Source: an optimization exercise on an open RTL-to-GDS flow (aim: small area and a short achievable clock period). Production flows keep margins and buffers that such runs may drop.
Function was checked by simulation only, so behaviour that the tests miss may differ from the original.
Not every run is shown, and edits may drop behaviour that the tests do not exercise.
No activity file was given, so power comes from the tool's default toggle rates.

Fig. 1: run 1, metal layers overlaid
Scale bar: 100 um.
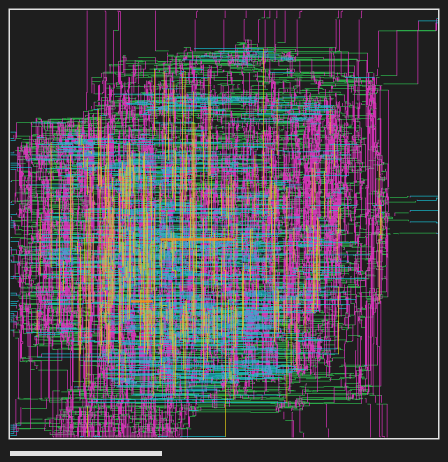
Fig. 2: run 1, path with the least slack
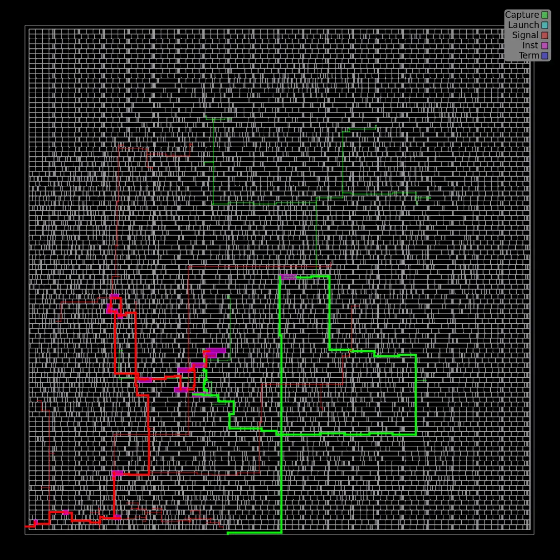
Fig. 3: run 1, I/O nets highlighted
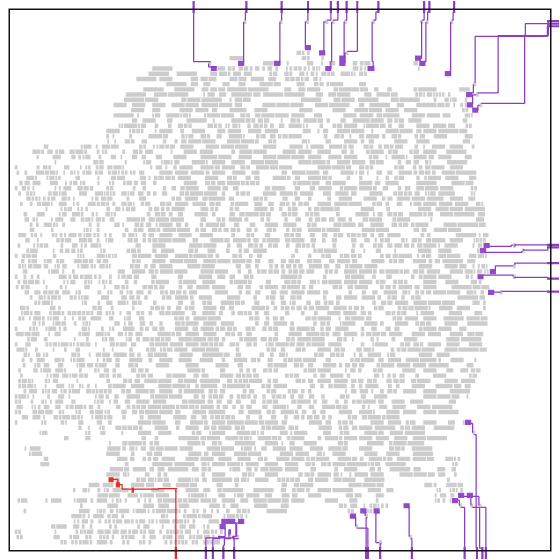
==> flow/design.v, too long to show whole: its modules and the start of the top module <==
// module ALU: 1237 lines
// module alu_fa: 4 lines
// module alu_bsel: 3 lines
// module alu_ha: 4 lines
module ALU(
    input logic CLK,
    input logic RST,
    input logic ACT,
    input logic[3:0]  OP,
    input logic[1:0]  MOVI,
    input logic[31:0] REG_A,
    input logic[31:0] REG_B,
    input logic[31:0] MEM,
    input logic[31:0] IMM,
    output logic[31:0] DATA,
    output logic       RDY,
    output logic       VLD
);
  // ...
==> flow/flow/run.sh <==
#!/bin/bash
# The standard layout, with plain buffers (not delay cells) on the ports.
export BUFFER_PORTS_ARGS="-buffer_cell sky130_fd_sc_hd__buf_2"
bash standard.sh > standard.log 2>&1
==> flow/standard.sh <==
#!/bin/bash
# synth_recipe.tcl (not shown) runs the flow's synth.tcl, then flattens the netlist and writes it again
# the make line also repeats each setting of config.mk as NAME=value (left out here)
make -C /OpenROAD-flow-scripts/flow DESIGN_CONFIG=/design/flow/config.mk WORK_HOME=/design/flow/orfs CLKGATE_MAP_FILE= SYNTH_SCRIPT=/design/flow/synth_recipe.tcl "${@:-finish}"
==> flow/config.mk <==
export PLATFORM = sky130hd
export DESIGN_NAME = ALU
export DESIGN_NICKNAME = ALU
export VERILOG_FILES = /design/flow/design.v
export SDC_FILE = /design/flow/constraint.sdc
export NUM_CORES = 4
export LEC_CHECK = 0
export CAP_MARGIN = 20
export CORE_MARGIN = 2
export CORE_UTILIZATION = 40
export SETUP_SLACK_MARGIN = 3.0
export SLEW_MARGIN = 20
export SYNTH_HIERARCHICAL = 1
export SYNTH_MINIMUM_KEEP_SIZE = 5
export TNS_END_PERCENT = 0
==> flow/constraint.sdc <==
create_clock -name core_clock -period 10.5 [get_ports {CLK}]
set_input_delay 2.1000 -clock core_clock [delete_from_list [all_inputs] [get_ports {CLK}]]
set_output_delay 2.1000 -clock core_clock [all_outputs]
set_load 0.01 [all_outputs]
==> reports/summary.txt, run 1 <==
Reg2Reg Depth: 11
Busiest grt layer: met2
Setup bufs post-CTS: 3
CTS tree: built
WL met3: 17700 um
Critical path's slowest cell: nor2_1
Post-Syn Nets: 4019
Slew Viols, Final: 0
N_taps: 1040
Post-route design area: 0.0332 sq mm
Fraction of the mapped netlist area in simple logic gates: 5.29%
Multi-input gate share of total cell area: 78.0%
Synth top area cells: fa_1 (33%), xnor2_1 (14%), o22ai_1 (10%)
Placed inst area: 0.0324 sq mm
GRT overflow: 0
XOR/XNOR Fraction of Synth Area: 15.7%
Mux cell area share after synthesis: 4.13%
Comb. pwr: 0.00250 W
Largest net degree at the start of global routing: 67
CP bufs+invs: 3
Clk latency of the worst-skew pair: 0.49 ns
Netlist Area Pre-Place: 0.0310 sq mm
First-pass GRT wire length: 181000 um
Reg-to-reg setup timing slack: 6.24 ns
TritonCTS Buffers: 17
HPWL after DPL: 84800 um
Initial Utilization: 40.2%
Htree depth: 4
Share of layout cells above drive strength 1: 14.9%
Mean Syn Cell Area: 9.57 sq um
GR Util met3: 11.9%
WS Path Type: in -> reg
Setup Viol. Count Final: 0
Seq. cell area: 0.00329 sq mm
Met1 WL: 46100 um
Main combinational cell family by area after synthesis: adder cells
Post-route ant nets: 0
RSZ-0062 raised after global routing: yes
Power per cell area: 120 mW/mm^2
Status: no timing/DRC/antenna violations
EDFF count, synth: 64
Routed met2 length: 52400 um
WP data arrival: 7.84 ns
Non-clock buffers: 276
Vias in the first global route: 27700
Warnings, synthesis: 7
First-pass detailed-route iteration total: 8
Post-synthesis compound-gate area fraction: 18.5%
Crit share post-route: 72.5%
Internal power: 0.00215 W
Max Fanout on Critical Path: 29
Most common cell in the netlist: o22ai_1
Seq pwr share: 20.9%
Clk root buf: clkbuf_16
CP required: 10.73 ns
Top post-synthesis cells by count: o22ai_1 (510), fa_1 (503), xnor2_1 (496)
Clock buffer depth: 2
WP depth: 15
Top_reg_cell synth: dfxtp_1
Comb_multi_in: 2595
Routed WL per cell: 29.7 um
Non-Filler Instances: 4191
Clock Network Area Fraction: 1.85%
Min Tclk post-route: 7.61 ns
Max rail drop VDD: 0.000116 V
Total power: 0.00399 W
Most frequent CP cell: fa_1
Min-delay worst type: reg -> reg
Leading cell kind: multi-input gates
Sequential cell count: 132
CP max stage delay: 0.85 ns
Die area: 0.0796 sq mm
Comb pwr share: 62.6%
Commonest non-fill, non-tap cell in the layout: o22ai_1
Max-cap violation count: 0
Hold slack: 0.507 ns
Clock Pin Slew Worst Setup and Hold Paths: 0.07 ns
Cell Rows: 102
Buffering overhead: 5.06%
Mean number of vias per cell: 6.47
Hold Path Depth: 1
Clk_buf instances: 19
Met2 Track Usage GR: 46.0%
Unique masters post-synth: 73
Pre-CTS setup slack: 2.21 ns
Met1 Use GR: 38.9%
Syn-to-layout area delta: 7.36%
Post-synth top area share: 32.5%
Seq/Total Area, Yosys: 10.6%
Pin slew with the least headroom to its limit: 1.22 ns
CP delay by family, top: adder cells
Clock Power: 0.000659 W
Hold buffers post-CTS: 0
Leading power group: combinational cells
Critical Path Start Type: input port
Chip height: 282 um
Logic inverters: 115
Sequential power: 0.000836 W
Syn Inst Count: 3235
Nets@finish: 3921
Sink Count: 132
DRC viols: 0
Multi-input logic area: 0.0259 sq mm
Post_cts resized: 4
Dpl cells: 4145
Synth Area in Adders: 38.4%
Gp weighted congestion: 0.982
Biggest area consumer among synthesized cells: fa_1
Pleak: 14.0 nW
Crit path cell chain: buf_2, buf_4, mux2i_1, nor2_1, a21oi_4, buf_4, ha_1, o21bai_1, a221oi_1, o21ai_0, fa_1, fa_1, fa_1, fa_1, fa_1
Diodes inserted: 1
Slew HR: 18.7%
Clk pwr share: 16.5%
Net switching power: 0.00184 W
Clk_skew: 0.0207 ns
Sw Ratio: 46.2%
Initial antenna violation count: 1
Seq cells post-synth: 132
FMAX: 131 MHz
Fraction of area in registers: 9.89%
Starting DRT DRC Count: 3496
Final Hold Fails: 0
Notes on Fig. 1 above:
| colour | layer | wire length |
|---|---|---|
| orange | metal 5 | 58.9 um |
| cyan | metal 3 | 17700 um |
| magenta | metal 2 | 52.4 mm |
| yellow | metal 4 | 8350 um |
| green | metal 1 | 46.1 mm |
vias: 27100
Routed Wire Length: 125000 um
Global Route Usage Sum: 30.9%

Notes on Fig. 2 above:
Setup TNS: 0 ns
Core Util, Final: 43.1%
final worst slack: 2.89 ns

Notes on Fig. 3 above:
| colour | port | direction | end cells | wire |
|---|---|---|---|---|
| purple | DATA | output | 32 | 1070 um |
| red | RST | input | 3 | 72.7 um |
Ports: 171
Port Buffers: 170

==> run 2, diff against run 1 <==
--- a/flow/config.mk
+++ b/flow/config.mk
@@ -8,8 +8,7 @@
 export CAP_MARGIN = 20
 export CORE_MARGIN = 2
 export CORE_UTILIZATION = 40
-export SETUP_SLACK_MARGIN = 3.0
+export SETUP_SLACK_MARGIN = 4.0
 export SLEW_MARGIN = 20
 export SYNTH_HIERARCHICAL = 1
 export SYNTH_MINIMUM_KEEP_SIZE = 5
-export TNS_END_PERCENT = 0
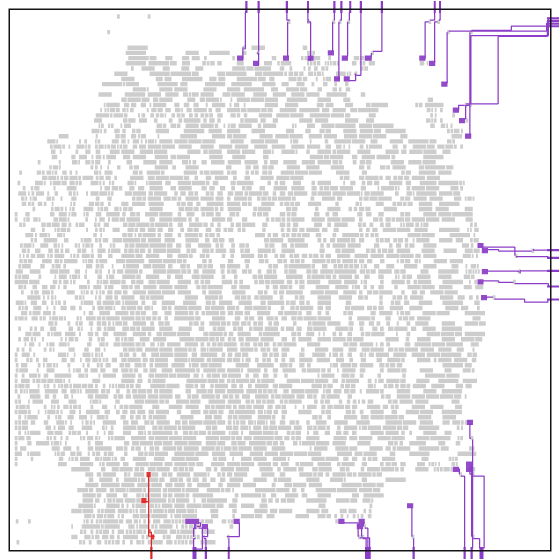
Fig. 4. I/O nets highlighted (run 2).

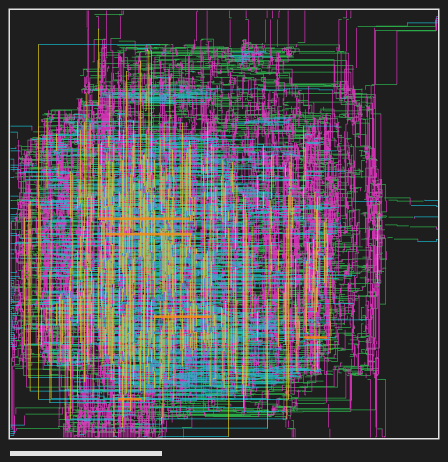
Fig. 5. Metal layers overlaid (run 2).
Scale bar: 100 um.
| colour | layer | wire length |
|---|---|---|
| cyan | metal 3 | 22.4 mm |
| orange | metal 5 | 179 um |
| magenta | metal 2 | 56.3 mm |
| yellow | metal 4 | 12500 um |
| green | metal 1 | 47.7 mm |

==> reports/summary.txt, run 2 <==
Status: no timing/DRC/antenna violations
Routed met2 length: 56300 um
Logic inverters: 115
Placed inst area: 0.0325 sq mm
Min Tclk post-route: 6.63 ns
Post-synthesis compound-gate area fraction: 18.5%
Hold buffers post-CTS: 0
Clock buffer depth: 2
Hold Path Depth: 1
First-pass GRT wire length: 194000 um
Clock Pin Slew Worst Setup and Hold Paths: 0.08 ns
Pre-CTS setup slack: 2.14 ns
Total power: 0.00426 W
CP delay by family, top: adder cells
Post-synth top area share: 32.5%
Starting DRT DRC Count: 4690
GRT overflow: 0
Sequential power: 0.000829 W
Fraction of area in registers: 8.90%
Most frequent CP cell: fa_1
Seq pwr share: 19.5%
CTS tree: built
RSZ-0062 raised after global routing: yes
Hold slack: 0.531 ns
Commonest non-fill, non-tap cell in the layout: fa_1
Cell Rows: 102
CP max stage delay: 0.59 ns
Clk_buf instances: 18
Routed WL per cell: 31.8 um
Comb. pwr: 0.00273 W
CP bufs+invs: 5
WS Path Type: in -> reg
Sequential cell count: 132
Fraction of the mapped netlist area in simple logic gates: 5.29%
HPWL after DPL: 85400 um
Leading cell kind: multi-input gates
Met1 WL: 47700 um
Comb pwr share: 64.2%
Clock Power: 0.000696 W
Min-delay worst type: reg -> reg
Post_cts resized: 162
Pleak: 15.7 nW
Sink Count: 132
Dpl cells: 4151
N_taps: 1040
Internal power: 0.00230 W
Chip height: 282 um
Seq cells post-synth: 132
Diodes inserted: 0
Slew HR: 19.2%
Vias in the first global route: 28100
Post-route ant nets: 0
Clk root buf: clkbuf_16
Port Buffers: 170
Initial Utilization: 40.2%
First-pass detailed-route iteration total: 7
Synth top area cells: fa_1 (33%), xnor2_1 (14%), o22ai_1 (10%)
Top post-synthesis cells by count: o22ai_1 (510), fa_1 (503), xnor2_1 (496)
Most common cell in the netlist: o22ai_1
Mean Syn Cell Area: 9.57 sq um
Syn Inst Count: 3235
Unique masters post-synth: 73
Met1 Use GR: 40.0%
Initial antenna violation count: 4
Main combinational cell family by area after synthesis: adder cells
Top_reg_cell synth: dfxtp_1
Setup TNS: 0 ns
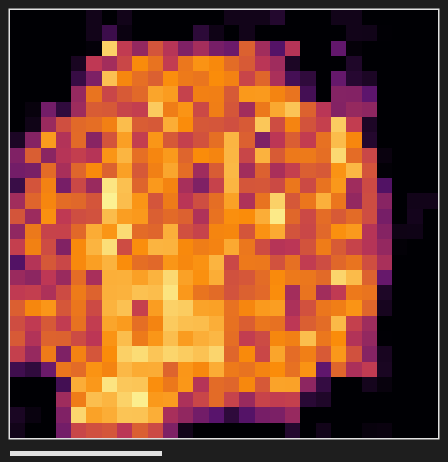
Fig. 6. Cell density map (run 2).
Scale bar: 100 um. The die is cut into 28 by 28 equal tiles; black is low, pale yellow is high, 0 to 100% covered.
nearly empty tiles: 23%
emptiest ninth of the die: north-east
mean over tiles: 45%
fullest tile: 97%
tiles over 75% full: 19%

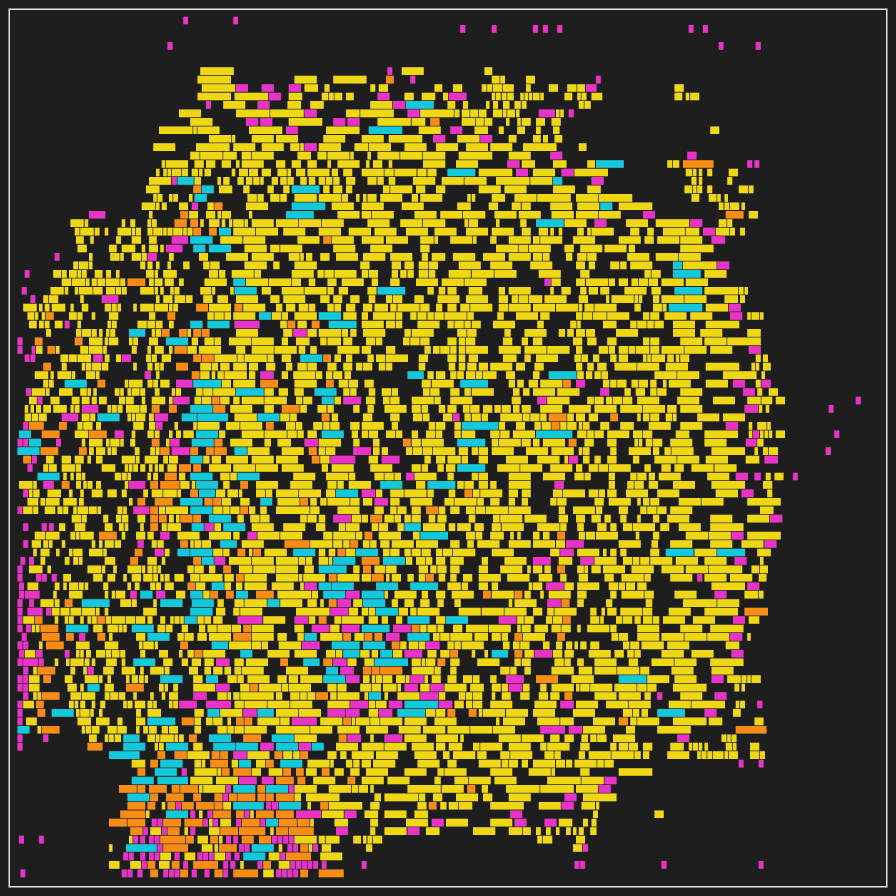
Fig. 7. Cell sizes after repair (run 2).
| colour | size | cells | share |
|---|---|---|---|
| cyan | _6 and larger | 161 | 4.8% |
| orange | _3 and _4 cells | 247 | 7.4% |
| yellow | _0 and _1 cells | 2577 | 77% |
| magenta | _2 cells | 348 | 10% |
Non-clock buffers: 444
final worst slack: 3.87 ns
post-route design area: 0.0369 sq mm
Syn-to-layout area delta: 19.3%

==> run 3, diff against run 2 <==
--- a/flow/config.mk
+++ b/flow/config.mk
@@ -8,7 +8,7 @@
 export CAP_MARGIN = 20
 export CORE_MARGIN = 2
 export CORE_UTILIZATION = 40
-export SETUP_SLACK_MARGIN = 4.0
+export SETUP_SLACK_MARGIN = 3.25
 export SLEW_MARGIN = 20
 export SYNTH_HIERARCHICAL = 1
 export SYNTH_MINIMUM_KEEP_SIZE = 5
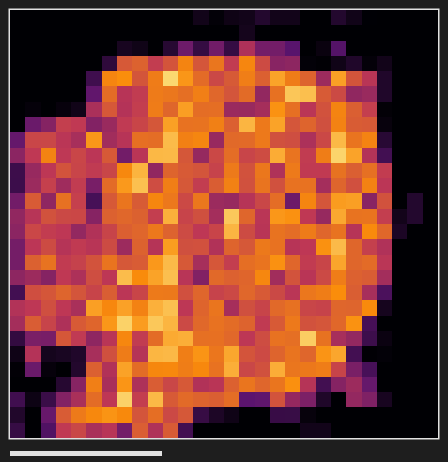
Fig. 8. Cell density map (run 3).
Scale bar: 100 um. The die is cut into 28 by 28 equal tiles; black is low, pale yellow is high, 0 to 100% covered.
tiles over 75% full: 8.8%
mean over tiles: 41%
densest ninth of the die: centre
fullest tile: 92%
nearly empty tiles: 24%
CORE AREA: 0.0771 sq mm
Initial Utilization: 40.2%
Core Util, Final: 43.8%

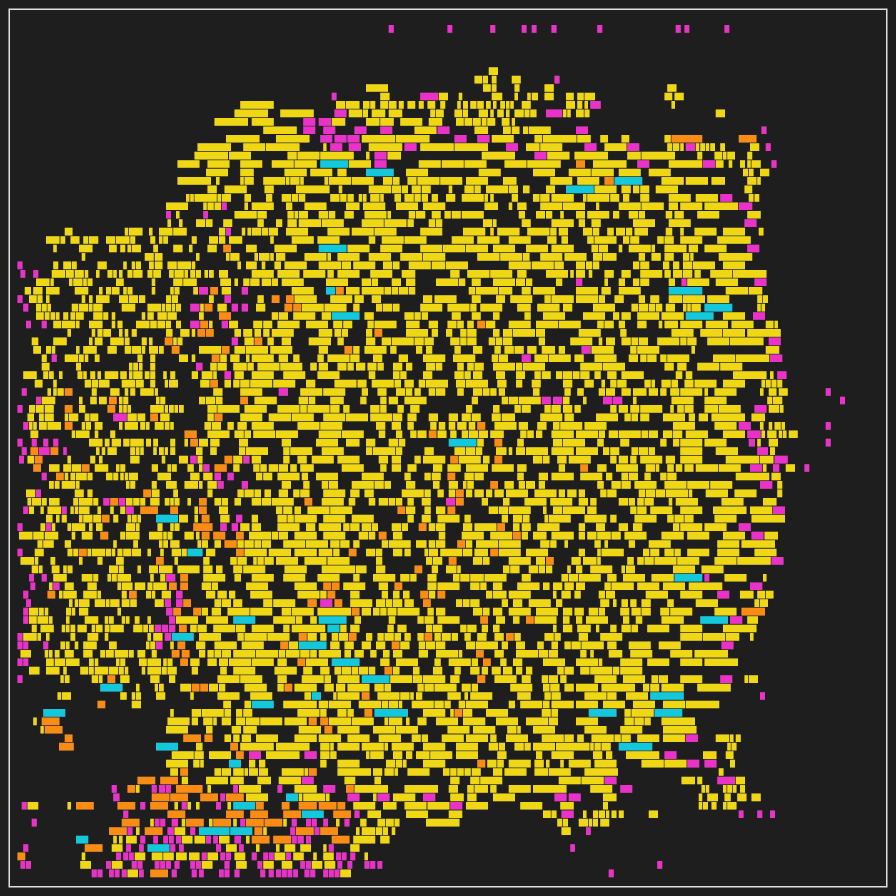
Fig. 9. Cell sizes after repair (run 3).
| colour | size | cells | share |
|---|---|---|---|
| cyan | _6 and larger | 40 | 1.3% |
| magenta | _2 cells | 300 | 9.4% |
| yellow | _0 and _1 cells | 2677 | 84% |
| orange | _3 and _4 cells | 180 | 5.6% |

==> reports/summary.txt, run 3 <==
Sequential power: 0.000837 W
First-pass detailed-route iteration total: 9
Die area: 0.0796 sq mm
Setup bufs post-CTS: 41
Routed met2 length: 53000 um
WP depth: 14
Total power: 0.00405 W
Post-synth ARST share: 0%
Nets@finish: 3968
Routed WL per cell: 30.9 um
Pre-CTS setup slack: 2.21 ns
DRC viols: 0
CP endpoint kind: flip-flop
Multi-input gate share of total cell area: 76.9%
Sink Count: 132
Mean Syn Cell Area: 9.57 sq um
Initial antenna violation count: 3
Unique masters post-synth: 73
CTS tree: built
Post_cts resized: 21
CP bufs+invs: 3
Clock buffer depth: 2
Hold Path Depth: 1
Logic inverters: 115
Met1 WL: 47100 um
Non-clock buffers: 318
Starting DRT DRC Count: 3740
CP delay by family, top: adder cells
Power per cell area: 120 mW/mm^2
Fraction of the mapped netlist area in simple logic gates: 5.29%
Net switching power: 0.00188 W
CP max stage delay: 0.58 ns
FMAX: 140 MHz
Pleak: 14.2 nW
Max Fanout on Critical Path: 38
Vias in the first global route: 27900
Synth top area cells: fa_1 (33%), xnor2_1 (14%), o22ai_1 (10%)
Clock Network Area Fraction: 1.82%
Most frequent CP cell: fa_1
Setup TNS: 0 ns
Share of layout cells above drive strength 1: 16.3%
N_taps: 1040
RSZ-0062 raised after global routing: no
Met1 Use GR: 39.3%
WL met3: 20200 um
Internal power: 0.00218 W
Biggest area consumer among synthesized cells: fa_1
Clk latency of the worst-skew pair: 0.48 ns
Global Route Usage Sum: 32.4%
Comb pwr share: 63.1%
Fraction of area in registers: 9.74%
Leading power group: combinational cells
Post-route design area: 0.0337 sq mm
Gp weighted congestion: 0.982
First-pass GRT wire length: 188000 um
Post-Syn Nets: 4019
Dpl cells: 4145
Leading cell kind: multi-input gates
Hold buffers post-CTS: 0
Critical Path Start Type: input port
Critical path's slowest cell: fa_1
Syn-to-layout area delta: 9.03%
Top post-synthesis cells by count: o22ai_1 (510), fa_1 (503), xnor2_1 (496)
Ports: 171
Port Buffers: 170
Syn Inst Count: 3235
Routed Wire Length: 131000 um
Crit path cell chain: buf_2, nand2b_1, nor3_4, clkbuf_8, o21ai_2, buf_4, o22ai_1, xnor2_1, fa_1, fa_1, fa_1, fa_1, fa_1, fa_1
Seq cells post-synth: 132
WS Path Type: in -> reg
Most common cell in the netlist: o22ai_1
Chip width: 282 um
Comb. pwr: 0.00256 W
Hold slack: 0.504 ns
Top_reg_cell synth: dfxtp_1
Slew HR: 14.1%
Mux cell area share after synthesis: 4.13%
WP data arrival: 7.39 ns
Sw Ratio: 46.3%
Post-synth top area share: 32.5%
Chip height: 282 um
Setup Viol. Count Final: 0
Max-cap violation count: 0
TritonCTS Buffers: 17
Sequential cell count: 132
Clk_skew: 0.0159 ns
Seq pwr share: 20.7%
Slew Viols, Final: 0
Largest net degree at the start of global routing: 67
Post-synthesis compound-gate area fraction: 18.5%
Synth Area in Adders: 38.4%
XOR/XNOR Fraction of Synth Area: 15.7%
Busiest grt layer: met2
Buffering overhead: 6.35%
CP required: 10.72 ns
Comb_multi_in: 2600
Main combinational cell family by area after synthesis: adder cells
EDFF count, synth: 64
Crit share post-route: 68.3%
Clk root buf: clkbuf_16
Htree depth: 4
Clock Power: 0.000658 W
Max rail drop VDD: 0.000118 V
Met2 Track Usage GR: 46.4%
Final Hold Fails: 0
Clock Pin Slew Worst Setup and Hold Paths: 0.07 ns
Mean number of vias per cell: 6.55
Uppermost routed layer: met5
Status: no timing/DRC/antenna violations
Pin slew with the least headroom to its limit: 1.27 ns
Reg2Reg Depth: 11
Multi-input logic area: 0.0260 sq mm
Clk pwr share: 16.2%
Clk_buf instances: 19
Reg-to-reg setup timing slack: 6.33 ns
Post-route ant nets: 0
Min-delay worst type: reg -> reg
HPWL after DPL: 84800 um
Fill count: 7517
Warnings, synthesis: 7
Diodes inserted: 3
Seq. cell area: 0.00329 sq mm
Most used cells in the layout excluding fill and tap cells: o22ai_1 (510), fa_1 (503), xnor2_1 (496), buf_2 (169), nor2_1 (162)
Commonest non-fill, non-tap cell in the layout: o22ai_1
Placed inst area: 0.0324 sq mm
GR Util met3: 14.5%
GRT overflow: 0
Cell Rows: 102
Netlist Area Pre-Place: 0.0310 sq mm
Seq/Total Area, Yosys: 10.6%
Vias: 27800
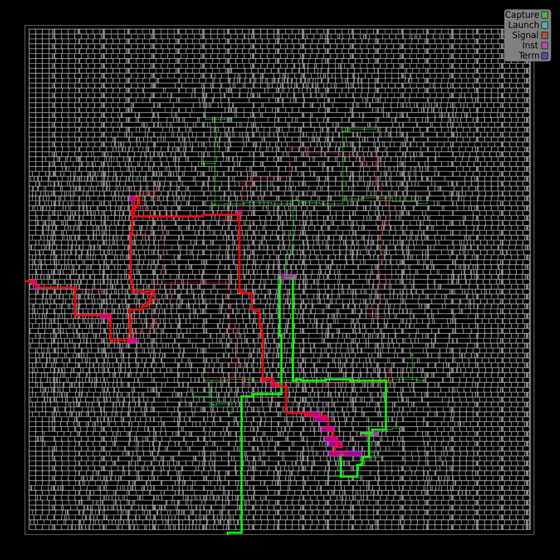
Fig. 10. Path with the least slack (run 3).
min Tclk post-route: 7.17 ns
Non-Filler Instances: 4240
final worst slack: 3.33 ns

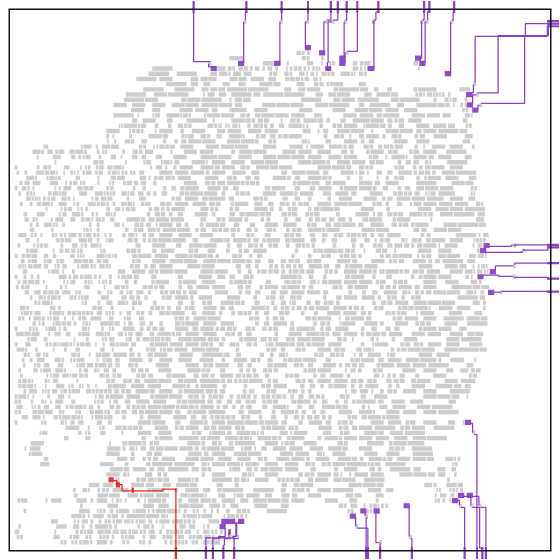
Fig. 11. I/O nets highlighted (run 3).
| colour | port | direction | end cells | wire |
|---|---|---|---|---|
| red | RST | input | 3 | 72.8 um |
| purple | DATA | output | 32 | 1070 um |

==> run 4, diff against run 3 <==
--- a/flow/config.mk
+++ b/flow/config.mk
@@ -8,7 +8,7 @@
 export CAP_MARGIN = 20
 export CORE_MARGIN = 2
 export CORE_UTILIZATION = 40
-export SETUP_SLACK_MARGIN = 3.25
+export SETUP_SLACK_MARGIN = 3.0
 export SLEW_MARGIN = 20
 export SYNTH_HIERARCHICAL = 1
 export SYNTH_MINIMUM_KEEP_SIZE = 5
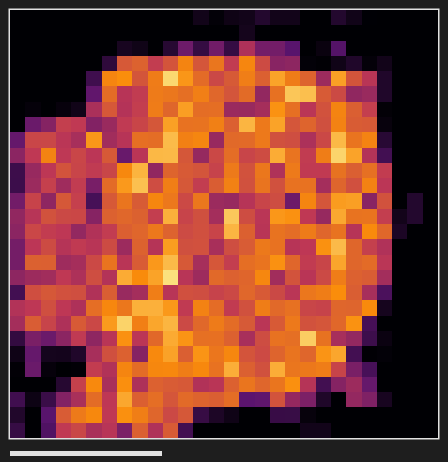
Fig. 12. Cell density map (run 4).
Scale bar: 100 um. The die is cut into 28 by 28 equal tiles; black is low, pale yellow is high, 0 to 100% covered.
mean over tiles: 40%
fullest tile: 94%
tiles over 75% full: 8.2%
densest ninth of the die: centre
nearly empty tiles: 25%
Core Util, Final: 43.4%

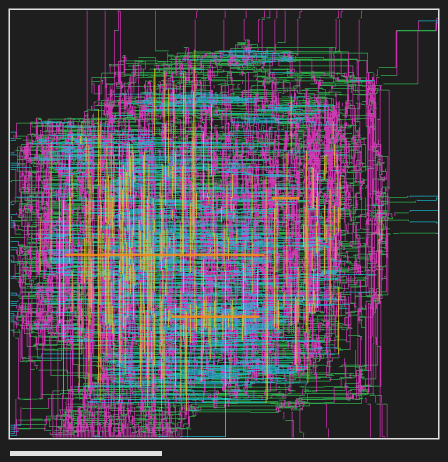
Fig. 13. Metal layers overlaid (run 4).
Scale bar: 100 um.
| colour | layer | wire length |
|---|---|---|
| magenta | metal 2 | 53.1 mm |
| yellow | metal 4 | 8590 um |
| green | metal 1 | 46.3 mm |
| orange | metal 5 | 202 um |
| cyan | metal 3 | 18100 um |

==> reports/summary.txt, run 4 <==
Post_cts resized: 13
Htree depth: 4
WS Path Type: in -> reg
Seq cells post-synth: 132
Met2 Track Usage GR: 46.4%
Commonest non-fill, non-tap cell in the layout: o22ai_1
Internal power: 0.00216 W
Multi-input logic area: 0.0259 sq mm
GRT overflow: 0
Mean number of vias per cell: 6.48
Placed inst area: 0.0324 sq mm
Vias: 27300
Pin slew with the least headroom to its limit: 1.15 ns
Most used cells in the layout excluding fill and tap cells: o22ai_1 (510), fa_1 (503), xnor2_1 (496), buf_2 (169), nor2_1 (164)
Vias in the first global route: 27700
Post-synthesis compound-gate area fraction: 18.5%
Sink Count: 132
Port Buffers: 170
Setup bufs post-CTS: 3
Clk root buf: clkbuf_16
Clk_skew: 0.0217 ns
Max rail drop VDD: 0.000117 V
Non-clock buffers: 300
Total power: 0.00402 W
Unique masters post-synth: 73
Max-cap violation count: 0
Met1 WL: 46300 um
Setup Viol. Count Final: 0
WL met3: 18100 um
Clock Power: 0.000659 W
Top_reg_cell synth: dfxtp_1
N_taps: 1040
Starting DRT DRC Count: 3601
Synth top area cells: fa_1 (33%), xnor2_1 (14%), o22ai_1 (10%)
Cell Rows: 102
Pleak: 14.1 nW
Clock Pin Slew Worst Setup and Hold Paths: 0.07 ns
Syn Inst Count: 3235
TritonCTS Buffers: 17
First-pass GRT wire length: 184000 um
Clock buffer depth: 2
Most frequent CP cell: fa_1
Sw Ratio: 46.2%
Setup TNS: 0 ns
Leading power group: combinational cells
Mean Syn Cell Area: 9.57 sq um
Clock Network Area Fraction: 1.84%
Post-route ant nets: 0
Comb pwr share: 62.8%
Warnings, synthesis: 7
Synth Area in Adders: 38.4%
Clk_buf instances: 19
Routed WL per cell: 30.0 um
Chip height: 282 um
Syn-to-layout area delta: 8.14%
Chip width: 282 um
Global Route Usage Sum: 31.4%
Hold Path Depth: 1
Main combinational cell family by area after synthesis: adder cells
Uppermost routed layer: met5
Clk latency of the worst-skew pair: 0.49 ns
Most common cell in the netlist: o22ai_1
First-pass detailed-route iteration total: 6
Post-Syn Nets: 4019
Routed Wire Length: 126000 um
Leading cell kind: multi-input gates
Multi-input gate share of total cell area: 77.4%
Die area: 0.0796 sq mm
Slew HR: 22.3%
CP endpoint kind: flip-flop
Buffering overhead: 5.72%
Hold buffers post-CTS: 0
FMAX: 136 MHz
CORE AREA: 0.0771 sq mm
Post-synth ARST share: 0%
Largest net degree at the start of global routing: 67
RSZ-0062 raised after global routing: no
Comb. pwr: 0.00252 W
Reg2Reg Depth: 11
CTS tree: built
Busiest grt layer: met2
Gp weighted congestion: 0.982
Ports: 171
Share of layout cells above drive strength 1: 15.6%
Slew Viols, Final: 0
Power per cell area: 120 mW/mm^2
Net switching power: 0.00185 W
Seq pwr share: 20.8%
Fill count: 7525
CP required: 10.87 ns
Netlist Area Pre-Place: 0.0310 sq mm
Status: no timing/DRC/antenna violations
Hold slack: 0.505 ns
Seq/Total Area, Yosys: 10.6%
Fraction of area in registers: 9.82%
Clk pwr share: 16.4%
Mux cell area share after synthesis: 4.13%
Initial Utilization: 40.2%
Dpl cells: 4145
Sequential power: 0.000837 W
Crit path cell chain: buf_2, buf_4, mux2i_1, nor2_1, a21oi_4, buf_4, o22ai_1, xnor2_1, fa_1, fa_1, fa_1, fa_1, fa_1, fa_1
Pre-CTS setup slack: 2.21 ns
Crit share post-route: 70.0%
Initial antenna violation count: 2
DRC viols: 0
HPWL after DPL: 84800 um
Nets@finish: 3947
Logic inverters: 115
Met1 Use GR: 39.1%
CP max stage delay: 0.75 ns
Routed met2 length: 53100 um
Seq. cell area: 0.00329 sq mm
Max Fanout on Critical Path: 29
Final Hold Fails: 0
WP data arrival: 7.73 ns
XOR/XNOR Fraction of Synth Area: 15.7%
Diodes inserted: 1
CP bufs+invs: 3
Reg-to-reg setup timing slack: 6.24 ns
EDFF count, synth: 64
Min-delay worst type: reg -> reg
Comb_multi_in: 2597
Biggest area consumer among synthesized cells: fa_1
Post-synth top area share: 32.5%
Critical path's slowest cell: a21oi_4
Critical Path Start Type: input port
GR Util met3: 12.4%
Sequential cell count: 132
Fraction of the mapped netlist area in simple logic gates: 5.29%
Post-route design area: 0.0335 sq mm
Top post-synthesis cells by count: o22ai_1 (510), fa_1 (503), xnor2_1 (496)
WP depth: 14
CP delay by family, top: adder cells
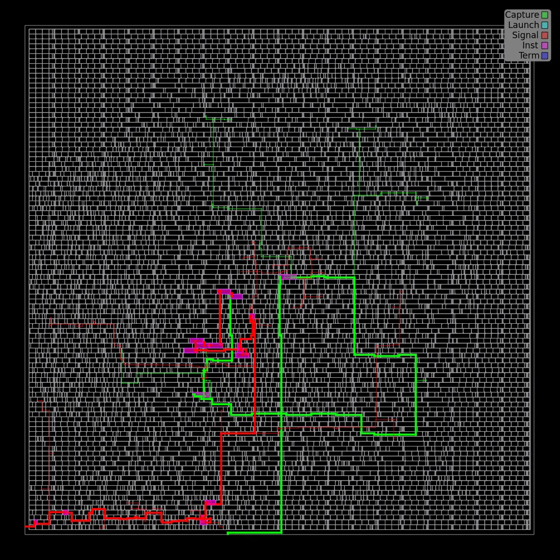
Fig. 14. Path with the least slack (run 4).
Non-Filler Instances: 4217
min Tclk post-route: 7.35 ns
final worst slack: 3.15 ns

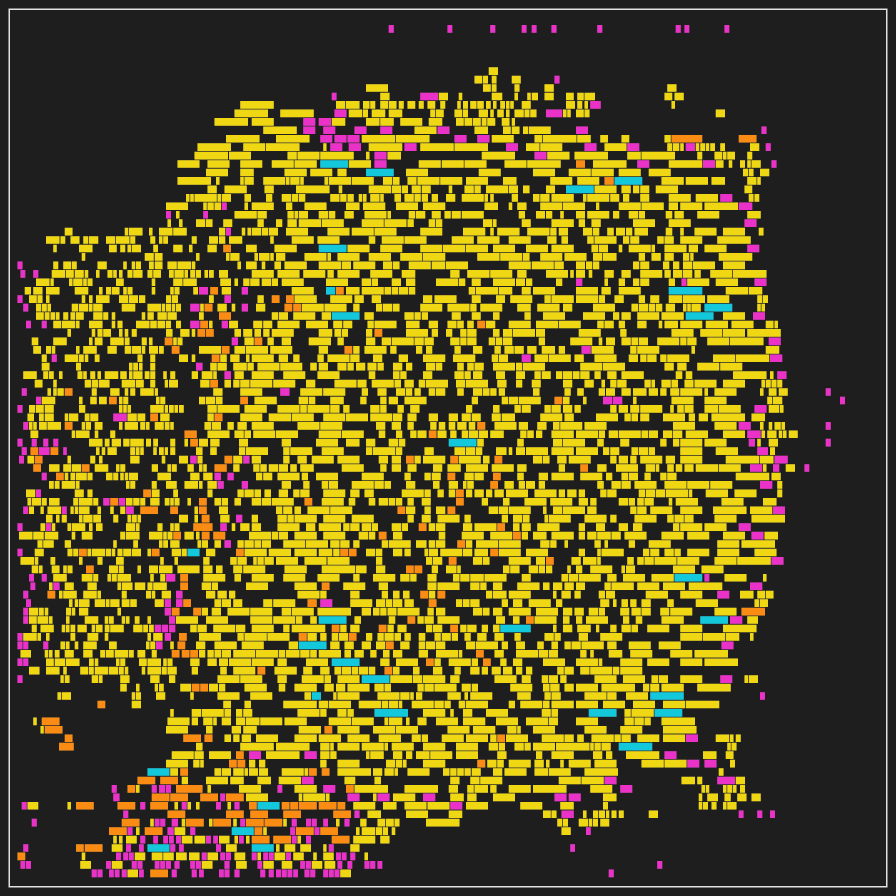
Fig. 15. Cell sizes after repair (run 4).
| colour | size | cells | share |
|---|---|---|---|
| cyan | _6 and larger | 30 | 0.94% |
| orange | _3 and _4 cells | 171 | 5.4% |
| magenta | _2 cells | 293 | 9.2% |
| yellow | _0 and _1 cells | 2682 | 84% |

==> run 5, diff against run 4 <==
--- a/flow/config.mk
+++ b/flow/config.mk
@@ -8,7 +8,7 @@
 export CAP_MARGIN = 20
 export CORE_MARGIN = 2
 export CORE_UTILIZATION = 40
-export SETUP_SLACK_MARGIN = 3.0
+export SETUP_SLACK_MARGIN = 3.5
 export SLEW_MARGIN = 20
 export SYNTH_HIERARCHICAL = 1
 export SYNTH_MINIMUM_KEEP_SIZE = 5
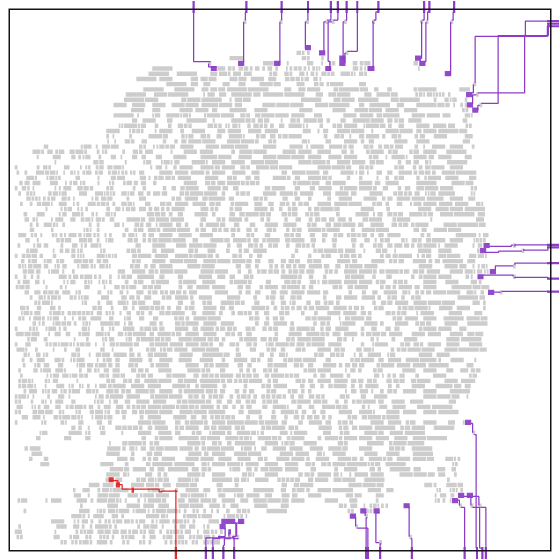
Fig. 16. I/O nets highlighted (run 5).

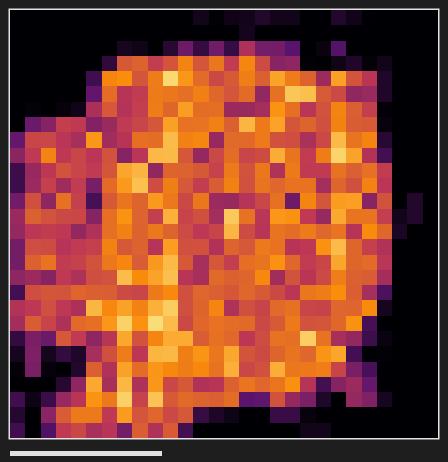
Fig. 17. Cell density map (run 5).
Scale bar: 100 um. The die is cut into 28 by 28 equal tiles; black is low, pale yellow is high, 0 to 100% covered.
densest ninth of the die: centre
tiles over 75% full: 9.8%
fullest tile: 93%
mean over tiles: 41%
nearly empty tiles: 24%
Core Util, Final: 44.2%

==> reports/summary.txt, run 5 <==
Leading cell kind: multi-input gates
Starting DRT DRC Count: 3720
Uppermost routed layer: met5
Pin slew with the least headroom to its limit: 1.22 ns
Clock Power: 0.000660 W
Cell Rows: 102
Met2 Track Usage GR: 47.2%
Netlist Area Pre-Place: 0.0310 sq mm
Routed Wire Length: 132000 um
Synth Area in Adders: 38.4%
Max rail drop VDD: 0.000118 V
Initial Utilization: 40.2%
HPWL after DPL: 84800 um
Crit share post-route: 66.5%
First-pass detailed-route iteration total: 8
Vias: 27800
Die area: 0.0796 sq mm
Leading power group: combinational cells
Fill count: 7474
Clock Network Area Fraction: 1.80%
WP depth: 12
Total power: 0.00407 W
Clk latency of the worst-skew pair: 0.48 ns
Setup TNS: 0 ns
CP bufs+invs: 1
Comb. pwr: 0.00257 W
Main combinational cell family by area after synthesis: adder cells
Post-Syn Nets: 4019
Max-cap violation count: 0
CORE AREA: 0.0771 sq mm
CTS tree: built
Most common cell in the netlist: o22ai_1
Post-route ant nets: 0
First-pass GRT wire length: 191000 um
Post-synth top area share: 32.5%
Mean Syn Cell Area: 9.57 sq um
Largest net degree at the start of global routing: 67
WP data arrival: 7.20 ns
Hold Path Depth: 1
Hold slack: 0.508 ns
Sequential cell count: 132
Synth top area cells: fa_1 (33%), xnor2_1 (14%), o22ai_1 (10%)
EDFF count, synth: 64
Top post-synthesis cells by count: o22ai_1 (510), fa_1 (503), xnor2_1 (496)
Post_cts resized: 30
RSZ-0062 raised after global routing: yes
WS Path Type: in -> reg
Most frequent CP cell: fa_1
Multi-input logic area: 0.0261 sq mm
Routed WL per cell: 31.0 um
Min-delay worst type: reg -> reg
GR Util met3: 15.1%
Slew HR: 17.6%
Global Route Usage Sum: 33.0%
Gp weighted congestion: 0.982
Top_reg_cell synth: dfxtp_1
Crit path cell chain: buf_2, nand2_1, o21ai_1, nand2_2, o22ai_1, xnor2_1, fa_1, fa_1, fa_1, fa_1, fa_1, fa_1
Syn Inst Count: 3235
Sw Ratio: 46.4%
GRT overflow: 0
Buffering overhead: 6.71%
Clk_buf instances: 19
Htree depth: 4
Chip width: 282 um
Unique masters post-synth: 73
Dpl cells: 4145
Hold buffers post-CTS: 0
Biggest area consumer among synthesized cells: fa_1
Final Hold Fails: 0
Warnings, synthesis: 7
Port Buffers: 170
Seq cells post-synth: 132
CP max stage delay: 0.71 ns
Max Fanout on Critical Path: 14
Pleak: 14.4 nW
Clk_skew: 0.0169 ns
Multi-input gate share of total cell area: 76.7%
Seq. cell area: 0.00329 sq mm
Post-synth ARST share: 0%
Reg2Reg Depth: 11
Comb_multi_in: 2602
Clk pwr share: 16.2%
Sequential power: 0.000836 W
FMAX: 143 MHz
Setup bufs post-CTS: 55
Sink Count: 132
Routed met2 length: 53900 um
Busiest grt layer: met2
Internal power: 0.00218 W
Most used cells in the layout excluding fill and tap cells: o22ai_1 (509), fa_1 (503), xnor2_1 (495), buf_2 (169), nor2_1 (161)
Seq pwr share: 20.6%
Post-route design area: 0.0341 sq mm
Comb pwr share: 63.2%
Met1 Use GR: 40.0%
Fraction of the mapped netlist area in simple logic gates: 5.29%
Clk root buf: clkbuf_16
Share of layout cells above drive strength 1: 16.7%
Setup Viol. Count Final: 0
Critical Path Start Type: input port
WL met3: 20300 um
Status: no timing/DRC/antenna violations
Clock Pin Slew Worst Setup and Hold Paths: 0.07 ns
CP delay by family, top: adder cells
Initial antenna violation count: 5
Post-synthesis compound-gate area fraction: 18.5%
CP endpoint kind: flip-flop
Placed inst area: 0.0324 sq mm
Seq/Total Area, Yosys: 10.6%
Met1 WL: 47300 um
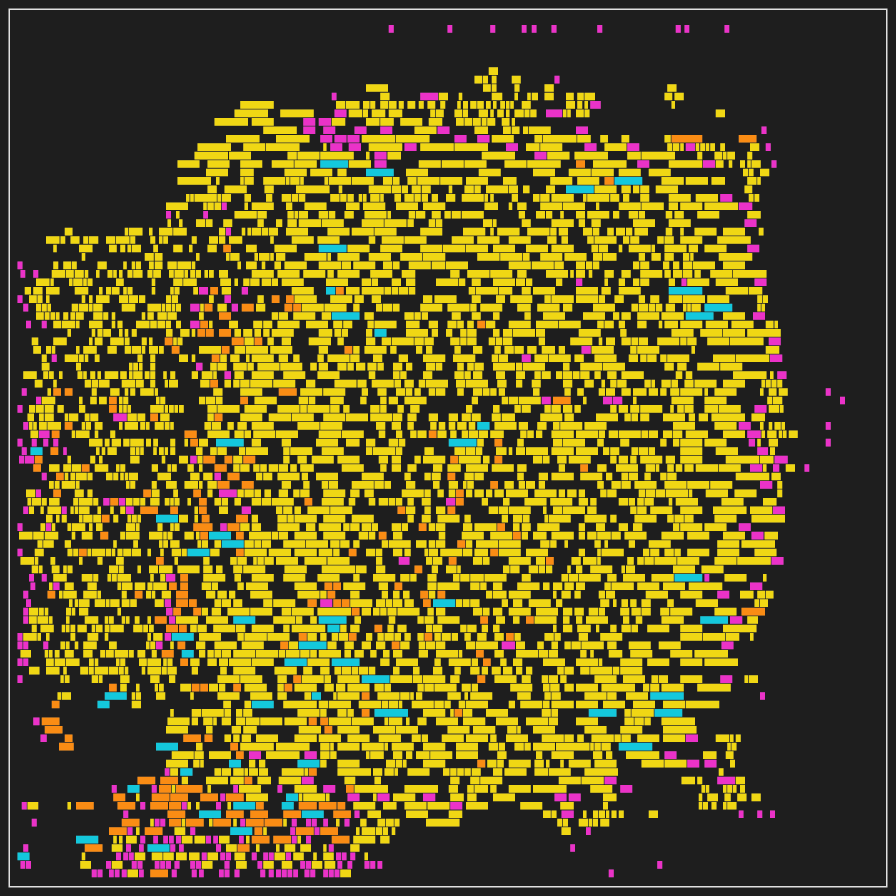
Fig. 18. Cell sizes after repair (run 5).
Syn-to-layout area delta: 10.1%
final worst slack: 3.52 ns
Non-clock buffers: 326

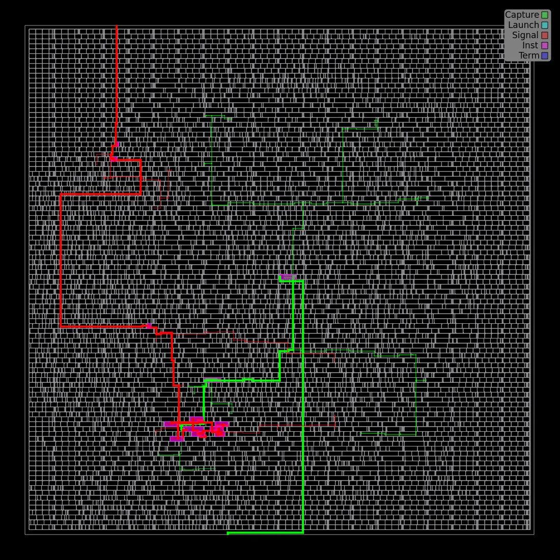
Fig. 19. Path with the least slack (run 5).
min Tclk post-route: 6.98 ns
Non-Filler Instances: 4251

==> run 6, diff against run 5 <==
--- a/flow/config.mk
+++ b/flow/config.mk
@@ -7,7 +7,8 @@
 export LEC_CHECK = 0
 export CAP_MARGIN = 20
 export CORE_MARGIN = 2
-export CORE_UTILIZATION = 40
+export CORE_UTILIZATION = 55
+export PLACE_DENSITY = 0.7
 export SETUP_SLACK_MARGIN = 3.5
 export SLEW_MARGIN = 20
 export SYNTH_HIERARCHICAL = 1
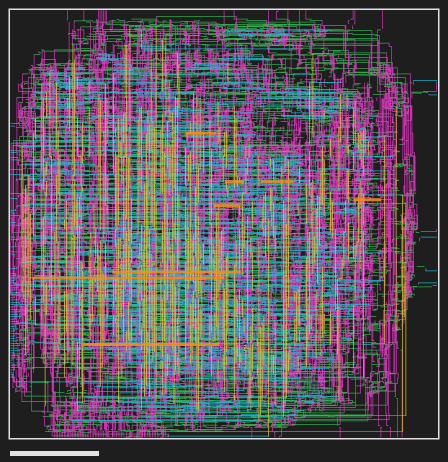
Fig. 20. Metal layers overlaid (run 6).
Scale bar: 50 um.
| colour | layer | wire length |
|---|---|---|
| yellow | metal 4 | 12900 um |
| green | metal 1 | 43.9 mm |
| orange | metal 5 | 323 um |
| cyan | metal 3 | 23.2 mm |
| magenta | metal 2 | 54.0 mm |
Global Route Usage Sum: 46.2%
Routed WL per cell: 33.9 um
Routed Wire Length: 134000 um
vias: 29000

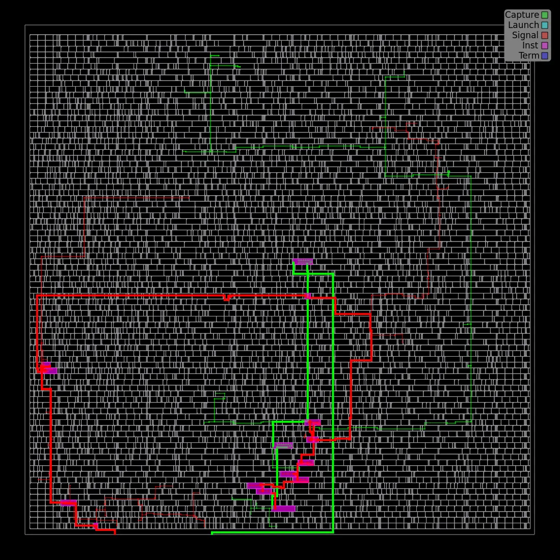
Fig. 21. Path with the least slack (run 6).
Non-Filler Instances: 3962
min Tclk post-route: 7.00 ns
Core Util, Final: 60.6%
final worst slack: 3.50 ns

==> reports/summary.txt, run 6 <==
Status: no timing/DRC/antenna violations
Clock buffer depth: 2
Clk pwr share: 13.9%
Netlist Area Pre-Place: 0.0310 sq mm
WP data arrival: 7.22 ns
Diodes inserted: 2
Final Hold Fails: 0
CP delay by family, top: adder cells
Critical path's slowest cell: nor2_1
Initial antenna violation count: 7
Gp weighted congestion: 0.996
CP required: 10.72 ns
Comb pwr share: 65.6%
Hold Path Depth: 1
Most common cell in the netlist: o22ai_1
Comb_multi_in: 2609
Syn-to-layout area delta: 8.55%
CP max stage delay: 0.64 ns
Clk_skew: 0.0124 ns
Post-Syn Nets: 4019
Chip height: 241 um
Dpl cells: 3857
GRT overflow: 0
Most frequent CP cell: fa_1
Synth Area in Adders: 38.4%
Non-clock buffers: 324
Fraction of the mapped netlist area in simple logic gates: 5.29%
Routed met2 length: 54000 um
First-pass detailed-route iteration total: 8
Ports: 171
Largest net degree at the start of global routing: 67
WL met3: 23200 um
Max-cap violation count: 0
Internal power: 0.00211 W
XOR/XNOR Fraction of Synth Area: 15.7%
Sequential cell count: 132
Leading power group: combinational cells
Starting DRT DRC Count: 4357
GR Util met3: 23.9%
Htree depth: 4
Main combinational cell family by area after synthesis: adder cells
WS Path Type: in -> reg
Post-route ant nets: 0
Power per cell area: 120 mW/mm^2
Top_reg_cell synth: dfxtp_1
Seq/Total Area, Yosys: 10.6%
Mean Syn Cell Area: 9.57 sq um
Pleak: 14.3 nW
Reg-to-reg setup timing slack: 6.44 ns
CTS tree: built
Clk_buf instances: 18
CP endpoint kind: flip-flop
Clk root buf: clkbuf_16
Reg2Reg Depth: 11
Die area: 0.0582 sq mm
Nets@finish: 3983
Clock Network Area Fraction: 1.55%
Sink Count: 132
Max rail drop VDD: 0.000119 V
Sw Ratio: 47.9%
Setup bufs post-CTS: 43
Share of layout cells above drive strength 1: 16.8%
Seq cells post-synth: 132
CP bufs+invs: 3
WP depth: 14
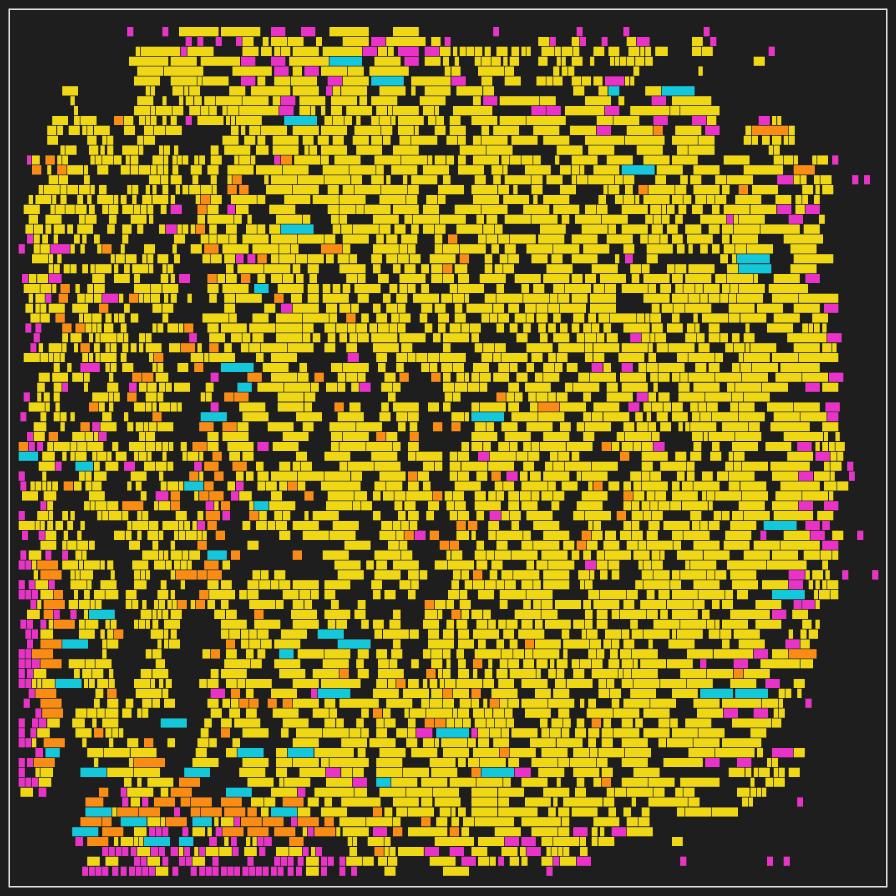
Fig. 22. Cell sizes after repair (run 6).
| colour | size | cells | share |
|---|---|---|---|
| cyan | _6 and larger | 47 | 1.5% |
| orange | _3 and _4 cells | 191 | 5.9% |
| magenta | _2 cells | 302 | 9.4% |
| yellow | _0 and _1 cells | 2672 | 83% |

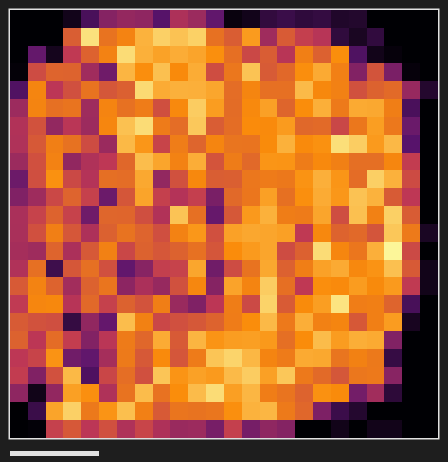
Fig. 23. Cell density map (run 6).
Scale bar: 50 um. The die is cut into 24 by 24 equal tiles; black is low, pale yellow is high, 0 to 100% covered.
tiles over 75% full: 25%
fullest tile: 98%
mean over tiles: 56%
nearly empty tiles: 8.7%
Initial Utilization: 55.9%
CORE AREA: 0.0554 sq mm

==> run 7, diff against run 6 <==
--- a/flow/config.mk
+++ b/flow/config.mk
@@ -7,9 +7,8 @@
 export LEC_CHECK = 0
 export CAP_MARGIN = 20
 export CORE_MARGIN = 2
-export CORE_UTILIZATION = 55
-export PLACE_DENSITY = 0.7
-export SETUP_SLACK_MARGIN = 3.5
+export CORE_UTILIZATION = 40
+export SETUP_SLACK_MARGIN = 3.75
 export SLEW_MARGIN = 20
 export SYNTH_HIERARCHICAL = 1
 export SYNTH_MINIMUM_KEEP_SIZE = 5
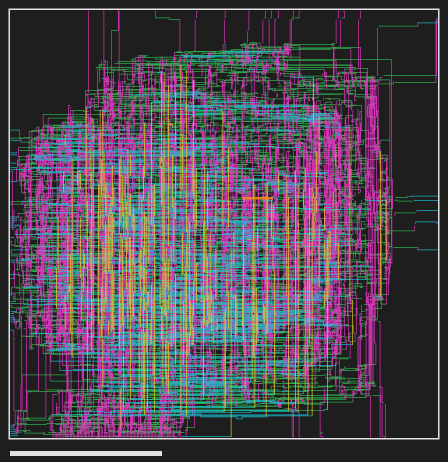
Fig. 24. Metal layers overlaid (run 7).
Scale bar: 100 um.
Routed WL per cell: 30.2 um
vias: 27400

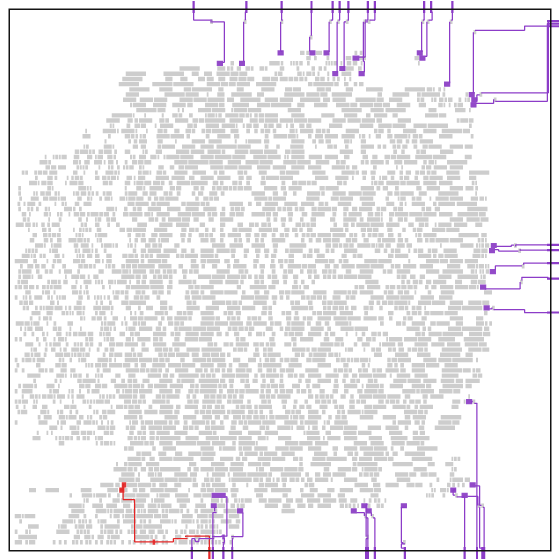
Fig. 25. I/O nets highlighted (run 7).

==> reports/summary.txt, run 7 <==
Most common cell in the netlist: o22ai_1
Largest net degree at the start of global routing: 67
Max Fanout on Critical Path: 18
Seq cells post-synth: 132
Met1 Use GR: 39.5%
Routed Wire Length: 128000 um
Comb pwr share: 63.4%
Initial antenna violation count: 2
Clk_skew: 0.0155 ns
CP endpoint kind: flip-flop
Seq/Total Area, Yosys: 10.6%
Post_cts resized: 79
Ports: 171
Final worst slack: 3.75 ns
CTS tree: built
Netlist Area Pre-Place: 0.0310 sq mm
Uppermost routed layer: met5
Net switching power: 0.00188 W
Hold slack: 0.504 ns
WS Path Type: in -> reg
FMAX: 148 MHz
Critical path's slowest cell: fa_1
Hold buffers post-CTS: 0
Post-synthesis compound-gate area fraction: 18.5%
Sequential cell count: 132
WP depth: 14
Logic inverters: 115
Chip width: 282 um
Multi-input gate share of total cell area: 75.8%
Critical Path Start Type: input port
Reg2Reg Depth: 12
Met1 WL: 46000 um
Global Route Usage Sum: 32.2%
Clock Power: 0.000667 W
Die area: 0.0796 sq mm
Clock Network Area Fraction: 1.81%
Clk pwr share: 16.3%
Seq. cell area: 0.00329 sq mm
WP data arrival: 6.98 ns
Pre-CTS setup slack: 2.16 ns
Crit share post-route: 64.3%
Fill count: 7379
Diodes inserted: 0
Busiest grt layer: met2
Post-Syn Nets: 4019
Cell Rows: 102
EDFF count, synth: 64
Post-route ant nets: 0
Synth top area cells: fa_1 (33%), xnor2_1 (14%), o22ai_1 (10%)
XOR/XNOR Fraction of Synth Area: 15.7%
Sink Count: 132
Power per cell area: 118 mW/mm^2
Routed met2 length: 53800 um
Seq pwr share: 20.3%
Syn-to-layout area delta: 11.7%
Warnings, synthesis: 7
Pin slew with the least headroom to its limit: 1.31 ns
Share of layout cells above drive strength 1: 17.2%
Clock buffer depth: 2
Unique masters post-synth: 73
GRT overflow: 0
Crit path cell chain: buf_6, clkbuf_16, mux2i_2, nor2_4, a21oi_4, buf_8, o22ai_1, xnor2_1, fa_1, fa_1, fa_1, fa_1, fa_1, fa_1
Fraction of area in registers: 9.51%
Status: no timing/DRC/antenna violations
Most used cells in the layout excluding fill and tap cells: o22ai_1 (506), fa_1 (503), xnor2_1 (494), buf_2 (167), nor2_1 (159)
Chip height: 282 um
N_taps: 1040
Met2 Track Usage GR: 47.1%
Post-route design area: 0.0346 sq mm
CP required: 10.73 ns
Final Hold Fails: 0
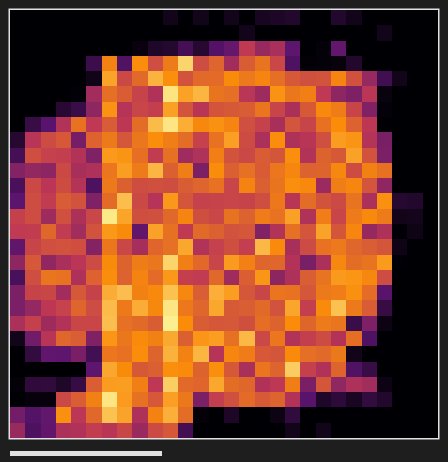
Fig. 26. Cell density map (run 7).
Scale bar: 100 um. The die is cut into 28 by 28 equal tiles; black is low, pale yellow is high, 0 to 100% covered.
mean over tiles: 42%
densest ninth of the die: centre
tiles over 75% full: 11%
nearly empty tiles: 24%
fullest tile: 97%

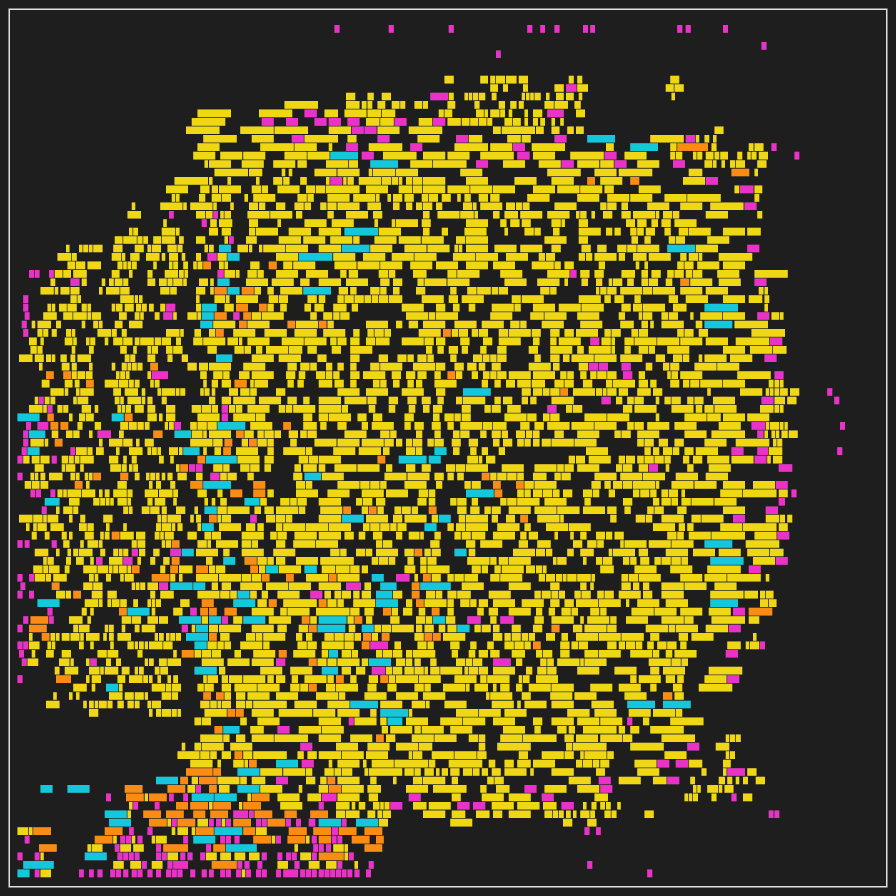
Fig. 27. Cell sizes after repair (run 7).
| colour | size | cells | share |
|---|---|---|---|
| yellow | _0 and _1 cells | 2659 | 83% |
| magenta | _2 cells | 293 | 9.1% |
| orange | _3 and _4 cells | 161 | 5.0% |
| cyan | _6 and larger | 100 | 3.1% |

==> run 8, diff against run 7 <==
--- a/flow/config.mk
+++ b/flow/config.mk
@@ -5,10 +5,10 @@
 export SDC_FILE = /design/flow/constraint.sdc
 export NUM_CORES = 4
 export LEC_CHECK = 0
-export CAP_MARGIN = 20
+export CAP_MARGIN = 10
 export CORE_MARGIN = 2
 export CORE_UTILIZATION = 40
 export SETUP_SLACK_MARGIN = 3.75
-export SLEW_MARGIN = 20
+export SLEW_MARGIN = 10
 export SYNTH_HIERARCHICAL = 1
 export SYNTH_MINIMUM_KEEP_SIZE = 5
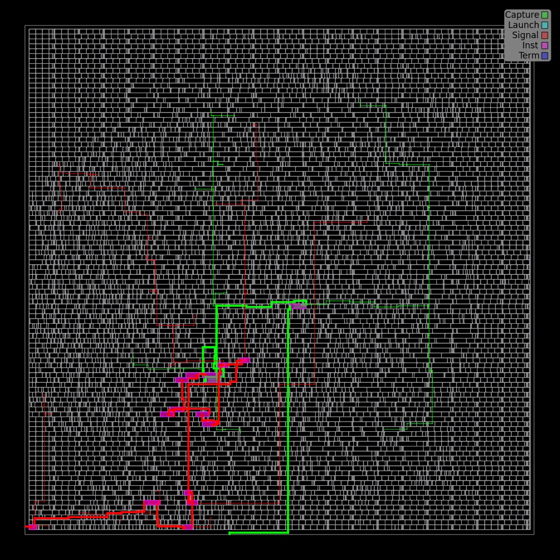
Fig. 28. Path with the least slack (run 8).
Non-Filler Instances: 4253
Core Util, Final: 44.8%
final worst slack: 3.75 ns

==> reports/summary.txt, run 8 <==
Unique masters post-synth: 73
Routed Wire Length: 128000 um
Warnings, synthesis: 7
Placed inst area: 0.0324 sq mm
Max Fanout on Critical Path: 18
Hold buffers post-CTS: 0
Buffering overhead: 7.87%
Pre-CTS setup slack: 2.16 ns
Max rail drop VDD: 0.000130 V
Initial Utilization: 40.2%
Leading cell kind: multi-input gates
Chip width: 282 um
Hold slack: 0.504 ns
Clock Power: 0.000667 W
Comb_multi_in: 2602
XOR/XNOR Fraction of Synth Area: 15.7%
Dpl cells: 4142
Sw Ratio: 46.0%
GRT overflow: 0
CORE AREA: 0.0771 sq mm
Slew Viols, Final: 0
Syn-to-layout area delta: 11.7%
Htree depth: 4
Multi-input gate share of total cell area: 75.8%
Sequential power: 0.000833 W
Net switching power: 0.00188 W
Most frequent CP cell: fa_1
Sink Count: 132
Logic inverters: 115
Max-cap violation count: 0
Clk latency of the worst-skew pair: 0.48 ns
Non-clock buffers: 332
Post-route ant nets: 0
Mux cell area share after synthesis: 4.13%
Biggest area consumer among synthesized cells: fa_1
Vias: 27400
CP max stage delay: 0.58 ns
Seq pwr share: 20.3%
Post-synthesis compound-gate area fraction: 18.5%
Min Tclk post-route: 6.75 ns
DRC viols: 0
Global Route Usage Sum: 32.2%
Most used cells in the layout excluding fill and tap cells: o22ai_1 (506), fa_1 (503), xnor2_1 (494), buf_2 (167), nor2_1 (159)
Netlist Area Pre-Place: 0.0310 sq mm
Setup TNS: 0 ns
Clock buffer depth: 2
CP required: 10.73 ns
WL met3: 18600 um
Vias in the first global route: 28000
Status: no timing/DRC/antenna violations
Commonest non-fill, non-tap cell in the layout: o22ai_1
Fraction of area in registers: 9.51%
Ports: 171
Setup Viol. Count Final: 0
WS Path Type: in -> reg
Post-route design area: 0.0346 sq mm
Largest net degree at the start of global routing: 67
Crit path cell chain: buf_6, clkbuf_16, mux2i_2, nor2_4, a21oi_4, buf_8, o22ai_1, xnor2_1, fa_1, fa_1, fa_1, fa_1, fa_1, fa_1
Synth Area in Adders: 38.4%
WP depth: 14
Reg-to-reg setup timing slack: 6.63 ns
Sequential cell count: 132
Seq cells post-synth: 132
Critical Path Start Type: input port
Gp weighted congestion: 0.958
TritonCTS Buffers: 17
Mean Syn Cell Area: 9.57 sq um
Power per cell area: 118 mW/mm^2
Post-synth ARST share: 0%
Chip height: 282 um
Multi-input logic area: 0.0262 sq mm
Routed WL per cell: 30.2 um
Met2 Track Usage GR: 47.1%
Synth top area cells: fa_1 (33%), xnor2_1 (14%), o22ai_1 (10%)
Leading power group: combinational cells
Main combinational cell family by area after synthesis: adder cells
Post_cts resized: 79
First-pass detailed-route iteration total: 10
Clock Network Area Fraction: 1.81%
Uppermost routed layer: met5
Most common cell in the netlist: o22ai_1
Busiest grt layer: met2
Diodes inserted: 0
Min-delay worst type: reg -> reg
CP bufs+invs: 3
Fraction of the mapped netlist area in simple logic gates: 5.29%
Port Buffers: 170

[port drivers added, routing unchanged]
No port has a modelled driver above. Below, the same layouts with a new extraction and two added sets of constraints.
Step 1 sets driving cells, clkbuf_16 on the clock port and buf_2 on the other inputs (assumed; they add their load-dependent delay and slew).
Step 2 adds t to the input delays and takes it off the output delays; t is the mean of the earliest and latest rising clock arrival at the registers after step 1. Input paths then give back, and output paths get back, about the clock's delay inside the block.
Three values: no drivers, after step 1, after step 2; two values: the first two.
| run | shift t [ns] | setup slack, ns | worst register clock-pin slew, ns | pins driven straight from the clock port |
|---|---|---|---|---|
| run 1 | 0.528 | 2.892 / 2.921 / 2.394 | 0.07 / 0.07 | 1 |
| run 2 | 0.530 | 3.869 / 3.905 / 3.375 | 0.08 / 0.08 | 1 |
| run 3 | 0.532 | 3.333 / 3.369 / 2.838 | 0.07 / 0.07 | 1 |
| run 4 | 0.530 | 3.145 / 3.175 / 2.645 | 0.07 / 0.07 | 1 |
| run 5 | 0.534 | 3.521 / 3.525 / 2.991 | 0.08 / 0.08 | 1 |
| run 6 | 0.544 | 3.499 / 3.523 / 2.979 | 0.07 / 0.07 | 1 |
| run 7 | 0.519 | 3.746 / 3.758 / 3.239 | 0.07 / 0.07 | 1 |
| run 8 | 0.519 | 3.746 / 3.758 / 3.239 | 0.07 / 0.07 | 1 |
After both steps every run listed still meets setup and hold. For run 5, which loses most, drivers alone change the setup slack by +0.004 ns; drivers and shift together by -0.530 ns.
